Background: an optimization exercise with open tools, aiming at small area and a short achievable clock period. Do not read the settings as production practice.
In this exercise RTL edits were held to simulation tests only and were not proved equivalent to the original.
The series may have gaps, and a smaller design here may also do less where the tests do not look.

### Wiring heat map, run 1

Bar = 100 um. 40 x 40 tiles, from dark blue (low) to red (high), scaled to the fullest tile. Values are wire area over tile area, all layers added.
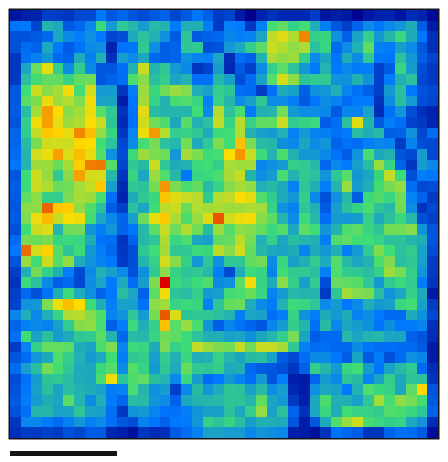
### Routed metal, one colour a layer, run 1

Bar = 100 um. Two of the layers only.
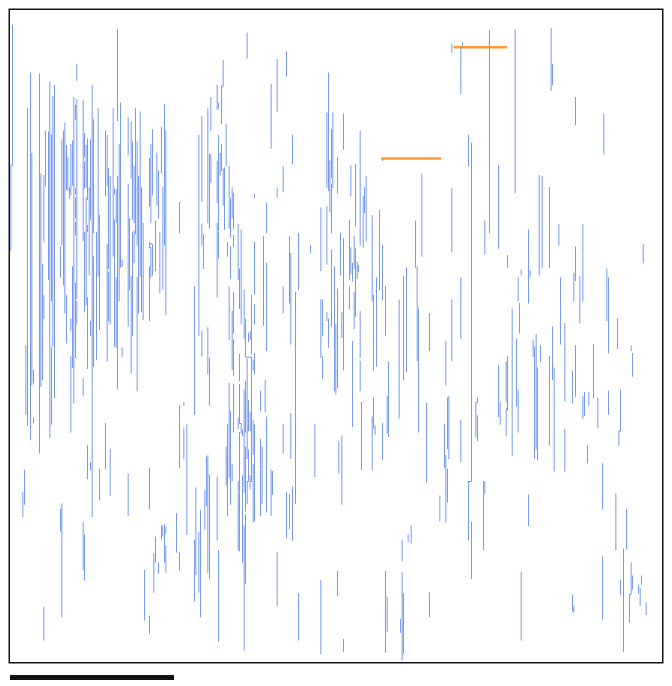
### Placed standard cells, run 1

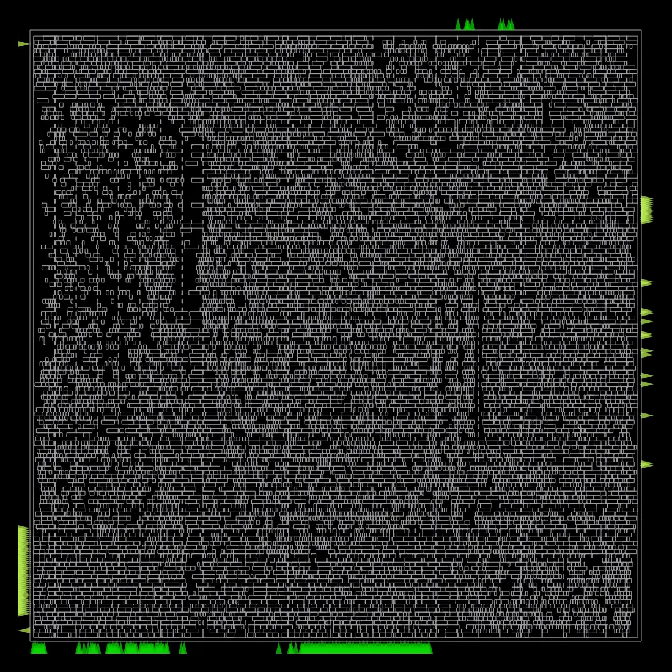
### Routing congestion, run 1

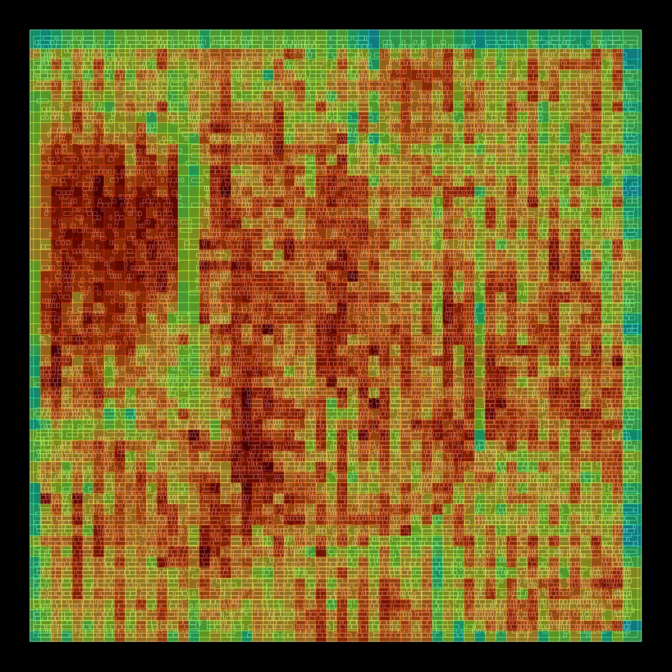
## flow/design.v in outline (module list and top-level ports)
// module awgn_taus: 58 lines
// module awgn_ln1: 80 lines
// module awgn_ln2: 802 lines
// module awgn_ln3: 2952 lines
// module awgn_sq1: 36 lines
// module awgn_sq2: 25 lines
// module awgn_sq3: 760 lines
// module awgn_sq4: 65 lines
// module awgn_ang: 272 lines
// module awgn_out: 1443 lines
// module awgn_top: 61 lines
module awgn_top(clk, reset, s0, s1, s2, s3, s4, s5, x0, x1, valid);
  // ...
==> flow/run.sh <==
#!/bin/bash
# synth_recipe.tcl (not shown) runs the flow's synth.tcl, then flattens the netlist and writes it again
# the make line also repeats each setting of config.mk as NAME=value (left out here)
make -C /OpenROAD-flow-scripts/flow DESIGN_CONFIG=/design/flow/config.mk WORK_HOME=/design/flow/orfs CLKGATE_MAP_FILE= SYNTH_SCRIPT=/design/flow/synth_recipe.tcl finish
==> flow/config.mk <==
export PLATFORM = sky130hd
export DESIGN_NAME = awgn_top
export DESIGN_NICKNAME = awgn_top
export VERILOG_FILES = /design/flow/design.v
export SDC_FILE = /design/flow/constraint.sdc
export NUM_CORES = 4
export LEC_CHECK = 0
export CAP_MARGIN = 20
export CORE_MARGIN = 2
export CORE_UTILIZATION = 60
export SLEW_MARGIN = 20
export SYNTH_MEMORY_MAX_BITS = 16384
==> flow/constraint.sdc <==
create_clock -name core_clock -period 23.0 [get_ports {clk}]
set_input_delay 4.6000 -clock core_clock [delete_from_list [all_inputs] [get_ports {clk}]]
set_output_delay 4.6000 -clock core_clock [all_outputs]
set_load 0.01 [all_outputs]
==> impl_metrics.csv, run 1 <==
group,metric,value,unit
yosys,synth_cells,12000,
routing,viasPerCell,6.45,
cts,clkTransAtPathRegs,0.06,ns
layout,clk_share,0.0333,
layout,nets,12900,
layout,most-common-layout-cells,"1136 x nor2_1, 1103 x nand2_1, 1091 x inv_1",
layout,fillCellCount,13300,
critical_path,path_cells,"buf_4, clkinv_1, buf_4, ha_1, nand2_1, and3_1, o21ai_0, a41oi_1, fa_1, ha_1, or2_2, o31ai_1, a211oi_1, o311ai_0, o21ai_0, nor2_1, o2111ai_1, a31oi_1, nor2b_1, o21ai_0, nor2b_1, xnor2_1",
yosys,syn_nets,13500,
grt,antenna_found_initial,5,
placement,placed_area,95500,um2
routing,drtPass1Iterations,9,
sta,tightestPinTransition,1.22,ns
yosys,synth_mux_area_frac,0.0538,
layout,multi_input_area_share,0.705,
critical_path,cp.required,23.67,ns
layout,inv_count,1105,
yosys,synth-edff-count,0,
layout,buf_share,0.0355,
yosys,yosysUniqueCellTypes,106,
sta,rsz0062_at_grt,"false",
min_path,hold_path_class,"reg -> reg",
layout,dominant_cells,"multi-input combinational cells",
placement,pre_cts_ws,16.07,ns
yosys,yosys.area_share.simple,0.131,
routing,wl_met1,123,mm
layout,instances_no_fill,13500,
yosys,synth_area_per_cell,7.81,um2
cts,cts-buffers-inserted,91,
critical_path,slowest_delay,0.81,ns
layout,largest_reg_flops,75,
sta,slew_viol_final,0,
run,maxCapViolCount,0,
yosys,syn_area,93300,um2
routing,drc,0,
sta,fin_ws,15.76,ns
placement,place_inst,13300,
floorplan,num_io_pins,229,
layout,buffers,392,
cts,insertion_delay,0.81,ns
critical_path,rr_worst_depth,22,
routing,top_layer_used,"met5",
critical_path,crit_top_cell,"o21ai_0",
layout,postLayoutCellArea,98800,um2
sta,finClkSkew,0.0905,ns
yosys,synth_top_area_cell,"fa_1",
layout,drive_above_1_share,0.0616,
grt,grt_pass1_wl,480,mm
cts,cts_buffer_depth,3,
layout,antenna_cells,2,
critical_path,cpLargestDelayFamily,"compound AO/OA/AOI/OAI gates",
sta,tns,0,ns
routing,met2_length,141,mm
yosys,synth_flop_cell,"dfxtp_1",
floorplan,core,154000,um2
critical_path,r2r_slack,15.76,ns
critical_path,crit_slowest_cell,"ha_1",
yosys,yosysMostFrequentCell,"nor2_1",
layout,num-clock-buffers,112,
layout,syn2layout_area_growth,5.87,%
outcome,status,"timing/DRC/antenna clean",
min_path,min_path_cells,0,
grt,globalRouteMet3Util,0.0596,
critical_path,cp_max_fo,24,
cts,cts_root_buffer,"clkbuf_16",
cts,cts_hold_buf,0,
yosys,synth_xor_area_frac,0.0681,
layout,multi_input_area,69700,um2
routing,wl_met3,28.2,mm
yosys,netlist.area_leader.share,0.180,
critical_path,startpoint_type,"flop",
floorplan,die_h,398,um
sta,period_minus_slack,7.24,ns
yosys,synth-compound-area-share,0.234,
critical_path,arrival,7.91,ns
floorplan,fp-row-count,144,
layout,seq_cell_count,775,
Notes on 'Wiring heat map' above:
emptiest ninth of the die: north-east
nearly empty tiles: 0.10%
fullest tile: 0.86
mean over tiles: 0.33

Notes on 'Routed metal, one colour a layer' above:
| layer | colour | wire length |
|---|---|---|
| met5 | orange | 66.2 um |
| met4 | blue | 16700 um |
GR Util All Layers: 0.382
Via Count: 87000
DR WL/cell: 22.9 um

Notes on 'Placed standard cells' above:
sequential share of cell area: 0.158
Core Util, Final: 0.641
Tap Cells: 2044

Notes on 'Routing congestion' above:
met1 usage: 0.496
met2 usage: 0.619

### Where the registers sit, run 1

Other sequential cells in the stronger grey, the rest of the logic in the fainter grey.
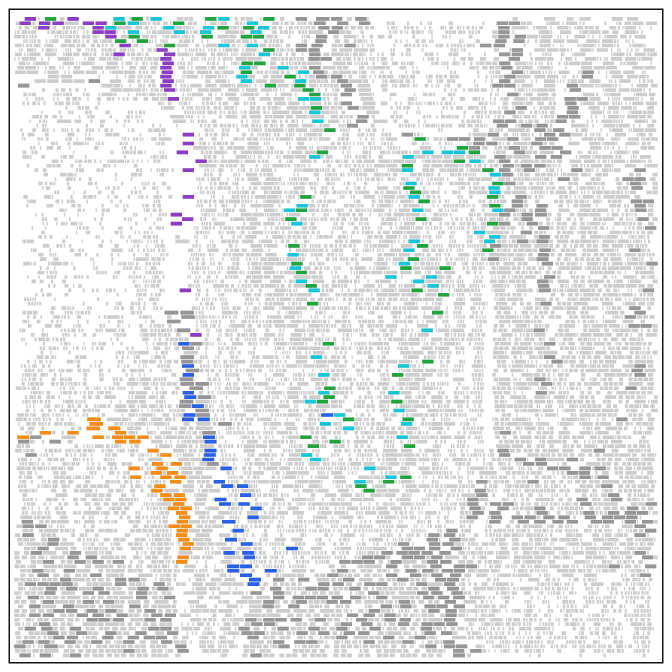

==> run 2, diff against run 1 <==
--- a/flow/config.mk
+++ b/flow/config.mk
@@ -9,3 +9,3 @@
 export CORE_MARGIN = 2
-export CORE_UTILIZATION = 60
+export CORE_UTILIZATION = 40
 export SLEW_MARGIN = 20
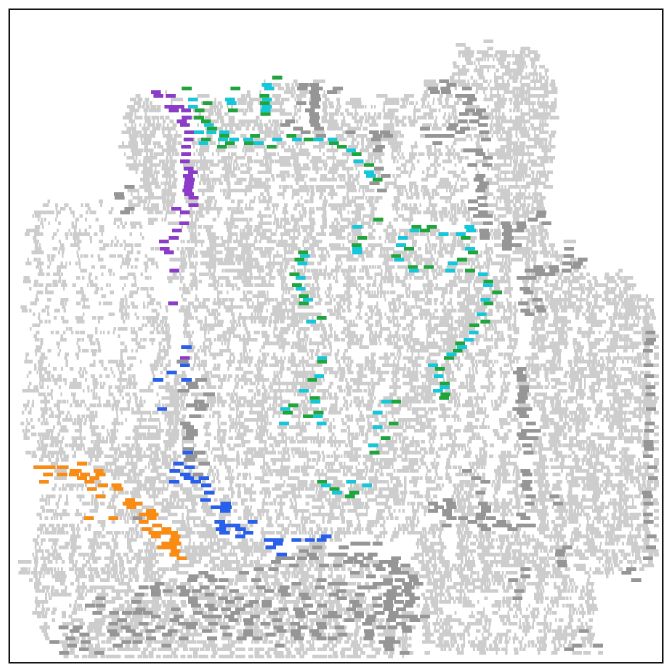
*Where the registers sit, run 2*
Other sequential cells in the stronger grey, the rest of the logic in the fainter grey.
| name in the netlist | colour | flops |
|---|---|---|
| `l1.xe1` | orange | 47 |
| `l3.zb` | green | 74 |
| `l2.xb2` | blue | 40 |
| `l3.za` | cyan | 75 |
| `l2.w2` | purple | 36 |

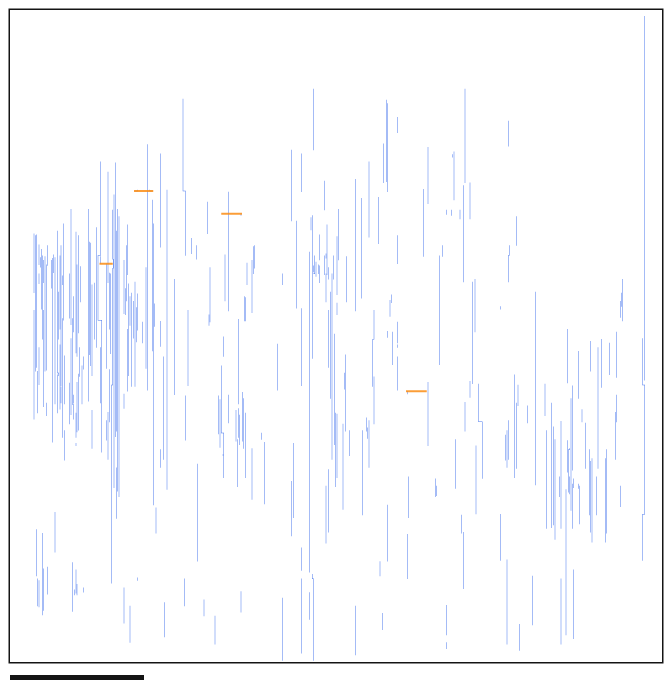
*Routed metal, one colour a layer, run 2*
Bar = 100 um. Two of the layers only.
| layer | colour | wire length |
|---|---|---|
| met5 | orange | 48.8 um |
| met4 | blue | 14700 um |
Via Count: 85800
DR WL/cell: 22.0 um
GR Util All Layers: 0.263

==> run 2 against run 1 <==
Compared with the run above:
- still clean on timing, DRC and antenna
- fmax shrank 10%
- utilization shrank 21 points
- critical path depth is the same
- clock skew shrank 0.0019 ns
- first-iteration DRC count shrank 12%
==> impl_metrics.csv, run 2 <==
group,metric,value,unit
critical_path,cp_max_fo,24,
cts,cts_root_buffer,"clkbuf_16",
cts,cts_buffer_depth,3,
yosys,yosys.area_share.simple,0.131,
yosys,synth_xor_area_frac,0.0681,
sta,relSlewSlack,0.207,
critical_path,cp.required,23.65,ns
yosys,synth_flop_cell,"dfxtp_1",
routing,drt-total-wl,319,mm
yosys,synth_top_family_by_area,"adder cells",
yosys,synth_area_per_cell,7.81,um2
grt,antenna_found_initial,11,
placement,placed_area,96900,um2
yosys,netlist.area_leader.share,0.180,
sta,tns,0,ns
floorplan,die_h,487,um
min_path,min_path_cells,0,
grt,globalRouteMet3Util,0.0335,
sta,fmax,0.124,GHz
yosys,syn_nets,13500,
cts,clkTransAtPathRegs,0.07,ns
layout,multi_input_area_share,0.695,
layout,fillCellCount,23000,
yosys,syn_area,93300,um2
layout,buf_share,0.0363,
cts,tritoncts,"built",
cts,insertion_delay,0.79,ns
floorplan,fp-row-count,177,
sta,period_minus_slack,8.07,ns
yosys,synth-edff-count,0,
layout,seq_cell_count,775,
critical_path,crit_slowest_cell,"ha_1",
sta,fin_ws,14.93,ns
critical_path,cpLargestDelayFamily,"compound AO/OA/AOI/OAI gates",
cts,h-tree-depth,3,
layout,largest_reg_flops,75,
grt,grt_max_degree,121,
critical_path,startpoint_type,"flop",
yosys,yosysMostFrequentCell,"nor2_1",
routing,drtPass1Iterations,9,
cts,cts_setup_buffers,0,
floorplan,n_tap_cell,3043,
run,maxCapViolCount,0,
layout,instances_no_fill,14500,
layout,inv_count,1105,
placement,pre_cts_ws,15.26,ns
sta,tightestPinTransition,1.18,ns
floorplan,num_io_pins,229,
layout,seqCellArea,15700,um2
routing,drc,0,
sta,rsz0062_at_grt,"false",
routing,top_layer_used,"met5",
layout,syn2layout_area_growth,7.27,%
routing,met2_length,144,mm
layout,most-common-layout-cells,"1137 x nor2_1, 1104 x nand2_1, 1092 x inv_1",
critical_path,path_cells,"buf_4, clkinv_1, ha_1, nor2b_1, buf_4, a21oi_1, and2_0, o311ai_0, nand2_1, nand2_1, o221ai_1, fa_1, inv_1, ha_1, a2111o_1, o21ai_0, o21ai_0, o41ai_1, o21ai_0, nor3b_1, a31oi_1, a21oi_1",
critical_path,end_kind,"flop",
grt,met2_usage,0.420,
layout,postLayoutCellArea,100000,um2
cts,cts_resized,0,
yosys,synth_mux_area_frac,0.0538,
layout,clk_share,0.0321,
routing,wl_met1,137,mm
yosys,synth-compound-area-share,0.234,
grt,met1_usage,0.358,
sta,slew_viol_final,0,
placement,gp_congestion,0.953,
layout,antenna_cells,10,
routing,wl_met3,23.9,mm
cts,cts-buffers-inserted,91,
layout,utilization,0.431,
yosys,yosysUniqueCellTypes,106,
layout,nets,12900,
routing,viasPerCell,5.92,
placement,io_buffers,220,
floorplan,core,232000,um2
layout,multi_input_area,69600,um2
critical_path,crit_top_cell,"o21ai_0",
yosys,synth_cells,12000,
layout,num-clock-buffers,115,
grt,busiest_layer,"met2",
critical_path,arrival,8.72,ns
yosys,synth_top_area_cell,"fa_1",
grt,grt_pass1_wl,496,mm
critical_path,slowest_delay,0.94,ns
critical_path,r2r_slack,14.93,ns
outcome,status,"timing/DRC/antenna clean",
sta,period_share,0.351,
critical_path,rr_worst_depth,22,
min_path,hold_path_class,"reg -> reg",
sta,finClkSkew,0.0886,ns
layout,drive_above_1_share,0.0627,
cts,cts_hold_buf,0,
layout,seq_share,0.156,
layout,buffers,411,
critical_path,critPathKind,"reg -> reg",
placement,place_inst,14300,
layout,dominant_cells,"multi-input combinational cells",
### M1 wires, run 2

Bar = 100 um. Supply wires on this layer in grey.
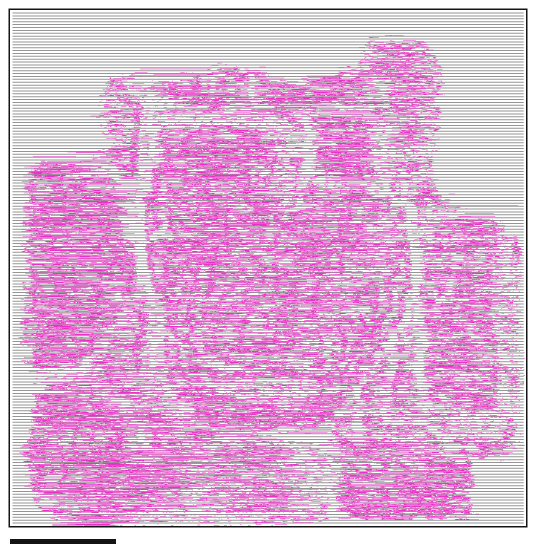

==> run 3: too many edits to list; what changed since run 2 <==
flow/design.v: 6554 -> 7208 lines; modules unchanged: 1
  awgn_taus: edited, 58 -> 58 lines
  awgn_ln1: edited, 80 -> 75 lines
  awgn_ln2: edited, 802 -> 1064 lines
  awgn_sq1: edited, 36 -> 38 lines
  awgn_sq2: edited, 25 -> 856 lines
  awgn_ang: edited, 272 -> 580 lines
  awgn_out: edited, 1443 -> 1537 lines
  awgn_top: edited, 61 -> 48 lines
  removed: awgn_sq3, awgn_sq4
==> module awgn_taus as of run 3 <==
module awgn_taus(clk, reset, s0, s1, s2, s3, s4, s5, u0, u1);
input clk;
input reset;
input [31:0] s0;
input [31:0] s1;
input [31:0] s2;
input [31:0] s3;
input [31:0] s4;
input [31:0] s5;
output [47:0] u0;
output [15:0] u1;
reg rq;
reg [31:1] t1p0;
reg [31:3] t1p1;
reg [31:4] t1p2;
wire [31:0] tv1;
wire [31:0] tv2;
wire [31:0] tv3;
wire [31:0] tx4;
wire [31:0] tx5;
wire [31:0] tx6;
wire [31:0] tu7;
reg [31:1] t2p0;
reg [31:3] t2p1;
reg [31:4] t2p2;
wire [31:0] tv8;
wire [31:0] tv9;
wire [31:0] tv10;
wire [31:0] tx11;
wire [31:0] tx12;
wire [31:0] tx13;
wire [31:0] tu14;
assign tv1 = {t1p0, 1'b0};
assign tv2 = {t1p1, 3'b0};
assign tv3 = {t1p2, 4'b0};
assign tx4 = (((tv1 << 13) ^ tv1) >> 19) ^ (tv1 << 12);
assign tx5 = (((tv2 << 2) ^ tv2) >> 25) ^ (tv2 << 4);
assign tx6 = (((tv3 << 3) ^ tv3) >> 11) ^ (tv3 << 17);
assign tu7 = tx4 ^ tx5 ^ tx6;
assign tv8 = {t2p0, 1'b0};
assign tv9 = {t2p1, 3'b0};
assign tv10 = {t2p2, 4'b0};
assign tx11 = (((tv8 << 13) ^ tv8) >> 19) ^ (tv8 << 12);
assign tx12 = (((tv9 << 2) ^ tv9) >> 25) ^ (tv9 << 4);
assign tx13 = (((tv10 << 3) ^ tv10) >> 11) ^ (tv10 << 17);
assign tu14 = tx11 ^ tx12 ^ tx13;
assign u0 = {tu7, tu14[31:16]};
assign u1 = tu14[15:0];
always @(posedge clk) begin
  rq <= reset;
  t1p0 <= rq ? s0[31:1] : tx4[31:1];
  t1p1 <= rq ? s1[31:3] : tx5[31:3];
  t1p2 <= rq ? s2[31:4] : tx6[31:4];
  t2p0 <= rq ? s3[31:1] : tx11[31:1];
  t2p1 <= rq ? s4[31:3] : tx12[31:3];
  t2p2 <= rq ? s5[31:4] : tx13[31:4];
end
endmodule
==> module awgn_top as of run 3 <==
module awgn_top(clk, reset, s0, s1, s2, s3, s4, s5, x0, x1, valid);
input clk;
input reset;
input [31:0] s0;
input [31:0] s1;
input [31:0] s2;
input [31:0] s3;
input [31:0] s4;
input [31:0] s5;
output [16:0] x0;
output [16:0] x1;
output valid;
wire [47:0] u0;
wire [15:0] u1;
wire [46:0] xe1;
wire [5:0] ex1;
wire [21:0] m5r;
wire [39:0] xb2;
wire [35:0] w2;
wire [74:0] za;
wire [74:0] zb;
wire [29:0] xf4;
wire [3:0] w14;
wire [14:0] fr;
wire pr;
wire [14:0] g0r;
wire [14:0] g1r;
wire sg0;
wire sg1;
wire [16:0] x0r;
wire [16:0] x1r;
reg [2:0] vcnt;
awgn_taus tg(.clk(clk), .reset(reset), .s0(s0), .s1(s1), .s2(s2), .s3(s3), .s4(s4), .s5(s5), .u0(u0), .u1(u1));
awgn_ln1 l1(.clk(clk), .u0(u0), .xe1(xe1), .ex1(ex1));
awgn_ln2 l2(.clk(clk), .xe1(xe1), .ex1(ex1), .m5r(m5r), .xb2(xb2), .w2(w2));
awgn_ln3 l3(.clk(clk), .m5r(m5r), .xb2(xb2), .w2(w2), .za(za), .zb(zb));
awgn_sq1 q1(.clk(clk), .za(za), .zb(zb), .xf4(xf4), .w14(w14));
awgn_sq2 q2(.clk(clk), .xf4(xf4), .w14(w14), .fr(fr), .pr(pr));
awgn_ang an(.clk(clk), .u1(u1), .g0r(g0r), .g1r(g1r), .sg0(sg0), .sg1(sg1));
awgn_out om(.clk(clk), .fr(fr), .pr(pr), .g0r(g0r), .g1r(g1r), .sg0(sg0), .sg1(sg1), .x0r(x0r), .x1r(x1r));
always @(posedge clk) begin
  if (reset) vcnt <= 3'd0;
  else if (vcnt != 3'd7) vcnt <= vcnt + 3'd1;
end
assign valid = (vcnt == 3'd7);
assign x0 = x0r;
assign x1 = x1r;
endmodule
==> module awgn_sq1 as of run 3 <==
module awgn_sq1(clk, za, zb, xf4, w14);
input clk;
input [74:0] za;
input [74:0] zb;
output [29:0] xf4;
output [3:0] w14;
wire [74:0] zs;
wire [30:0] e;
reg [3:0] w1;
wire [30:0] un;
reg [29:0] xf4;
reg [3:0] w14;
assign zs = za + zb;
assign e = zs[74:44];
always @(*) begin
  casez (e[30:18])
    13'b1????????????: w1 = 4'd0;
    13'b01???????????: w1 = 4'd1;
    13'b001??????????: w1 = 4'd2;
    13'b0001?????????: w1 = 4'd3;
    13'b00001????????: w1 = 4'd4;
    13'b000001???????: w1 = 4'd5;
    13'b0000001??????: w1 = 4'd6;
    13'b00000001?????: w1 = 4'd7;
    13'b000000001????: w1 = 4'd8;
    13'b0000000001???: w1 = 4'd9;
    13'b00000000001??: w1 = 4'd10;
    13'b000000000001?: w1 = 4'd11;
    13'b0000000000001: w1 = 4'd12;
    default: w1 = 4'd12;
  endcase
end
assign un = e << w1;
always @(posedge clk) begin
  xf4 <= w1[0] ? un[29:0] : un[30:1];
  w14 <= w1;
end
endmodule
==> module awgn_ln1 as of run 3 <==
module awgn_ln1(clk, u0, xe1, ex1);
input clk;
input [47:0] u0;
output [46:0] xe1;
output [5:0] ex1;
reg [5:0] lz;
wire [47:0] xe;
reg [46:0] xe1;
reg [5:0] ex1;
always @(*) begin
  if (u0[47:16] != 32'd0) begin
    lz = 6'd31;
    casez (u0[47:16])
      32'b1???????????????????????????????: lz = 6'd0;
      32'b01??????????????????????????????: lz = 6'd1;
      32'b001?????????????????????????????: lz = 6'd2;
      32'b0001????????????????????????????: lz = 6'd3;
      32'b00001???????????????????????????: lz = 6'd4;
      32'b000001??????????????????????????: lz = 6'd5;
      32'b0000001?????????????????????????: lz = 6'd6;
      32'b00000001????????????????????????: lz = 6'd7;
      32'b000000001???????????????????????: lz = 6'd8;
      32'b0000000001??????????????????????: lz = 6'd9;
      32'b00000000001?????????????????????: lz = 6'd10;
      32'b000000000001????????????????????: lz = 6'd11;
      32'b0000000000001???????????????????: lz = 6'd12;
      32'b00000000000001??????????????????: lz = 6'd13;
      32'b000000000000001?????????????????: lz = 6'd14;
      32'b0000000000000001????????????????: lz = 6'd15;
      32'b00000000000000001???????????????: lz = 6'd16;
      32'b000000000000000001??????????????: lz = 6'd17;
      32'b0000000000000000001?????????????: lz = 6'd18;
      32'b00000000000000000001????????????: lz = 6'd19;
      32'b000000000000000000001???????????: lz = 6'd20;
      32'b0000000000000000000001??????????: lz = 6'd21;
      32'b00000000000000000000001?????????: lz = 6'd22;
      32'b000000000000000000000001????????: lz = 6'd23;
      32'b0000000000000000000000001???????: lz = 6'd24;
      32'b00000000000000000000000001??????: lz = 6'd25;
      32'b000000000000000000000000001?????: lz = 6'd26;
      32'b0000000000000000000000000001????: lz = 6'd27;
      32'b00000000000000000000000000001???: lz = 6'd28;
      32'b000000000000000000000000000001??: lz = 6'd29;
      32'b0000000000000000000000000000001?: lz = 6'd30;
      32'b00000000000000000000000000000001: lz = 6'd31;
      default: lz = 6'd31;
    endcase
  end else if (u0[15:0] != 16'd0) begin
    casez (u0[15:0])
      16'b1???????????????: lz = 6'd32;
      16'b01??????????????: lz = 6'd33;
      16'b001?????????????: lz = 6'd34;
      16'b0001????????????: lz = 6'd35;
      16'b00001???????????: lz = 6'd36;
      16'b000001??????????: lz = 6'd37;
      16'b0000001?????????: lz = 6'd38;
      16'b00000001????????: lz = 6'd39;
      16'b000000001???????: lz = 6'd40;
      16'b0000000001??????: lz = 6'd41;
      16'b00000000001?????: lz = 6'd42;
      16'b000000000001????: lz = 6'd43;
      16'b0000000000001???: lz = 6'd44;
      16'b00000000000001??: lz = 6'd45;
      16'b000000000000001?: lz = 6'd46;
      16'b0000000000000001: lz = 6'd47;
      default: lz = 6'd47;
    endcase
  end else lz = 6'd62;
end
assign xe = u0 << lz;
always @(posedge clk) begin
  xe1 <= xe[46:0];
  ex1 <= lz + 6'd1;
end
endmodule
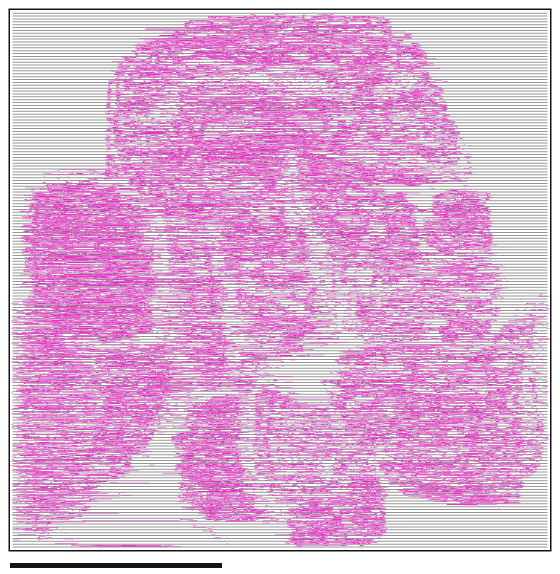
*M1 wires, run 3*
Bar = 200 um. Supply wires on this layer in grey.
nets with wire on the layer: 13448
wire length on this layer: 162 mm
main direction: horizontal
longest straight run: 115 um
share of all routed wire: 43%

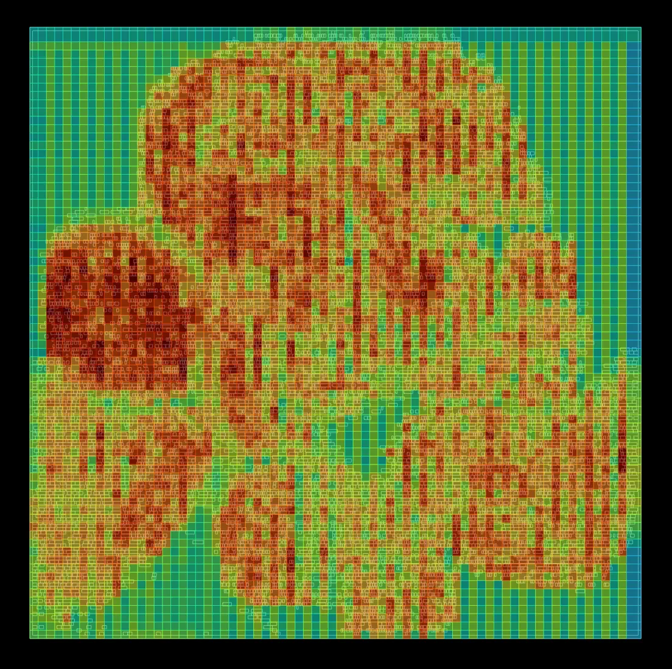
*Routing congestion, run 3*
DR WL/cell: 23.2 um
met2 usage: 0.432

==> run 3 against run 2 <==
Compared with the run above:
- global-route usage grew 1.8 points
- synthesized area is 9.2% higher
- first-iteration DRC count rose by 38%
- clock skew barely moved
- largest cell class unchanged
==> impl_metrics.csv, run 3 <==
group,metric,value,unit
outcome,status,"timing/DRC/antenna clean",
routing,drtPass1Iterations,6,
cts,insertion_delay,0.76,ns
floorplan,fp-row-count,185,
placement,place_inst,16000,
critical_path,crit_slowest_cell,"a31oi_1",
yosys,syn_nets,15100,
grt,globalRouteMet3Util,0.0489,
sta,fmax,0.104,GHz
critical_path,crit_top_cell,"buf_4",
yosys,synth_cells,13500,
sta,period_minus_slack,9.66,ns
yosys,yosysMostFrequentCell,"nor2_1",
routing,wl_met3,33.7,mm
sta,period_share,0.420,
sta,relSlewSlack,0.245,
layout,antenna_cells,8,
sta,tns,0,ns
cts,clkTransAtPathRegs,0.06,ns
layout,postLayoutCellArea,108000,um2
grt,grt_pass1_wl,575,mm
sta,fin_ws,13.34,ns
yosys,synth_top_area_cell,"fa_1",
layout,multi_input_area,78000,um2
layout,drive_above_1_share,0.0649,
sta,tightestPinTransition,1.13,ns
layout,seqCellArea,15000,um2
routing,drc,0,
layout,seq_share,0.138,
cts,cts-buffers-inserted,87,
critical_path,rr_worst_depth,26,
routing,viasPerCell,6.11,
critical_path,end_kind,"flop",
placement,pre_cts_ws,13.88,ns
layout,num-clock-buffers,105,
cts,cts_resized,0,
yosys,netlist.area_leader.share,0.161,
layout,largest_reg_flops,75,
routing,met2_length,164,mm
layout,nets,14400,
critical_path,startpoint_type,"flop",
cts,cts_root_buffer,"clkbuf_16",
yosys,synth-compound-area-share,0.276,
layout,clk_share,0.0283,
cts,tritoncts,"built",
layout,multi_input_area_share,0.719,
grt,antenna_found_initial,18,
yosys,synth-edff-count,0,
layout,buf_share,0.0370,
critical_path,cpLargestDelayFamily,"simple AND/OR/NAND/NOR gates",
yosys,synth_mux_area_frac,0.0499,
placement,io_buffers,212,
layout,instances_no_fill,16200,
cts,cts_setup_buffers,0,
yosys,yosys.area_share.simple,0.145,
cts,cts_buffer_depth,3,
layout,fillCellCount,26000,
layout,buffers,462,
critical_path,arrival,10.19,ns
layout,syn2layout_area_growth,6.36,%
yosys,syn_area,102000,um2
grt,grt_max_degree,134,
routing,wl_met1,162,mm
sta,slew_viol_final,0,
min_path,min_path_cells,0,
floorplan,die_h,509,um
sta,finClkSkew,0.0885,ns
yosys,synth_top_family_by_area,"compound AO/OA/AOI/OAI gates",
layout,dominant_cells,"multi-input combinational cells",
yosys,synth_area_per_cell,7.54,um2
layout,inv_count,1106,
### Placed standard cells, run 3

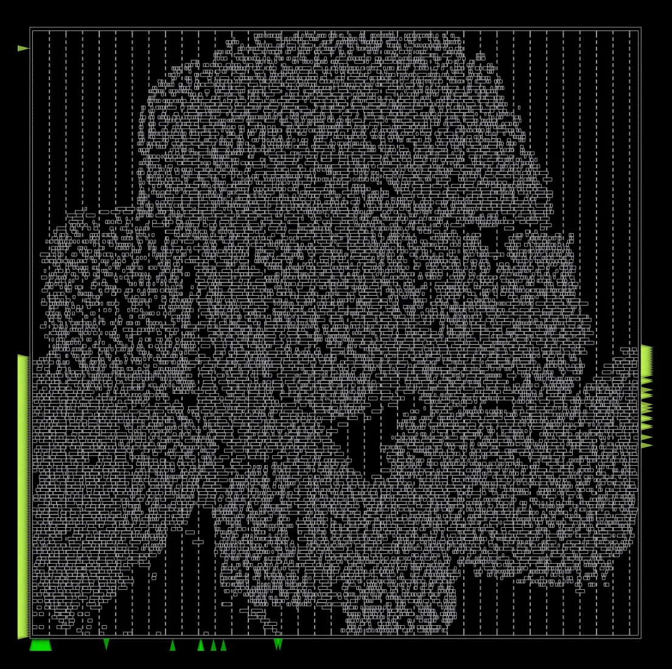

==> run 4: too many edits to list; what changed since run 3 <==
flow/design.v: 7208 -> 6386 lines; modules unchanged: 0
  awgn_taus: edited, 58 -> 58 lines
  awgn_ln1: edited, 75 -> 80 lines
  awgn_ln2: edited, 1064 -> 652 lines
  awgn_ln3: edited, 2952 -> 2848 lines
  awgn_sq1: edited, 38 -> 36 lines
  awgn_sq2: edited, 856 -> 25 lines
  awgn_sq3: new, 760 lines
  awgn_sq4: new, 41 lines
  awgn_ang: edited, 580 -> 322 lines
  awgn_out: edited, 1537 -> 1502 lines
  awgn_top: edited, 48 -> 62 lines
==> module awgn_sq1 as of run 4 <==
module awgn_sq1(clk, za, zb, e4, w14);
input clk;
input [74:0] za;
input [74:0] zb;
output [30:0] e4;
output [3:0] w14;
wire [74:0] zs;
wire [30:0] e;
reg [3:0] w1;
reg [30:0] e4;
reg [3:0] w14;
assign zs = za + zb;
assign e = ~zs[74:44];
always @(*) begin
  casez (e[30:18])
    13'b1????????????: w1 = 4'd0;
    13'b01???????????: w1 = 4'd1;
    13'b001??????????: w1 = 4'd2;
    13'b0001?????????: w1 = 4'd3;
    13'b00001????????: w1 = 4'd4;
    13'b000001???????: w1 = 4'd5;
    13'b0000001??????: w1 = 4'd6;
    13'b00000001?????: w1 = 4'd7;
    13'b000000001????: w1 = 4'd8;
    13'b0000000001???: w1 = 4'd9;
    13'b00000000001??: w1 = 4'd10;
    13'b000000000001?: w1 = 4'd11;
    13'b0000000000001: w1 = 4'd12;
    default: w1 = 4'd12;
  endcase
end
always @(posedge clk) begin
  e4 <= e;
  w14 <= w1;
end
endmodule
==> module awgn_ln1 as of run 4 <==
module awgn_ln1(clk, u0, xe1, ex1);
input clk;
input [47:0] u0;
output [46:0] xe1;
output [5:0] ex1;
reg [4:0] lzh;
reg [3:0] lzl;
wire hz;
wire lzz;
wire [5:0] lz;
wire [47:0] xe;
reg [46:0] xe1;
reg [5:0] ex1;
always @(*) begin
  casez (u0[47:16])
    32'b1???????????????????????????????: lzh = 5'd0;
    32'b01??????????????????????????????: lzh = 5'd1;
    32'b001?????????????????????????????: lzh = 5'd2;
    32'b0001????????????????????????????: lzh = 5'd3;
    32'b00001???????????????????????????: lzh = 5'd4;
    32'b000001??????????????????????????: lzh = 5'd5;
    32'b0000001?????????????????????????: lzh = 5'd6;
    32'b00000001????????????????????????: lzh = 5'd7;
    32'b000000001???????????????????????: lzh = 5'd8;
    32'b0000000001??????????????????????: lzh = 5'd9;
    32'b00000000001?????????????????????: lzh = 5'd10;
    32'b000000000001????????????????????: lzh = 5'd11;
    32'b0000000000001???????????????????: lzh = 5'd12;
    32'b00000000000001??????????????????: lzh = 5'd13;
    32'b000000000000001?????????????????: lzh = 5'd14;
    32'b0000000000000001????????????????: lzh = 5'd15;
    32'b00000000000000001???????????????: lzh = 5'd16;
    32'b000000000000000001??????????????: lzh = 5'd17;
    32'b0000000000000000001?????????????: lzh = 5'd18;
    32'b00000000000000000001????????????: lzh = 5'd19;
    32'b000000000000000000001???????????: lzh = 5'd20;
    32'b0000000000000000000001??????????: lzh = 5'd21;
    32'b00000000000000000000001?????????: lzh = 5'd22;
    32'b000000000000000000000001????????: lzh = 5'd23;
    32'b0000000000000000000000001???????: lzh = 5'd24;
    32'b00000000000000000000000001??????: lzh = 5'd25;
    32'b000000000000000000000000001?????: lzh = 5'd26;
    32'b0000000000000000000000000001????: lzh = 5'd27;
    32'b00000000000000000000000000001???: lzh = 5'd28;
    32'b000000000000000000000000000001??: lzh = 5'd29;
    32'b0000000000000000000000000000001?: lzh = 5'd30;
    32'b00000000000000000000000000000001: lzh = 5'd31;
    default: lzh = 5'd31;
  endcase
end
always @(*) begin
  casez (u0[15:0])
    16'b1???????????????: lzl = 4'd0;
    16'b01??????????????: lzl = 4'd1;
    16'b001?????????????: lzl = 4'd2;
    16'b0001????????????: lzl = 4'd3;
    16'b00001???????????: lzl = 4'd4;
    16'b000001??????????: lzl = 4'd5;
    16'b0000001?????????: lzl = 4'd6;
    16'b00000001????????: lzl = 4'd7;
    16'b000000001???????: lzl = 4'd8;
    16'b0000000001??????: lzl = 4'd9;
    16'b00000000001?????: lzl = 4'd10;
    16'b000000000001????: lzl = 4'd11;
    16'b0000000000001???: lzl = 4'd12;
    16'b00000000000001??: lzl = 4'd13;
    16'b000000000000001?: lzl = 4'd14;
    16'b0000000000000001: lzl = 4'd15;
    default: lzl = 4'd15;
  endcase
end
assign hz = u0[47:16] == 32'd0;
assign lzz = u0[15:0] == 16'd0;
assign lz = hz ? (lzz ? 6'd62 : {2'b10, lzl}) : {1'b0, lzh};
assign xe = u0 << lz;
always @(posedge clk) begin
  xe1 <= xe[46:0];
  ex1 <= lz + 6'd1;
end
endmodule
==> module awgn_top as of run 4 <==
module awgn_top(clk, reset, s0, s1, s2, s3, s4, s5, x0, x1, valid);
input clk;
input reset;
input [31:0] s0;
input [31:0] s1;
input [31:0] s2;
input [31:0] s3;
input [31:0] s4;
input [31:0] s5;
output [16:0] x0;
output [16:0] x1;
output valid;
wire [47:0] u0;
wire [15:0] u1;
wire [46:0] xe1;
wire [5:0] ex1;
wire [32:0] m5s;
wire [41:0] x32;
wire [39:0] xb2;
wire [26:0] eb2;
wire [29:0] rc2;
wire [74:0] za;
wire [74:0] zb;
wire [30:0] e4;
wire [3:0] w14;
wire [24:0] xf5;
wire [18:0] rs5;
wire [3:0] w15;
wire [14:0] ya6;
wire [3:0] w16;
wire [14:0] fr;
wire [16:0] f3r;
wire pr;
wire [23:0] g0s;
wire [23:0] g1s;
wire sg0;
wire sg1;
wire [16:0] x0r;
wire [16:0] x1r;
reg [3:0] vcnt;
reg vr;
awgn_taus tg(.clk(clk), .reset(reset), .s0(s0), .s1(s1), .s2(s2), .s3(s3), .s4(s4), .s5(s5), .u0(u0), .u1(u1));
awgn_ln1 l1(.clk(clk), .u0(u0), .xe1(xe1), .ex1(ex1));
awgn_ln2 l2(.clk(clk), .xe1(xe1), .ex1(ex1), .m5s(m5s), .x32(x32), .xb2(xb2), .eb2(eb2), .rc2(rc2));
awgn_ln3 l3(.clk(clk), .m5s(m5s), .xb2(xb2), .x32(x32), .eb2(eb2), .rc2(rc2), .za(za), .zb(zb));
awgn_sq1 q1(.clk(clk), .za(za), .zb(zb), .e4(e4), .w14(w14));
awgn_sq2 q2(.clk(clk), .e4(e4), .w14(w14), .xf5(xf5), .rs5(rs5), .w15(w15));
awgn_sq3 q3(.clk(clk), .xf5(xf5), .rs5(rs5), .w15(w15), .ya6(ya6), .w16(w16));
awgn_sq4 q4(.clk(clk), .ya6(ya6), .w16(w16), .fr(fr), .f3r(f3r), .pr(pr));
awgn_ang an(.clk(clk), .u1(u1), .g0s(g0s), .g1s(g1s), .sg0(sg0), .sg1(sg1));
awgn_out om(.clk(clk), .fr(fr), .f3r(f3r), .pr(pr), .g0s(g0s), .g1s(g1s), .sg0(sg0), .sg1(sg1), .x0r(x0r), .x1r(x1r));
always @(posedge clk) begin
  if (reset) vcnt <= 4'd0;
  else if (vcnt != 4'd8) vcnt <= vcnt + 4'd1;
end
assign valid = vr;
assign x0 = x0r;
assign x1 = x1r;
always @(posedge clk) begin
  vr <= ~reset & (vcnt == 4'd8);
end
endmodule
==> module awgn_sq4 as of run 4 <==
module awgn_sq4(clk, ya6, w16, fr, f3r, pr);
input clk;
input [14:0] ya6;
input [3:0] w16;
output [14:0] fr;
output [16:0] f3r;
output pr;
wire pos;
reg [1:0] fbv;
wire [14:0] f;
reg [14:0] fr;
reg [16:0] f3r;
reg pr;
assign pos = w16 <= 4'd5;
always @(*) begin
  case (w16)
    4'd0: fbv = 2'd0;
    4'd1: fbv = 2'd0;
    4'd2: fbv = 2'd0;
    4'd3: fbv = 2'd0;
    4'd4: fbv = 2'd0;
    4'd5: fbv = 2'd0;
    4'd6: fbv = 2'd0;
    4'd7: fbv = 2'd1;
    4'd8: fbv = 2'd1;
    4'd9: fbv = 2'd2;
    4'd10: fbv = 2'd2;
    4'd11: fbv = 2'd3;
    4'd12: fbv = 2'd3;
    4'd13: fbv = 2'd0;
    4'd14: fbv = 2'd0;
    4'd15: fbv = 2'd0;
  endcase
end
assign f = pos ? ya6 : (ya6 >> fbv);
always @(posedge clk) begin
  fr <= f;
  f3r <= {2'b0, f} + {1'b0, f, 1'b0};
  pr <= pos;
end
endmodule
==> module awgn_taus as of run 4 <==
module awgn_taus(clk, reset, s0, s1, s2, s3, s4, s5, u0, u1);
input clk;
input reset;
input [31:0] s0;
input [31:0] s1;
input [31:0] s2;
input [31:0] s3;
input [31:0] s4;
input [31:0] s5;
output [47:0] u0;
output [15:0] u1;
reg rq;
reg [31:1] t1p0;
reg [31:3] t1p1;
reg [31:4] t1p2;
wire [31:0] tv1;
wire [31:0] tv2;
wire [31:0] tv3;
wire [31:0] tx4;
wire [31:0] tx5;
wire [31:0] tx6;
wire [31:0] tu7;
reg [31:0] t2p0;
reg [31:0] t2p1;
reg [31:0] t2p2;
wire [31:0] tv8;
wire [31:0] tv9;
wire [31:0] tv10;
wire [31:0] tx11;
wire [31:0] tx12;
wire [31:0] tx13;
wire [31:0] tu14;
assign tv1 = {t1p0, 1'b0};
assign tv2 = {t1p1, 3'b0};
assign tv3 = {t1p2, 4'b0};
assign tx4 = (((tv1 << 13) ^ tv1) >> 19) ^ (tv1 << 12);
assign tx5 = (((tv2 << 2) ^ tv2) >> 25) ^ (tv2 << 4);
assign tx6 = (((tv3 << 3) ^ tv3) >> 11) ^ (tv3 << 17);
assign tu7 = tx4 ^ tx5 ^ tx6;
assign tv8 = {t2p0[31:1], 1'b0};
assign tv9 = {t2p1[31:3], 3'b0};
assign tv10 = {t2p2[31:4], 4'b0};
assign tx11 = (((tv8 << 13) ^ tv8) >> 19) ^ (tv8 << 12);
assign tx12 = (((tv9 << 2) ^ tv9) >> 25) ^ (tv9 << 4);
assign tx13 = (((tv10 << 3) ^ tv10) >> 11) ^ (tv10 << 17);
assign tu14 = tx11 ^ tx12 ^ tx13;
assign u0 = {tu7, tu14[31:16]};
assign u1 = t2p0[15:0] ^ t2p1[15:0] ^ t2p2[15:0];
always @(posedge clk) begin
  rq <= reset;
  t1p0 <= rq ? s0[31:1] : tx4[31:1];
  t1p1 <= rq ? s1[31:3] : tx5[31:3];
  t1p2 <= rq ? s2[31:4] : tx6[31:4];
  t2p0 <= rq ? s3[31:0] : tx11[31:0];
  t2p1 <= rq ? s4[31:0] : tx12[31:0];
  t2p2 <= rq ? s5[31:0] : tx13[31:0];
end
endmodule
==> module awgn_sq2 as of run 4 <==
module awgn_sq2(clk, e4, w14, xf5, rs5, w15);
input clk;
input [30:0] e4;
input [3:0] w14;
output [24:0] xf5;
output [18:0] rs5;
output [3:0] w15;
wire [30:0] un;
wire [29:0] xf;
wire [5:0] sadr;
wire [18:0] roms;
localparam [1215:0] roms_T = 1216'hff981fa87bebbdfc4d9f646de7e53c678f7a4fecf59d542ba133f2fc5e3a45c2a037beeee53ada531affd756a9e9ab0d101d9d5af3164e5026c7b098ab870c1fe059cbe5f57815ee6dadbb12b315d5f952b1fcd499fa5e89453aa7d47ce03498bb52adfe4892c76ca8b8e11085613ddc0d607e60cf62addf28ba3f671338dbd05aa73b3a8c64062c175d75be2d12256d8ea71b54109267b8;
reg [24:0] xf5;
reg [18:0] rs5;
reg [3:0] w15;
assign un = e4 << w14;
assign xf = w14[0] ? un[29:0] : un[30:1];
assign sadr = {w14[0], xf[29:25]};
assign roms = roms_T[sadr*19 +: 19];
always @(posedge clk) begin
  xf5 <= xf[24:0];
  rs5 <= roms;
  w15 <= w14;
end
endmodule
==> flow/flow/run.sh (new file) <==
#!/bin/bash
# Standard layout (standard synthesis, same SDC and constraints), with the timing repair
# asked to keep extra setup slack so that it also works on paths well below the 23 ns period.
set -euo pipefail
bash standard.sh SETUP_SLACK_MARGIN=16.5 finish > flow_make.log 2>&1
==> flow/standard.sh (new file) <==
#!/bin/bash
# synth_recipe.tcl (not shown) runs the flow's synth.tcl, then flattens the netlist and writes it again
# the make line also repeats each setting of config.mk as NAME=value (left out here)
make -C /OpenROAD-flow-scripts/flow DESIGN_CONFIG=/design/flow/config.mk WORK_HOME=/design/flow/orfs CLKGATE_MAP_FILE= SYNTH_SCRIPT=/design/flow/synth_recipe.tcl "${@:-finish}"
--- a/flow/config.mk
+++ b/flow/config.mk
@@ -8,5 +8,5 @@
 export CAP_MARGIN = 20
 export CORE_MARGIN = 2
-export CORE_UTILIZATION = 40
+export CORE_UTILIZATION = 60
 export SLEW_MARGIN = 20
 export SYNTH_MEMORY_MAX_BITS = 16384
removed: flow/run.sh
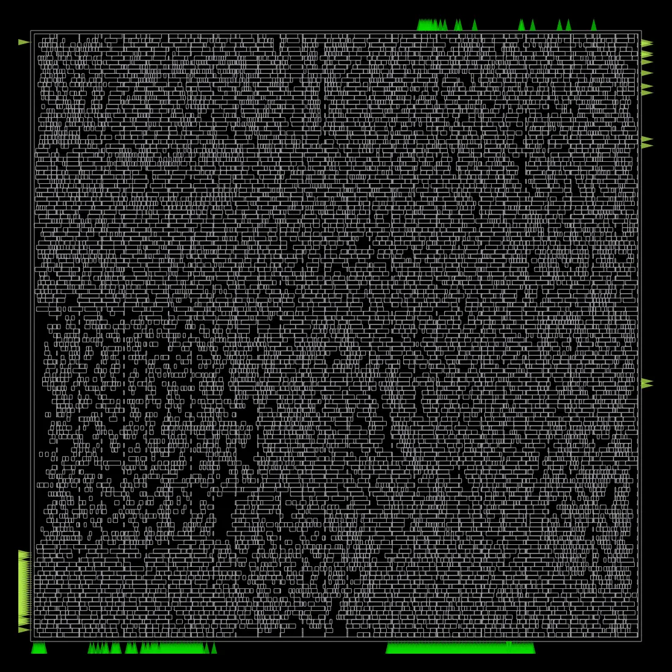
*Placed standard cells, run 4*
Post-Layout Cell Count: 11200
sequential share of cell area: 0.194
Tap Cells: 1876
core area: 139000 um2

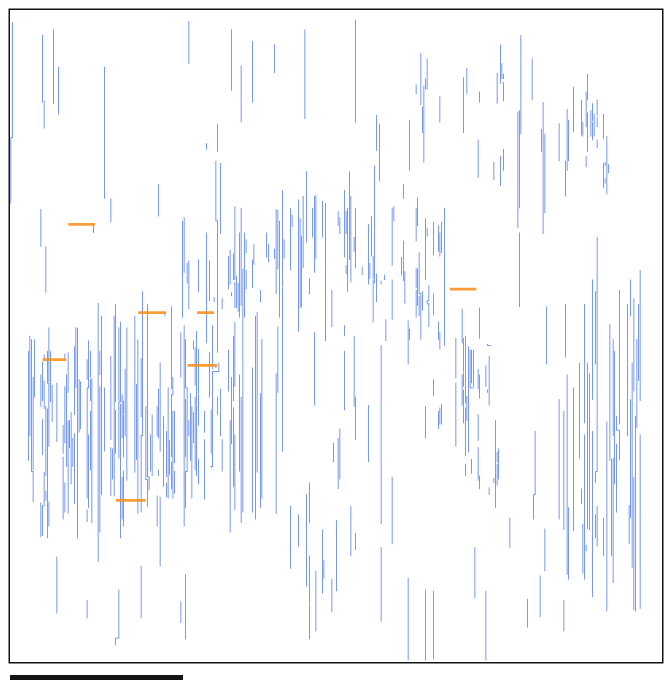
*Routed metal, one colour a layer, run 4*
Bar = 100 um. Two of the layers only.
| layer | colour | wire length |
|---|---|---|
| met4 | blue | 14900 um |
| met5 | orange | 93.8 um |
final WL: 274 mm
DR WL/cell: 24.5 um
GR Util All Layers: 0.380
Via Count: 74400

==> run 4 against run 3 <==
Compared with the run above:
- utilization grew 22 points
- die area is 45% lower
- via count decreased by 25%
- hold slack better by 0.0044 ns
- global-route usage grew 9.9 points
- wire length shrank 27%
- largest cell class unchanged
==> impl_metrics.csv, run 4 <==
group,metric,value,unit
min_path,hold_path_class,"reg -> reg",
outcome,status,"timing/DRC/antenna clean",
critical_path,cpLargestDelayFamily,"compound AO/OA/AOI/OAI gates",
critical_path,crit_slowest_cell,"a211oi_1",
cts,cts_resized,23,
layout,fillCellCount,11700,
cts,clkTransAtPathRegs,0.06,ns
sta,tightestPinTransition,1.13,ns
grt,globalRouteMet3Util,0.0836,
placement,gp_congestion,1.03,
placement,io_buffers,220,
yosys,synth_cells,9548,
yosys,synth_top_family_by_area,"adder cells",
critical_path,rr_worst_depth,27,
routing,wl_met3,30.7,mm
routing,top_layer_used,"met5",
sta,tns,0,ns
yosys,syn_area,83700,um2
layout,multi_input_area,58700,um2
sta,finClkSkew,0.0531,ns
critical_path,r2r_slack,16.67,ns
yosys,yosysUniqueCellTypes,95,
sta,fin_ws,16.67,ns
layout,multi_input_area_share,0.652,
yosys,synth_flop_cell,"dfxtp_1",
layout,drive_above_1_share,0.0689,
routing,wl_met1,108,mm
routing,drc,0,
placement,place_inst,11000,
sta,fmax,0.158,GHz
cts,cts_hold_buf,0,
layout,antenna_cells,5,
cts,cts_setup_buffers,1,
yosys,synth-compound-area-share,0.216,
critical_path,cp.required,23.60,ns
layout,utilization,0.647,
yosys,synth-edff-count,0,
layout,syn2layout_area_growth,7.51,%
layout,seqCellArea,17400,um2
grt,antenna_found_initial,10,
placement,placed_area,86400,um2
### Routing congestion, run 4

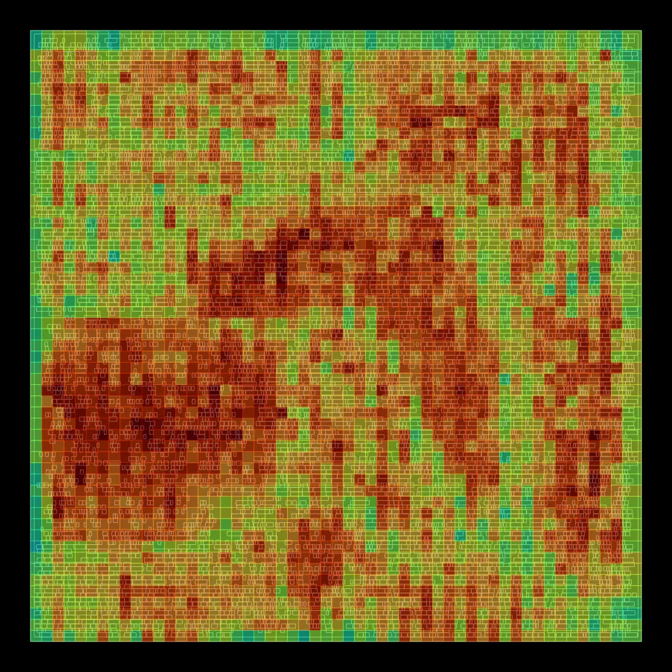

--- run 5: outline of the changes from run 4 ---
flow/design.v: 6386 -> 6842 lines; modules unchanged: 3
  awgn_ln1: edited, 80 -> 83 lines
  awgn_ln2: edited, 652 -> 809 lines
  awgn_ln3: edited, 2848 -> 2853 lines
  awgn_sq1: edited, 36 -> 37 lines
  awgn_sq3: edited, 760 -> 760 lines
  awgn_ang: edited, 322 -> 610 lines
  awgn_out: edited, 1502 -> 1502 lines
  awgn_top: edited, 62 -> 64 lines
==> module awgn_sq1 as of run 5 <==
module awgn_sq1(clk, za, zb, zc, e4, w14);
input clk;
input [30:0] za;
input [30:0] zb;
input zc;
output [30:0] e4;
output [3:0] w14;
wire [30:0] zs;
wire [30:0] e;
reg [3:0] w1;
reg [30:0] e4;
reg [3:0] w14;
assign zs = za + zb + {30'd0, zc};
assign e = ~zs;
always @(*) begin
  casez (e[30:18])
    13'b1????????????: w1 = 4'd0;
    13'b01???????????: w1 = 4'd1;
    13'b001??????????: w1 = 4'd2;
    13'b0001?????????: w1 = 4'd3;
    13'b00001????????: w1 = 4'd4;
    13'b000001???????: w1 = 4'd5;
    13'b0000001??????: w1 = 4'd6;
    13'b00000001?????: w1 = 4'd7;
    13'b000000001????: w1 = 4'd8;
    13'b0000000001???: w1 = 4'd9;
    13'b00000000001??: w1 = 4'd10;
    13'b000000000001?: w1 = 4'd11;
    13'b0000000000001: w1 = 4'd12;
    default: w1 = 4'd12;
  endcase
end
always @(posedge clk) begin
  e4 <= e;
  w14 <= w1;
end
endmodule
==> module awgn_ln1 as of run 5 <==
module awgn_ln1(clk, u0, xe1, ex1, xa1n);
input clk;
input [47:0] u0;
output [46:0] xe1;
output [5:0] ex1;
output [6:0] xa1n;
reg [4:0] lzh;
reg [3:0] lzl;
wire hz;
wire lzz;
wire [5:0] lz;
wire [47:0] xe;
reg [46:0] xe1;
reg [5:0] ex1;
reg [6:0] xa1n;
always @(*) begin
  casez (u0[47:16])
    32'b1???????????????????????????????: lzh = 5'd0;
    32'b01??????????????????????????????: lzh = 5'd1;
    32'b001?????????????????????????????: lzh = 5'd2;
    32'b0001????????????????????????????: lzh = 5'd3;
    32'b00001???????????????????????????: lzh = 5'd4;
    32'b000001??????????????????????????: lzh = 5'd5;
    32'b0000001?????????????????????????: lzh = 5'd6;
    32'b00000001????????????????????????: lzh = 5'd7;
    32'b000000001???????????????????????: lzh = 5'd8;
    32'b0000000001??????????????????????: lzh = 5'd9;
    32'b00000000001?????????????????????: lzh = 5'd10;
    32'b000000000001????????????????????: lzh = 5'd11;
    32'b0000000000001???????????????????: lzh = 5'd12;
    32'b00000000000001??????????????????: lzh = 5'd13;
    32'b000000000000001?????????????????: lzh = 5'd14;
    32'b0000000000000001????????????????: lzh = 5'd15;
    32'b00000000000000001???????????????: lzh = 5'd16;
    32'b000000000000000001??????????????: lzh = 5'd17;
    32'b0000000000000000001?????????????: lzh = 5'd18;
    32'b00000000000000000001????????????: lzh = 5'd19;
    32'b000000000000000000001???????????: lzh = 5'd20;
    32'b0000000000000000000001??????????: lzh = 5'd21;
    32'b00000000000000000000001?????????: lzh = 5'd22;
    32'b000000000000000000000001????????: lzh = 5'd23;
    32'b0000000000000000000000001???????: lzh = 5'd24;
    32'b00000000000000000000000001??????: lzh = 5'd25;
    32'b000000000000000000000000001?????: lzh = 5'd26;
    32'b0000000000000000000000000001????: lzh = 5'd27;
    32'b00000000000000000000000000001???: lzh = 5'd28;
    32'b000000000000000000000000000001??: lzh = 5'd29;
    32'b0000000000000000000000000000001?: lzh = 5'd30;
    32'b00000000000000000000000000000001: lzh = 5'd31;
    default: lzh = 5'd31;
  endcase
end
always @(*) begin
  casez (u0[15:0])
    16'b1???????????????: lzl = 4'd0;
    16'b01??????????????: lzl = 4'd1;
    16'b001?????????????: lzl = 4'd2;
    16'b0001????????????: lzl = 4'd3;
    16'b00001???????????: lzl = 4'd4;
    16'b000001??????????: lzl = 4'd5;
    16'b0000001?????????: lzl = 4'd6;
    16'b00000001????????: lzl = 4'd7;
    16'b000000001???????: lzl = 4'd8;
    16'b0000000001??????: lzl = 4'd9;
    16'b00000000001?????: lzl = 4'd10;
    16'b000000000001????: lzl = 4'd11;
    16'b0000000000001???: lzl = 4'd12;
    16'b00000000000001??: lzl = 4'd13;
    16'b000000000000001?: lzl = 4'd14;
    16'b0000000000000001: lzl = 4'd15;
    default: lzl = 4'd15;
  endcase
end
assign hz = u0[47:16] == 32'd0;
assign lzz = u0[15:0] == 16'd0;
assign lz = hz ? (lzz ? 6'd62 : {2'b10, lzl}) : {1'b0, lzh};
assign xe = u0 << lz;
always @(posedge clk) begin
  xe1 <= xe[46:0];
  ex1 <= lz + 6'd1;
  xa1n <= ~xe[46:40];
end
endmodule
==> module awgn_top as of run 5 <==
module awgn_top(clk, reset, s0, s1, s2, s3, s4, s5, x0, x1, valid);
input clk;
input reset;
input [31:0] s0;
input [31:0] s1;
input [31:0] s2;
input [31:0] s3;
input [31:0] s4;
input [31:0] s5;
output [16:0] x0;
output [16:0] x1;
output valid;
wire [47:0] u0;
wire [15:0] u1;
wire [46:0] xe1;
wire [5:0] ex1;
wire [6:0] xa1n;
wire [32:0] m5s;
wire [41:0] x32;
wire [39:0] xb2;
wire [26:0] eb2;
wire [29:0] rc2;
wire [30:0] za;
wire [30:0] zb;
wire zc;
wire [30:0] e4;
wire [3:0] w14;
wire [24:0] xf5;
wire [18:0] rs5;
wire [3:0] w15;
wire [14:0] ya6;
wire [3:0] w16;
wire [14:0] fr;
wire [16:0] f3r;
wire pr;
wire [23:0] g0s;
wire [23:0] g1s;
wire sg0;
wire sg1;
wire [16:0] x0r;
wire [16:0] x1r;
reg [3:0] vcnt;
reg vr;
awgn_taus tg(.clk(clk), .reset(reset), .s0(s0), .s1(s1), .s2(s2), .s3(s3), .s4(s4), .s5(s5), .u0(u0), .u1(u1));
awgn_ln1 l1(.clk(clk), .u0(u0), .xe1(xe1), .ex1(ex1), .xa1n(xa1n));
awgn_ln2 l2(.clk(clk), .xe1(xe1), .ex1(ex1), .xa1n(xa1n), .m5s(m5s), .x32(x32), .xb2(xb2), .eb2(eb2), .rc2(rc2));
awgn_ln3 l3(.clk(clk), .m5s(m5s), .xb2(xb2), .x32(x32), .eb2(eb2), .rc2(rc2), .za(za), .zb(zb), .zc(zc));
awgn_sq1 q1(.clk(clk), .za(za), .zb(zb), .zc(zc), .e4(e4), .w14(w14));
awgn_sq2 q2(.clk(clk), .e4(e4), .w14(w14), .xf5(xf5), .rs5(rs5), .w15(w15));
awgn_sq3 q3(.clk(clk), .xf5(xf5), .rs5(rs5), .w15(w15), .ya6(ya6), .w16(w16));
awgn_sq4 q4(.clk(clk), .ya6(ya6), .w16(w16), .fr(fr), .f3r(f3r), .pr(pr));
awgn_ang an(.clk(clk), .u1(u1), .g0s(g0s), .g1s(g1s), .sg0(sg0), .sg1(sg1));
awgn_out om(.clk(clk), .fr(fr), .f3r(f3r), .pr(pr), .g0s(g0s), .g1s(g1s), .sg0(sg0), .sg1(sg1), .x0r(x0r), .x1r(x1r));
always @(posedge clk) begin
  if (reset) vcnt <= 4'd0;
  else if (vcnt != 4'd8) vcnt <= vcnt + 4'd1;
end
assign valid = vr;
assign x0 = x0r;
assign x1 = x1r;
always @(posedge clk) begin
  vr <= ~reset & (vcnt == 4'd8);
end
endmodule
==> flow/flow/run.sh (replaced) <==
#!/bin/bash
# Standard layout (standard synthesis, same SDC and constraints), with the timing repair
# asked to keep extra setup slack so that it also works on paths well below the 23 ns period.
set -euo pipefail
bash standard.sh SETUP_SLACK_MARGIN=16.8 finish > flow_make.log 2>&1
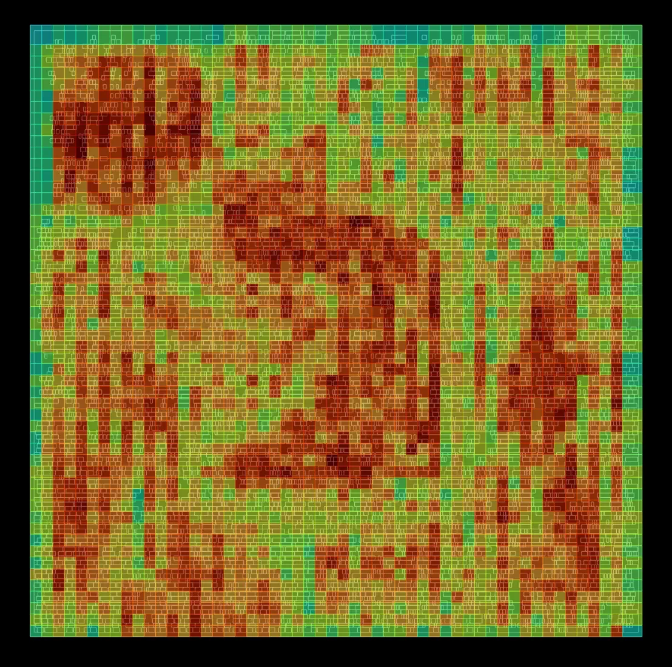
*Routing congestion, run 5*
met2 usage: 0.565
GR peak layer: met2
Core Util, Final: 0.649

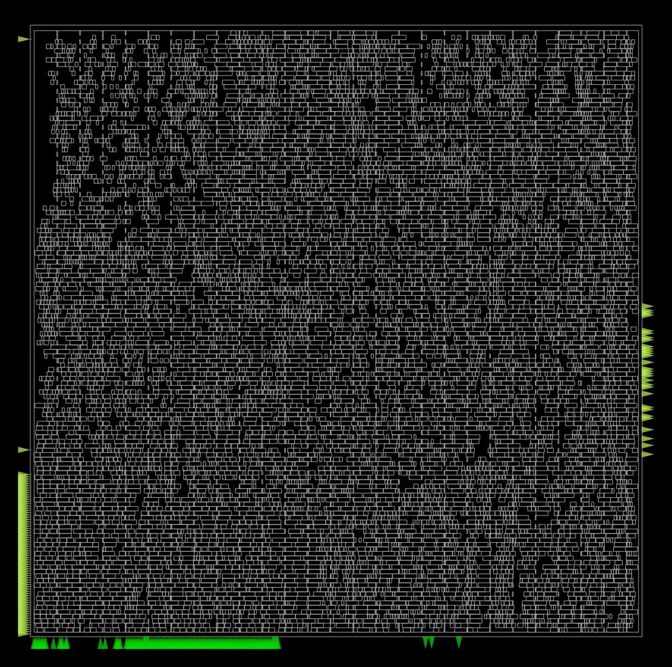
*Placed standard cells, run 5*
FFs & Latches: 791
sequential share of cell area: 0.183
core area: 133000 um2
Tap Cells: 1768
site row count: 134

==> run 5 against run 4 <==
Compared with the run above:
- cell count shrank 5.1%
- still clean
- critical path type is now reg -> out
- synthesized cell count down 5.7%
- utilization up 0.23 points
- synthesized area is 3.6% lower
- critical endpoint is now x1[12]
- die area down 3.6%
- via count fell by 7.6%
==> impl_metrics.csv, run 5 <==
group,metric,value,unit
outcome,status,"timing/DRC/antenna clean",
yosys,synth-edff-count,0,
layout,buf_share,0.0352,
sta,tightestPinTransition,1.08,ns
grt,grt_max_degree,89,
grt,grt_pass1_vias,69000,
layout,num-clock-buffers,113,
cts,cts_resized,38,
yosys,synth_area_per_cell,8.96,um2
layout,drive_above_1_share,0.0670,
critical_path,crit_slowest_cell,"clkdlybuf4s50_1",
yosys,synth_flop_cell,"dfxtp_1",
yosys,synth-compound-area-share,0.195,
cts,cts_setup_buffers,1,
layout,antenna_cells,10,
sta,fmax,0.163,GHz
grt,met1_usage,0.462,
sta,rsz0062_at_grt,"false",
sta,tns,0,ns
grt,grt_usage,0.353,
layout,multi_input_area,56400,um2
routing,drtPass1Iterations,23,
critical_path,cpLargestDelayFamily,"buffers and inverters",
floorplan,num_io_pins,229,
floorplan,die_h,371,um
routing,drc,0,
critical_path,critPathKind,"reg -> out",
placement,gp_congestion,0.971,
cts,insertion_delay,0.76,ns
yosys,yosysUniqueCellTypes,96,
routing,viasPerCell,6.47,
floorplan,dieArea,137000,um2
placement,placed_area,83400,um2
yosys,synth_top_family_by_area,"adder cells",
yosys,netlist.area_leader.share,0.208,
layout,syn2layout_area_growth,7.47,%
critical_path,cp.required,18.40,ns
layout,nets,10400,
layout,postLayoutCellArea,86700,um2
sta,period_share,0.267,
critical_path,r2r_slack,17.00,ns
routing,wl_met3,24.9,mm
layout,multi_input_area_share,0.651,
yosys,synth_top_area_cell,"fa_1",
grt,grt_pass1_wl,385,mm
placement,pre_cts_ws,16.50,ns
critical_path,path_depth,1,
min_path,hold_path_class,"reg -> reg",
yosys,syn_nets,10700,
run,maxCapViolCount,0,
layout,seqCellArea,15900,um2
critical_path,slowest_delay,0.52,ns
layout,dominant_cells,"multi-input combinational cells",
cts,clkTransAtPathRegs,0.06,ns
layout,largest_reg_flops,47,
cts,cts_buffer_depth,3,
layout,buffers,335,
cts,cts_hold_buf,0,
routing,wire_per_inst,23.1,um
critical_path,rr_worst_depth,14,
yosys,synth_cells,9000,
routing,wl_met1,97.7,mm
sta,fin_ws,16.86,ns
critical_path,arrival,1.54,ns
critical_path,path_cells,"clkdlybuf4s50_1",
layout,fillCellCount,11200,
yosys,yosysMostFrequentCell,"inv_1",
routing,met2_length,111,mm
min_path,min_path_cells,0,
critical_path,cp_max_fo,1,
yosys,synth_xor_area_frac,0.0509,
layout,instances_no_fill,10600,
grt,antenna_found_initial,10,
sta,finClkSkew,0.0716,ns
yosys,synth_mux_area_frac,0.0587,
layout,inv_count,1603,
yosys,syn_area,80600,um2
cts,tritoncts,"built",
placement,io_buffers,220,
cts,h-tree-depth,3,
critical_path,end_kind,"output port",
grt,globalRouteMet3Util,0.0694,
cts,cts_root_buffer,"clkbuf_16",
cts,cts-buffers-inserted,88,
layout,clk_share,0.0354,
sta,relSlewSlack,0.280,
sta,period_minus_slack,6.14,ns
sta,slew_viol_final,0,
critical_path,startpoint_type,"flop",
routing,vias,68800,
routing,drt-total-wl,246,mm
yosys,yosys.area_share.simple,0.0885,
### M1 wires, run 5

Bar = 100 um. Supply wires on this layer in grey.
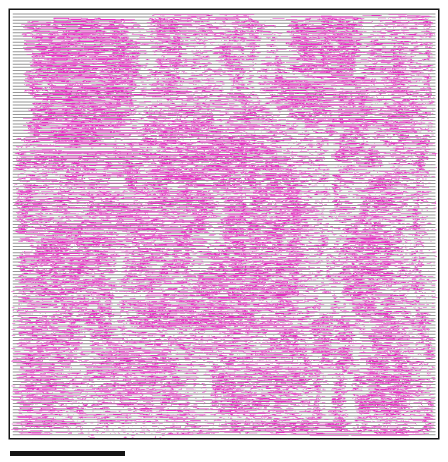

## Run 6: large edit since run 5, in outline
flow/design.v: 6842 -> 6837 lines; modules unchanged: 3
  awgn_ln2: edited, 809 -> 733 lines
  awgn_ln3: edited, 2853 -> 2949 lines
  awgn_sq1: edited, 37 -> 39 lines
  awgn_sq3: edited, 760 -> 764 lines
  awgn_ang: edited, 610 -> 608 lines
  awgn_out: edited, 1502 -> 1502 lines
  awgn_top: edited, 64 -> 60 lines
  removed: awgn_sq2
==> module awgn_sq1 as of run 6 <==
module awgn_sq1(clk, za, zb, zc, xf5, w15);
input clk;
input [30:0] za;
input [30:0] zb;
input zc;
output [29:0] xf5;
output [3:0] w15;
wire [30:0] zs;
wire [30:0] e;
reg [3:0] w1;
wire [30:0] un;
reg [29:0] xf5;
reg [3:0] w15;
assign zs = za + zb + {30'd0, zc};
assign e = ~zs;
always @(*) begin
  casez (e[30:18])
    13'b1????????????: w1 = 4'd0;
    13'b01???????????: w1 = 4'd1;
    13'b001??????????: w1 = 4'd2;
    13'b0001?????????: w1 = 4'd3;
    13'b00001????????: w1 = 4'd4;
    13'b000001???????: w1 = 4'd5;
    13'b0000001??????: w1 = 4'd6;
    13'b00000001?????: w1 = 4'd7;
    13'b000000001????: w1 = 4'd8;
    13'b0000000001???: w1 = 4'd9;
    13'b00000000001??: w1 = 4'd10;
    13'b000000000001?: w1 = 4'd11;
    13'b0000000000001: w1 = 4'd12;
    default: w1 = 4'd12;
  endcase
end
assign un = e << w1;
always @(posedge clk) begin
  xf5 <= w1[0] ? un[29:0] : un[30:1];
  w15 <= w1;
end
endmodule
==> module awgn_top as of run 6 <==
module awgn_top(clk, reset, s0, s1, s2, s3, s4, s5, x0, x1, valid);
input clk;
input reset;
input [31:0] s0;
input [31:0] s1;
input [31:0] s2;
input [31:0] s3;
input [31:0] s4;
input [31:0] s5;
output [16:0] x0;
output [16:0] x1;
output valid;
wire [47:0] u0;
wire [15:0] u1;
wire [46:0] xe1;
wire [5:0] ex1;
wire [6:0] xa1n;
wire [32:0] m5s;
wire [41:0] x32;
wire [39:0] xb2;
wire [5:0] ex2n;
wire [29:0] rc2;
wire [30:0] za;
wire [30:0] zb;
wire zc;
wire [29:0] xf5;
wire [3:0] w15;
wire [14:0] ya6;
wire [3:0] w16;
wire [14:0] fr;
wire [16:0] f3r;
wire pr;
wire [23:0] g0s;
wire [23:0] g1s;
wire sg0;
wire sg1;
wire [16:0] x0r;
wire [16:0] x1r;
reg [3:0] vcnt;
reg vr;
awgn_taus tg(.clk(clk), .reset(reset), .s0(s0), .s1(s1), .s2(s2), .s3(s3), .s4(s4), .s5(s5), .u0(u0), .u1(u1));
awgn_ln1 l1(.clk(clk), .u0(u0), .xe1(xe1), .ex1(ex1), .xa1n(xa1n));
awgn_ln2 l2(.clk(clk), .xe1(xe1), .ex1(ex1), .xa1n(xa1n), .m5s(m5s), .x32(x32), .xb2(xb2), .ex2n(ex2n), .rc2(rc2));
awgn_ln3 l3(.clk(clk), .m5s(m5s), .xb2(xb2), .x32(x32), .ex2n(ex2n), .rc2(rc2), .za(za), .zb(zb), .zc(zc));
awgn_sq1 q1(.clk(clk), .za(za), .zb(zb), .zc(zc), .xf5(xf5), .w15(w15));
awgn_sq3 q3(.clk(clk), .xf5(xf5), .w15(w15), .ya6(ya6), .w16(w16));
awgn_sq4 q4(.clk(clk), .ya6(ya6), .w16(w16), .fr(fr), .f3r(f3r), .pr(pr));
awgn_ang an(.clk(clk), .u1(u1), .g0s(g0s), .g1s(g1s), .sg0(sg0), .sg1(sg1));
awgn_out om(.clk(clk), .fr(fr), .f3r(f3r), .pr(pr), .g0s(g0s), .g1s(g1s), .sg0(sg0), .sg1(sg1), .x0r(x0r), .x1r(x1r));
always @(posedge clk) begin
  if (reset) vcnt <= 4'd0;
  else if (vcnt != 4'd7) vcnt <= vcnt + 4'd1;
end
assign valid = vr;
assign x0 = x0r;
assign x1 = x1r;
always @(posedge clk) begin
  vr <= ~reset & (vcnt == 4'd7);
end
endmodule
==> flow/flow/run.sh (replaced) <==
#!/bin/bash
# Standard layout (standard synthesis, same SDC and constraints). The timing repair is asked to
# keep extra setup slack, so that it also works on paths well below the 23 ns period, and the
# port buffers are buf_2 cells.
set -euo pipefail
bash standard.sh SETUP_SLACK_MARGIN=17.2 "BUFFER_PORTS_ARGS=-buffer_cell sky130_fd_sc_hd__buf_2" finish > flow_make.log 2>&1
--- a/flow/config.mk
+++ b/flow/config.mk
@@ -8,5 +8,5 @@
 export CAP_MARGIN = 20
 export CORE_MARGIN = 2
-export CORE_UTILIZATION = 60
+export CORE_UTILIZATION = 55
 export SLEW_MARGIN = 20
 export SYNTH_MEMORY_MAX_BITS = 16384
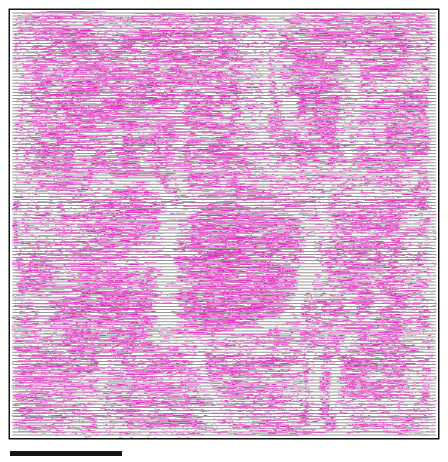
*M1 wires, run 6*
Bar = 100 um. Supply wires on this layer in grey.
main direction: horizontal
share of all routed wire: 39%
nets with wire on the layer: 9799
wire length on this layer: 100 mm
met1 usage: 0.450
Via Count: 68800
final WL: 259 mm

==> run 6 against run 5 <==
Compared with the run above:
- still clean on timing, DRC and antenna
- first-iteration DRC count down 6.6%
- sequential cell count shrank 87
- clock skew fell by 0.033 ns
- cell area is 1.6% lower
- synthesized area shrank 3.2%
- die area increased by 5.5%
- global-route usage fell by 0.058 points
- utilization decreased by 4.6 points
- critical path type is now reg -> reg
- critical endpoint is now l3.zc$_DFF_P_
==> impl_metrics.csv, run 6 <==
group,metric,value,unit
outcome,status,"timing/DRC/antenna clean",
critical_path,path_depth,22,
critical_path,rr_worst_depth,22,
layout,largest_reg_flops,47,
grt,grt_max_degree,107,
routing,drc,0,
routing,met2_length,119,mm
grt,grt_pass1_wl,404,mm
critical_path,cpLargestDelayFamily,"adder cells",
yosys,synth-compound-area-share,0.207,
yosys,synth_flop_cell,"dfxtp_1",
floorplan,fp-row-count,138,
layout,inv_count,1568,
routing,viasPerCell,6.44,
cts,cts-buffers-inserted,83,
placement,placed_area,80000,um2
sta,rsz0062_at_grt,"true",
sta,tightestPinTransition,1.27,ns
yosys,synth_xor_area_frac,0.0528,
layout,postLayoutCellArea,85300,um2
min_path,min_path_cells,0,
layout,seqCellArea,14300,um2
cts,insertion_delay,0.72,ns
sta,relSlewSlack,0.149,
layout,seq_share,0.168,
routing,top_layer_used,"met4",
sta,finClkSkew,0.0387,ns
layout,seq_cell_count,704,
grt,busiest_layer,"met2",
yosys,synth_top_family_by_area,"adder cells",
placement,io_buffers,220,
layout,buffers,423,
yosys,yosysMostFrequentCell,"inv_1",
placement,place_inst,10400,
yosys,yosysUniqueCellTypes,95,
grt,grt_pass1_vias,69700,
sta,period_share,0.253,
sta,slew_viol_final,0,
critical_path,critPathKind,"reg -> reg",
yosys,netlist.area_leader.share,0.220,
layout,syn2layout_area_growth,9.30,%
placement,pre_cts_ws,16.02,ns
floorplan,core,141000,um2
critical_path,cp_max_fo,14,
sta,period_minus_slack,5.83,ns
yosys,synth_cells,8863,
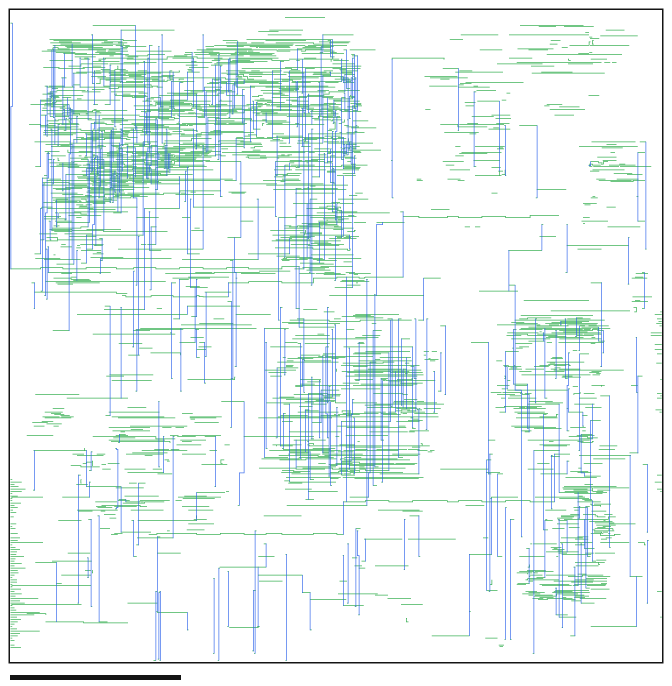
*Routed metal, one colour a layer, run 6*
Bar = 100 um. Two of the layers only.
| layer | colour | wire length |
|---|---|---|
| met4 | blue | 13800 um |
| met3 | green | 24.8 mm |
DR WL/cell: 24.2 um
GR Util All Layers: 0.352

### Wiring heat map, run 6

Bar = 100 um. 38 x 38 tiles, from dark blue (low) to red (high), scaled to the fullest tile. Values are wire area over tile area, all layers added.
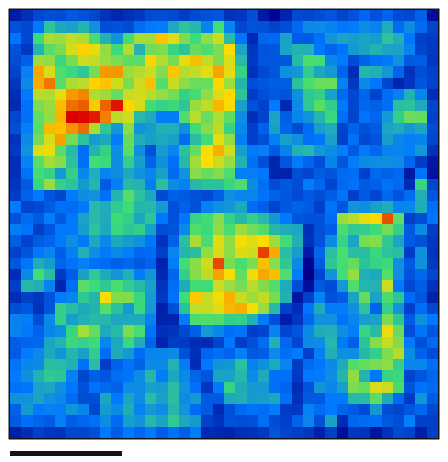

==> run 7: too many edits to list; what changed since run 6 <==
flow/design.v: 6837 -> 6350 lines; modules unchanged: 3
  awgn_ln2: edited, 733 -> 733 lines
  awgn_ln3: edited, 2949 -> 2681 lines
  awgn_sq1: edited, 39 -> 42 lines
  awgn_sq3: edited, 764 -> 765 lines
  awgn_ang: edited, 608 -> 608 lines
  awgn_out: edited, 1502 -> 1278 lines
  awgn_top: edited, 60 -> 61 lines
==> module awgn_sq1 as of run 7 <==
module awgn_sq1(clk, za, zb, zc, xf5, w15, oddn5);
input clk;
input [30:0] za;
input [30:0] zb;
input zc;
output [29:0] xf5;
output [3:0] w15;
output oddn5;
wire [30:0] zs;
wire [30:0] e;
reg [3:0] w1;
wire [30:0] un;
reg [29:0] xf5;
reg [3:0] w15;
reg oddn5;
assign zs = za + zb + {30'd0, zc};
assign e = zs;
always @(*) begin
  casez (e[30:18])
    13'b1????????????: w1 = 4'd0;
    13'b01???????????: w1 = 4'd1;
    13'b001??????????: w1 = 4'd2;
    13'b0001?????????: w1 = 4'd3;
    13'b00001????????: w1 = 4'd4;
    13'b000001???????: w1 = 4'd5;
    13'b0000001??????: w1 = 4'd6;
    13'b00000001?????: w1 = 4'd7;
    13'b000000001????: w1 = 4'd8;
    13'b0000000001???: w1 = 4'd9;
    13'b00000000001??: w1 = 4'd10;
    13'b000000000001?: w1 = 4'd11;
    13'b0000000000001: w1 = 4'd12;
    default: w1 = 4'd12;
  endcase
end
assign un = e << w1;
always @(posedge clk) begin
  xf5 <= w1[0] ? un[29:0] : un[30:1];
  w15 <= w1;
  oddn5 <= ~w1[0];
end
endmodule
==> module awgn_top as of run 7 <==
module awgn_top(clk, reset, s0, s1, s2, s3, s4, s5, x0, x1, valid);
input clk;
input reset;
input [31:0] s0;
input [31:0] s1;
input [31:0] s2;
input [31:0] s3;
input [31:0] s4;
input [31:0] s5;
output [16:0] x0;
output [16:0] x1;
output valid;
wire [47:0] u0;
wire [15:0] u1;
wire [46:0] xe1;
wire [5:0] ex1;
wire [6:0] xa1n;
wire [32:0] m5s;
wire [41:0] x32;
wire [39:0] xb2;
wire [5:0] ex2n;
wire [29:0] rc2;
wire [30:0] za;
wire [30:0] zb;
wire zc;
wire [29:0] xf5;
wire [3:0] w15;
wire oddn5;
wire [14:0] ya6;
wire [3:0] w16;
wire [14:0] fr;
wire [16:0] f3r;
wire pr;
wire [23:0] g0s;
wire [23:0] g1s;
wire sg0;
wire sg1;
wire [16:0] x0r;
wire [16:0] x1r;
reg [3:0] vcnt;
reg vr;
awgn_taus tg(.clk(clk), .reset(reset), .s0(s0), .s1(s1), .s2(s2), .s3(s3), .s4(s4), .s5(s5), .u0(u0), .u1(u1));
awgn_ln1 l1(.clk(clk), .u0(u0), .xe1(xe1), .ex1(ex1), .xa1n(xa1n));
awgn_ln2 l2(.clk(clk), .xe1(xe1), .ex1(ex1), .xa1n(xa1n), .m5s(m5s), .x32(x32), .xb2(xb2), .ex2n(ex2n), .rc2(rc2));
awgn_ln3 l3(.clk(clk), .m5s(m5s), .xb2(xb2), .x32(x32), .ex2n(ex2n), .rc2(rc2), .za(za), .zb(zb), .zc(zc));
awgn_sq1 q1(.clk(clk), .za(za), .zb(zb), .zc(zc), .xf5(xf5), .w15(w15), .oddn5(oddn5));
awgn_sq3 q3(.clk(clk), .xf5(xf5), .w15(w15), .oddn5(oddn5), .ya6(ya6), .w16(w16));
awgn_sq4 q4(.clk(clk), .ya6(ya6), .w16(w16), .fr(fr), .f3r(f3r), .pr(pr));
awgn_ang an(.clk(clk), .u1(u1), .g0s(g0s), .g1s(g1s), .sg0(sg0), .sg1(sg1));
awgn_out om(.clk(clk), .fr(fr), .f3r(f3r), .pr(pr), .g0s(g0s), .g1s(g1s), .sg0(sg0), .sg1(sg1), .x0r(x0r), .x1r(x1r));
always @(posedge clk) begin
  if (reset) vcnt <= 4'd0;
  else if (vcnt != 4'd7) vcnt <= vcnt + 4'd1;
end
assign valid = vr;
assign x0 = x0r;
assign x1 = x1r;
always @(posedge clk) begin
  vr <= ~reset & (vcnt == 4'd7);
end
endmodule
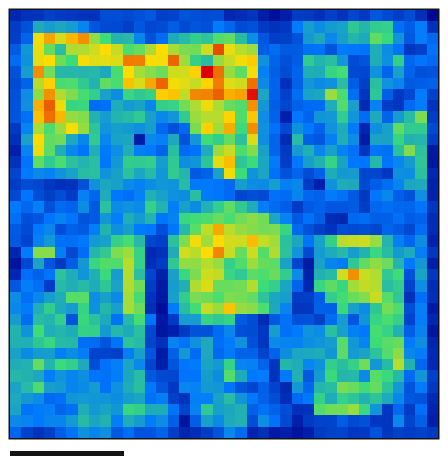
*Wiring heat map, run 7*
Bar = 100 um. 38 x 38 tiles, from dark blue (low) to red (high), scaled to the fullest tile. Values are wire area over tile area, all layers added.
fullest tile: 0.86
nearly empty tiles: 0.10%
tiles over half the peak: 19%
mean over tiles: 0.30
DR WL/cell: 23.9 um
final WL: 247 mm
GR Util All Layers: 0.343
Via Count: 66300

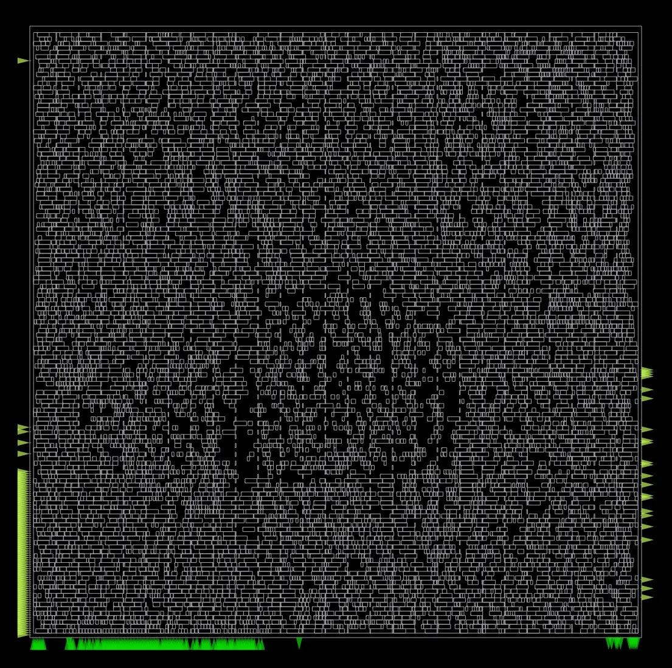
*Placed standard cells, run 7*
Core Util, Final: 0.600
sequential share of cell area: 0.173
FFs & Latches: 705

==> run 7 against run 6 <==
Compared with the run above:
- utilization fell by 0.34 points
- synthesized cell count down 2.3%
- setup slack got worse by 0.00080 ns
- register-to-register slack about the same
- cell count fell by 3.3%
- clock-buffer cell count shrank 2
- critical path depth rose by 1
- highest routed layer is now met5
==> impl_metrics.csv, run 7 <==
group,metric,value,unit
layout,buf_share,0.0351,
yosys,synth_cells,8660,
yosys,syn_nets,10200,
critical_path,arrival,6.41,ns
routing,top_layer_used,"met5",
yosys,yosysMostFrequentCell,"inv_1",
yosys,syn_area,76300,um2
sta,period_minus_slack,5.83,ns
sta,relSlewSlack,0.282,
layout,nets,9997,
cts,cts_buffer_depth,3,
cts,cts_setup_buffers,14,
sta,rsz0062_at_grt,"true",
grt,grt_max_degree,223,
critical_path,crit_slowest_cell,"fa_1",
layout,syn2layout_area_growth,8.25,%
yosys,synth_xor_area_frac,0.0533,
placement,io_buffers,220,
critical_path,path_cells,"clkinvlp_4, buf_12, nor2_4, a21oi_4, fa_2, fa_1, fa_2, fa_1, inv_1, ha_1, o21a_1, o21ai_0, nand2b_1, a21o_1, nand3_4, a2111oi_4, buf_6, o21ai_4, a2111oi_4, o31ai_4, or3_4, buf_6, xor2_1",
sta,slew_viol_final,0,
layout,fillCellCount,12200,
yosys,synth_mux_area_frac,0.0552,
layout,instances_no_fill,10300,
floorplan,core,138000,um2
cts,cts_root_buffer,"clkbuf_16",
critical_path,critPathKind,"reg -> reg",
critical_path,cp_max_fo,6,
routing,drtPass1Iterations,22,
layout,inv_count,1472,
layout,dominant_cells,"multi-input combinational cells",
layout,postLayoutCellArea,82600,um2
floorplan,fp-row-count,136,
layout,multi_input_area_share,0.663,
critical_path,rr_worst_depth,23,
placement,pre_cts_ws,15.83,ns
layout,antenna_cells,3,
min_path,min_path_cells,0,
cts,cts-buffers-inserted,81,
yosys,yosysUniqueCellTypes,100,
yosys,synth-compound-area-share,0.206,
layout,clk_share,0.0346,
placement,place_inst,10100,
routing,drc,0,
grt,met1_usage,0.451,
yosys,synth_top_family_by_area,"adder cells",
routing,viasPerCell,6.41,
routing,wl_met1,99.1,mm
floorplan,dieArea,142000,um2
floorplan,die_h,377,um
routing,met2_length,113,mm
outcome,status,"timing/DRC/antenna clean",
cts,clkTransAtPathRegs,0.06,ns
sta,fin_ws,17.17,ns
### Routing congestion, run 7

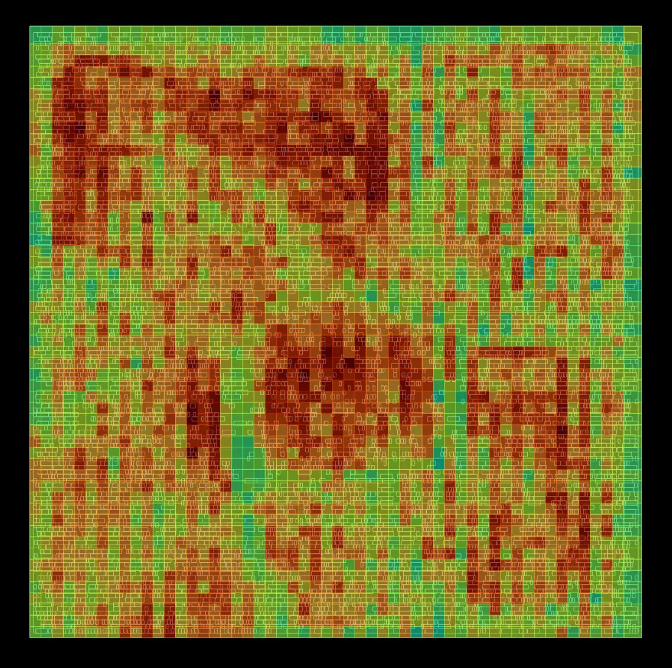

==> run 8, diff against run 7 <==
--- a/flow/flow/run.sh
+++ b/flow/flow/run.sh
@@ -5,2 +5,2 @@
 set -euo pipefail
-bash standard.sh SETUP_SLACK_MARGIN=17.2 "BUFFER_PORTS_ARGS=-buffer_cell sky130_fd_sc_hd__buf_2" finish > flow_make.log 2>&1
+bash standard.sh SETUP_SLACK_MARGIN=17.5 "BUFFER_PORTS_ARGS=-buffer_cell sky130_fd_sc_hd__buf_2" finish > flow_make.log 2>&1
--- a/flow/config.mk
+++ b/flow/config.mk
@@ -10,2 +10,4 @@
 export CORE_UTILIZATION = 55
+export CTS_CLUSTER_DIAMETER = 150
+export CTS_CLUSTER_SIZE = 20
 export SLEW_MARGIN = 20
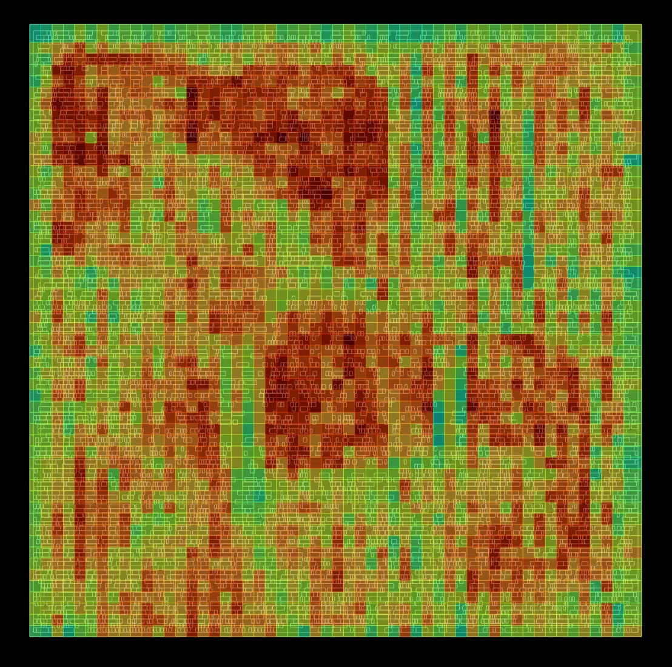
*Routing congestion, run 8*
GR Util All Layers: 0.342
GR Util met3: 0.0624
DR WL/cell: 23.9 um
met2 usage: 0.560

==> run 8 against run 7 <==
Compared with the run above:
- cell area fell by 0.96%
- critical path type unchanged
- fmax shrank 0.89%
- die area is the same
- still clean on timing, DRC and antenna
- critical path depth increased by 2
- largest cell class unchanged
- non-clock buffer count rose by 58
==> impl_metrics.csv, run 8 <==
group,metric,value,unit
layout,syn2layout_area_growth,7.21,%
sta,period_minus_slack,5.88,ns
routing,viasPerCell,6.39,
placement,place_inst,10100,
critical_path,crit_slowest_cell,"fa_1",
cts,cts_root_buffer,"clkbuf_16",
routing,wl_met3,22.9,mm
yosys,syn_area,76300,um2
sta,fmax,0.170,GHz
yosys,synth_flop_cell,"dfxtp_1",
layout,instances_no_fill,10300,
yosys,synth_top_area_cell,"fa_1",
cts,insertion_delay,0.66,ns
yosys,synth-edff-count,0,
floorplan,core,138000,um2
routing,wl_met1,98.7,mm
yosys,synth_area_per_cell,8.82,um2
yosys,synth_xor_area_frac,0.0533,
floorplan,dieArea,142000,um2
min_path,min_path_cells,0,
layout,most-common-layout-cells,"1437 x inv_1, 825 x fa_1, 624 x a222oi_1",
yosys,yosys.area_share.simple,0.0936,
layout,drive_above_1_share,0.122,
cts,cts-buffers-inserted,41,
sta,tightestPinTransition,1.06,ns
critical_path,cpLargestDelayFamily,"adder cells",
placement,placed_area,78200,um2
grt,busiest_layer,"met2",
layout,num-clock-buffers,43,
yosys,synth_top_family_by_area,"adder cells",
yosys,yosysMostFrequentCell,"inv_1",
layout,multi_input_area,55100,um2
placement,gp_congestion,0.987,
critical_path,critPathKind,"reg -> reg",
critical_path,rr_worst_depth,25,
layout,buf_share,0.0418,
grt,grt_max_degree,99,
routing,top_layer_used,"met5",
critical_path,cp.required,23.50,ns
layout,postLayoutCellArea,81900,um2
layout,antenna_cells,5,
run,maxCapViolCount,0,
layout,seqCellArea,14300,um2
layout,nets,10000,
yosys,synth-compound-area-share,0.206,
critical_path,slowest_delay,0.57,ns
grt,antenna_found_initial,6,
cts,cts_setup_buffers,34,
routing,met2_length,113,mm
layout,utilization,0.595,
layout,largest_reg_flops,47,
sta,finClkSkew,0.0262,ns
critical_path,arrival,6.38,ns
sta,relSlewSlack,0.287,
yosys,yosysUniqueCellTypes,100,
floorplan,fp-row-count,136,
placement,pre_cts_ws,16.09,ns
critical_path,r2r_slack,17.12,ns
routing,drtPass1Iterations,19,
yosys,synth_mux_area_frac,0.0552,
critical_path,end_kind,"flop",
cts,cts_buffer_depth,3,
outcome,status,"timing/DRC/antenna clean",
yosys,syn_nets,10200,
sta,rsz0062_at_grt,"true",
layout,multi_input_area_share,0.673,
layout,seq_cell_count,705,
cts,cts_hold_buf,0,
layout,fillCellCount,12300,
floorplan,num_io_pins,229,
cts,tritoncts,"built",
layout,dominant_cells,"multi-input combinational cells",
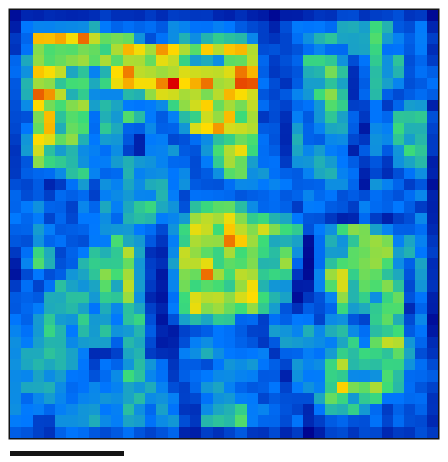
*Wiring heat map, run 8*
Bar = 100 um. 38 x 38 tiles, from dark blue (low) to red (high), scaled to the fullest tile. Values are wire area over tile area, all layers added.
fullest tile: 0.90
mean over tiles: 0.29
nearly empty tiles: 0.30%
tiles over half the peak: 17%
Via Count: 65800
final WL: 246 mm

### Routed metal, one colour a layer, run 8

Bar = 100 um. Two of the layers only.
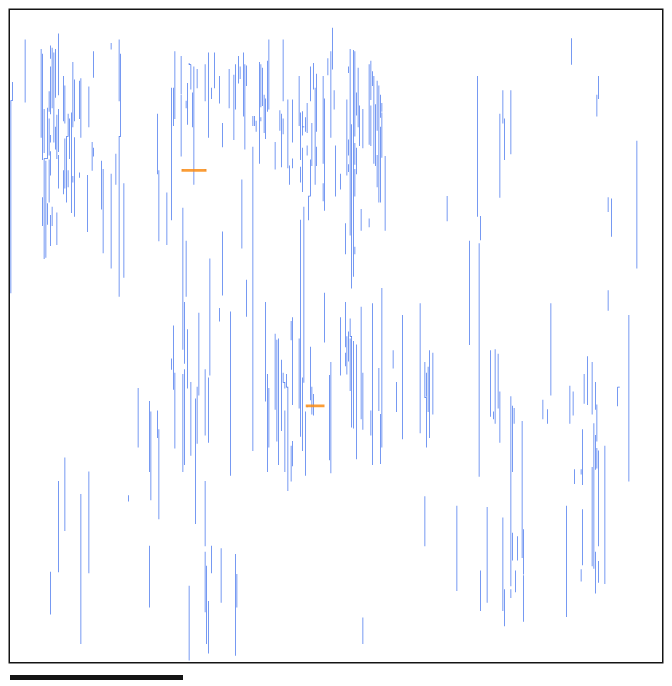

==> run 9, diff against run 8 <==
--- a/flow/flow/run.sh
+++ b/flow/flow/run.sh
@@ -5,2 +5,2 @@
 set -euo pipefail
-bash standard.sh SETUP_SLACK_MARGIN=17.5 "BUFFER_PORTS_ARGS=-buffer_cell sky130_fd_sc_hd__buf_2" finish > flow_make.log 2>&1
+bash standard.sh SETUP_SLACK_MARGIN=17.3 "BUFFER_PORTS_ARGS=-buffer_cell sky130_fd_sc_hd__buf_2" finish > flow_make.log 2>&1
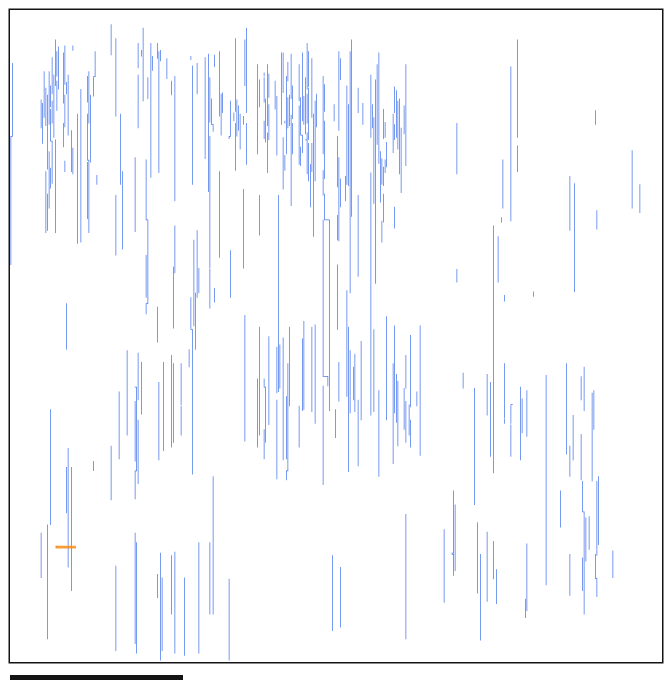
*Routed metal, one colour a layer, run 9*
Bar = 100 um. Two of the layers only.
| layer | colour | wire length |
|---|---|---|
| met5 | orange | 10.1 um |
| met4 | blue | 11600 um |

==> run 9 against run 8 <==
Compared with the run above:
- setup slack improved by 0.12 ns
- still clean
- largest cell class unchanged
==> impl_metrics.csv, run 9 <==
group,metric,value,unit
routing,drt-total-wl,247,mm
layout,antenna_cells,6,
yosys,yosysMostFrequentCell,"inv_1",
critical_path,r2r_slack,17.27,ns
cts,h-tree-depth,2,
critical_path,cp.required,18.40,ns
routing,drc,0,
floorplan,n_tap_cell,1794,
layout,postLayoutCellArea,81000,um2
layout,seq_cell_count,705,
yosys,syn_area,76300,um2
grt,grt_usage,0.342,
cts,cts_buffer_depth,3,
yosys,synth_top_family_by_area,"adder cells",
yosys,synth_top_area_cell,"fa_1",
layout,drive_above_1_share,0.109,
grt,antenna_found_initial,9,
sta,tightestPinTransition,1.10,ns
critical_path,arrival,1.17,ns
critical_path,cpLargestDelayFamily,"flip-flops",
layout,clk_share,0.0140,
layout,inv_count,1473,
layout,multi_input_area_share,0.677,
critical_path,crit_slowest_cell,"dfxtp_4",
critical_path,critPathKind,"reg -> out",
critical_path,path_depth,1,
floorplan,num_io_pins,229,
routing,wl_met1,99.1,mm
sta,finClkSkew,0.0485,ns
cts,cts_root_buffer,"clkbuf_16",
layout,most-common-layout-cells,"1444 x inv_1, 827 x fa_1, 624 x a222oi_1",
yosys,synth_flop_cell,"dfxtp_1",
floorplan,dieArea,142000,um2
cts,clkTransAtPathRegs,0.09,ns
min_path,hold_path_class,"reg -> reg",
cts,cts_resized,164,
critical_path,end_kind,"output port",
layout,buffers,393,
yosys,netlist.area_leader.share,0.221,
routing,vias,66100,
critical_path,cp_max_fo,1,
routing,wl_met3,23.5,mm
grt,busiest_layer,"met2",
cts,cts_setup_buffers,16,
placement,place_inst,10100,
yosys,synth-edff-count,0,
cts,tritoncts,"built",
outcome,status,"timing/DRC/antenna clean",
layout,seqCellArea,14300,um2
sta,tns,0,ns
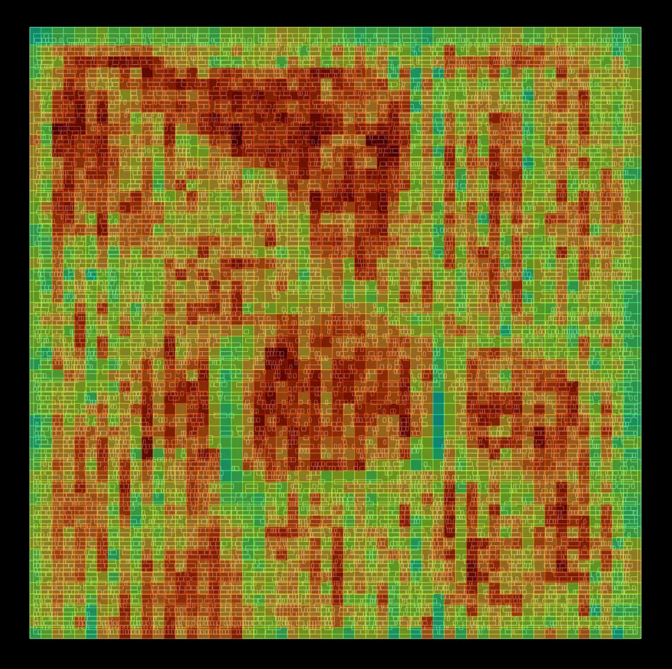
*Routing congestion, run 9*
met2 usage: 0.555
met1 usage: 0.454

### M1 wires, run 9

Bar = 100 um. Supply wires on this layer in grey.
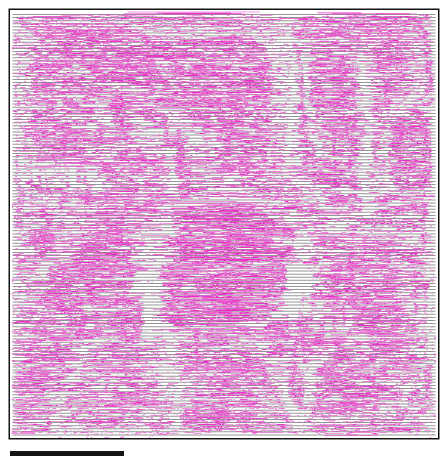

==> run 10, diff against run 9 <==
--- a/flow/config.mk
+++ b/flow/config.mk
@@ -9,5 +9,3 @@
 export CORE_MARGIN = 2
-export CORE_UTILIZATION = 55
-export CTS_CLUSTER_DIAMETER = 150
-export CTS_CLUSTER_SIZE = 20
+export CORE_UTILIZATION = 60
 export SLEW_MARGIN = 20
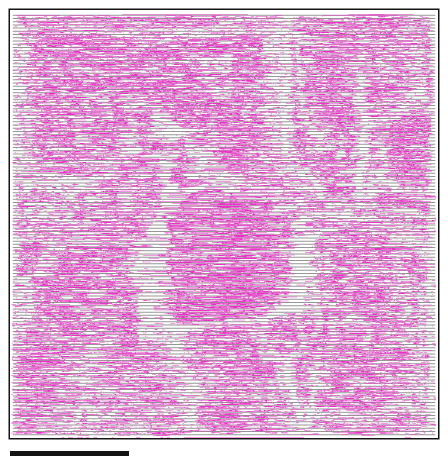
*M1 wires, run 10*
Bar = 100 um. Supply wires on this layer in grey.
main direction: horizontal
share of all routed wire: 38%
wire length on this layer: 93.7 mm
nets with wire on the layer: 9474

==> run 10 against run 9 <==
Compared with the run above:
- still clean
- first-iteration DRC count increased by 9.7%
- hold slack got worse by 0.0039 ns
- critical path depth increased by 25
- register-to-register slack got worse by 0.03 ns
- setup slack improved by 0.0047 ns
- fmax about the same
- sequential cell count unchanged
- global-route usage increased by 2.3 points
- clock-buffer cell count increased by 66
- largest cell class unchanged
==> impl_metrics.csv, run 10 <==
group,metric,value,unit
cts,tritoncts,"built",
routing,drtPass1Iterations,22,
layout,seq_share,0.173,
grt,grt_max_degree,105,
floorplan,num_io_pins,229,
routing,wl_met3,25.9,mm
yosys,synth_top_area_cell,"fa_1",
layout,utilization,0.655,
layout,largest_reg_flops,47,
placement,io_buffers,220,
placement,place_inst,9986,
layout,buf_share,0.0360,
cts,clkTransAtPathRegs,0.06,ns
critical_path,critPathKind,"reg -> reg",
sta,tns,0,ns
yosys,syn_area,76300,um2
critical_path,cp.required,23.54,ns
cts,h-tree-depth,3,
grt,antenna_found_initial,11,
grt,grt_usage,0.366,
layout,fillCellCount,10600,
layout,seq_cell_count,705,
critical_path,crit_top_cell,"inv_1",
yosys,yosys.area_share.simple,0.0936,
cts,cts-buffers-inserted,79,
cts,cts_resized,139,
cts,cts_setup_buffers,10,
routing,drc,0,
sta,rsz0062_at_grt,"true",
routing,top_layer_used,"met4",
routing,wire_per_inst,23.9,um
yosys,synth_flop_cell,"dfxtp_1",
layout,instances_no_fill,10200,
sta,period_share,0.251,
sta,period_minus_slack,5.76,ns
yosys,synth_xor_area_frac,0.0533,
placement,pre_cts_ws,16.07,ns
floorplan,core,126000,um2
cts,cts_root_buffer,"clkbuf_16",
outcome,status,"timing/DRC/antenna clean",
critical_path,cpLargestDelayFamily,"adder cells",
sta,finClkSkew,0.0385,ns
yosys,yosysUniqueCellTypes,100,
min_path,hold_path_class,"reg -> reg",
yosys,synth_top_family_by_area,"adder cells",
layout,postLayoutCellArea,82500,um2
critical_path,r2r_slack,17.24,ns
layout,num-clock-buffers,109,
yosys,syn_nets,10200,
critical_path,rr_worst_depth,26,
sta,fin_ws,17.24,ns
critical_path,crit_slowest_cell,"fa_1",
floorplan,n_tap_cell,1650,
sta,relSlewSlack,0.312,
layout,drive_above_1_share,0.116,
placement,placed_area,78000,um2
min_path,min_path_cells,0,
layout,nets,9996,
grt,met1_usage,0.472,
run,maxCapViolCount,0,
sta,tightestPinTransition,1.03,ns
cts,cts_hold_buf,0,
yosys,synth-edff-count,0,
cts,cts_buffer_depth,3,
critical_path,arrival,6.30,ns
critical_path,slowest_delay,0.52,ns
yosys,synth_mux_area_frac,0.0552,
critical_path,end_kind,"flop",
layout,antenna_cells,9,
yosys,synth_area_per_cell,8.82,um2
layout,dominant_cells,"multi-input combinational cells",
critical_path,startpoint_type,"flop",
floorplan,dieArea,130000,um2
sta,slew_viol_final,0,
floorplan,die_h,361,um
yosys,synth_cells,8660,
grt,grt_pass1_vias,67100,
grt,busiest_layer,"met2",
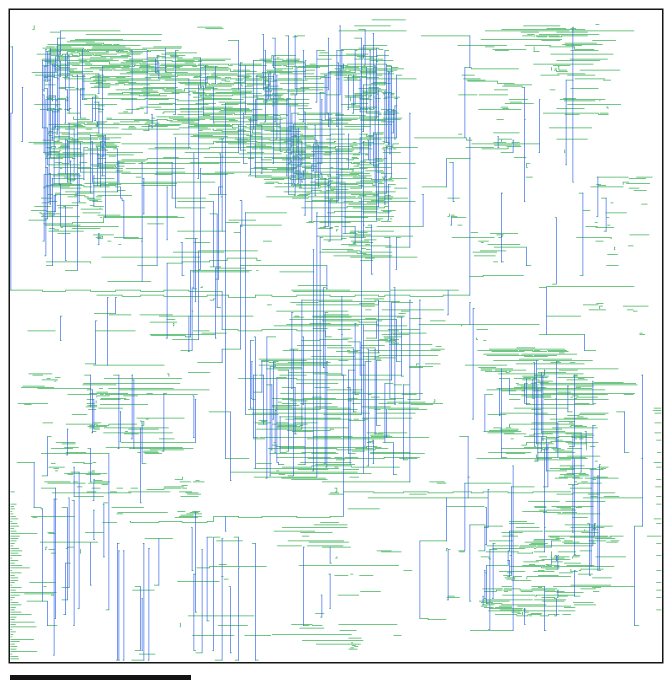
*Routed metal, one colour a layer, run 10*
Bar = 100 um. Two of the layers only.
| layer | colour | wire length |
|---|---|---|
| met3 | green | 25.9 mm |
| met4 | blue | 13800 um |


## Gallery

Where the registers sit.
Other sequential cells in the stronger grey, the rest of the logic in the fainter grey.
picture 1
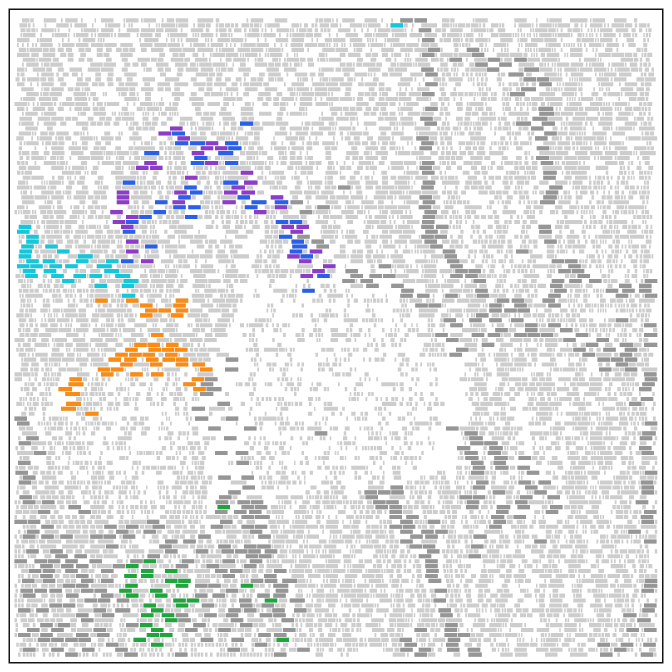
picture 2
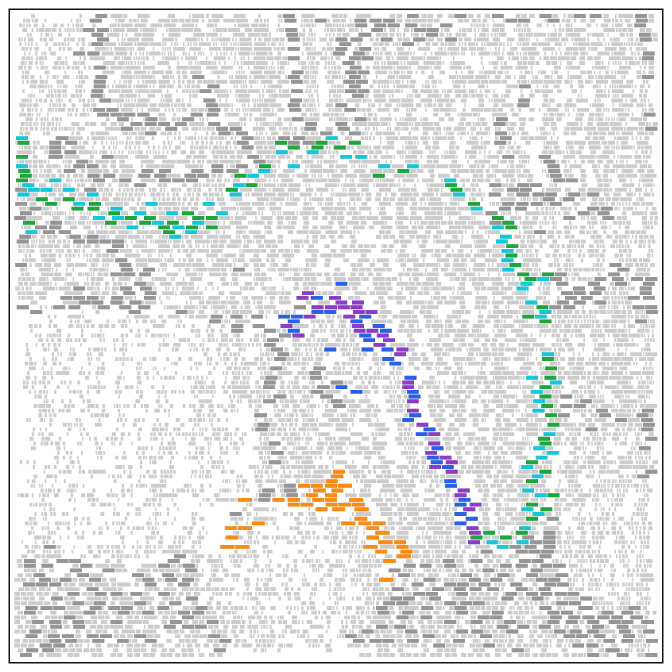
picture 3
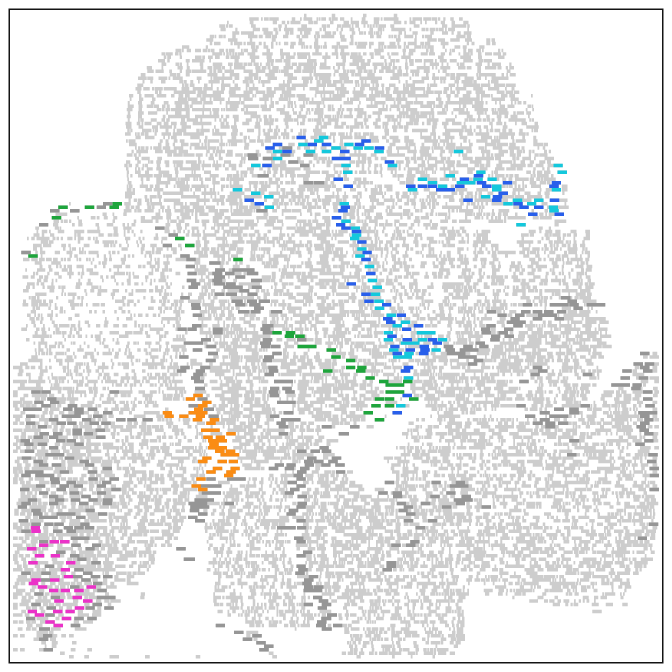
The one with the most sequential cells is picture 2.
The one with the most cells is picture 3.
| picture | from |
|---|---|
| picture 2 | run 4 |
| picture 3 | run 3 |
| picture 1 | run 10 |


==> gallery <==
Routed metal, one colour a layer.
(a)
Bar = 100 um. Two of the layers only.
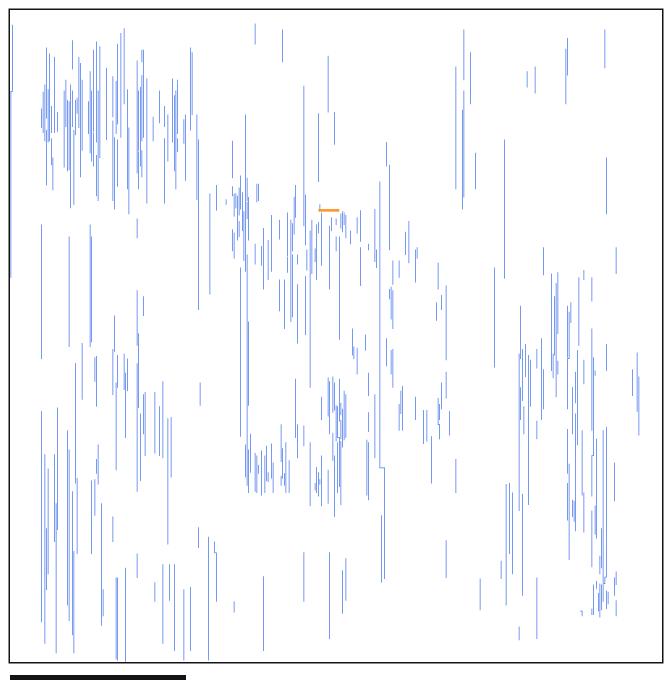
(b)
Bar = 200 um. Two of the layers only.
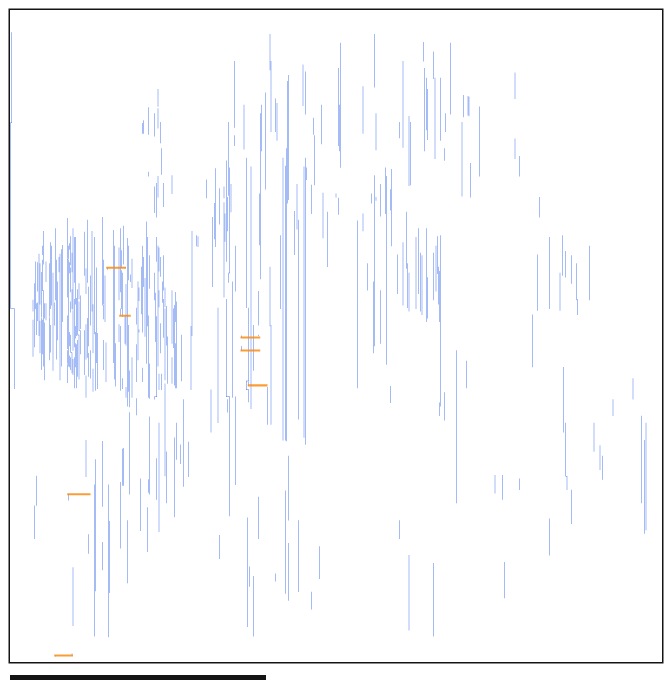
(c)
Bar = 100 um. Two of the layers only.
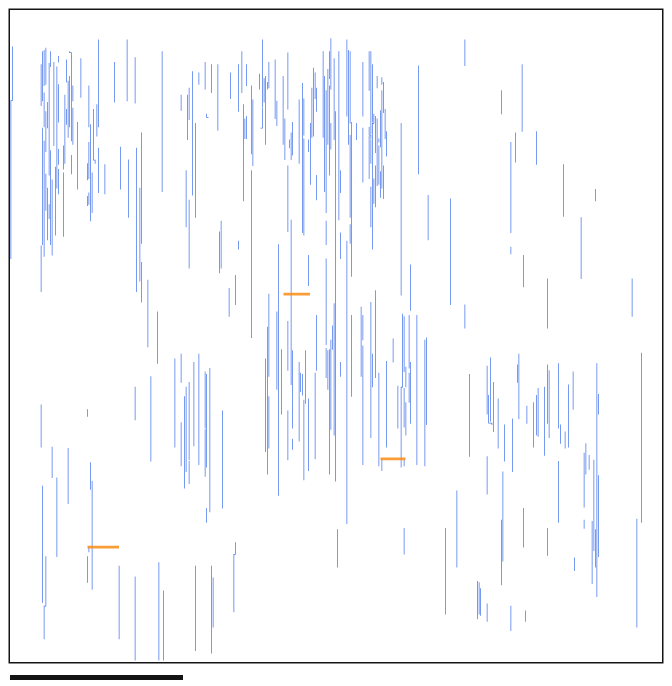
| from | picture |
|---|---|
| run 5 | (a) |
| run 3 | (b) |
| run 7 | (c) |
The one with the largest die is (b).
The one with the most wire is (b).

Key to (c):
| layer | colour | wire length |
|---|---|---|
| met4 | blue | 11000 um |
| met5 | orange | 43.2 um |

port drivers added, routing unchanged:
Ports are ideal in the flow. The routed layouts listed here were re-timed in OpenROAD. Step 1: set_driving_cell puts a clkbuf_16 on clk and a buf_2 on each other input, an assumption about the parent block. Step 2, shift: input delay + t, output delay - t, t = (earliest + latest rising clock arrival at the registers) / 2. This alone moves slack from input paths to output paths. a / b / c = no drivers / after step 1 / after step 2; a / b = the first two.
| run | t, ns | slack for setup (ns) | worst setup path at the end | latest minus earliest clock arrival (ns) |
|---|---|---|---|---|
| run 1 | 0.853 | 15.761 / 15.761 / 15.761 | register to register | 0.091 / 0.092 |
| run 2 | 0.844 | 14.929 / 14.929 / 14.929 | register to register | 0.092 / 0.093 |
| run 3 | 0.834 | 13.343 / 13.343 / 13.343 | register to register | 0.116 / 0.115 |
| run 4 | 0.808 | 16.666 / 16.666 / 16.666 | register to register | 0.058 / 0.058 |
| run 5 | 0.785 | 16.858 / 16.781 / 16.999 | register to register | 0.095 / 0.095 |
| run 6 | 0.774 | 17.170 / 17.170 / 17.170 | register to register | 0.039 / 0.039 |
| run 7 | 0.785 | 17.169 / 17.169 / 17.169 | register to register | 0.052 / 0.052 |
| run 8 | 0.717 | 17.117 / 17.117 / 17.117 | register to register | 0.030 / 0.030 |
| run 9 | 0.728 | 17.233 / 17.160 / 17.270 | register to register | 0.054 / 0.054 |
| run 10 | 0.758 | 17.238 / 17.200 / 17.238 | register to register | 0.039 / 0.039 |
After both steps every run listed still meets setup and hold.
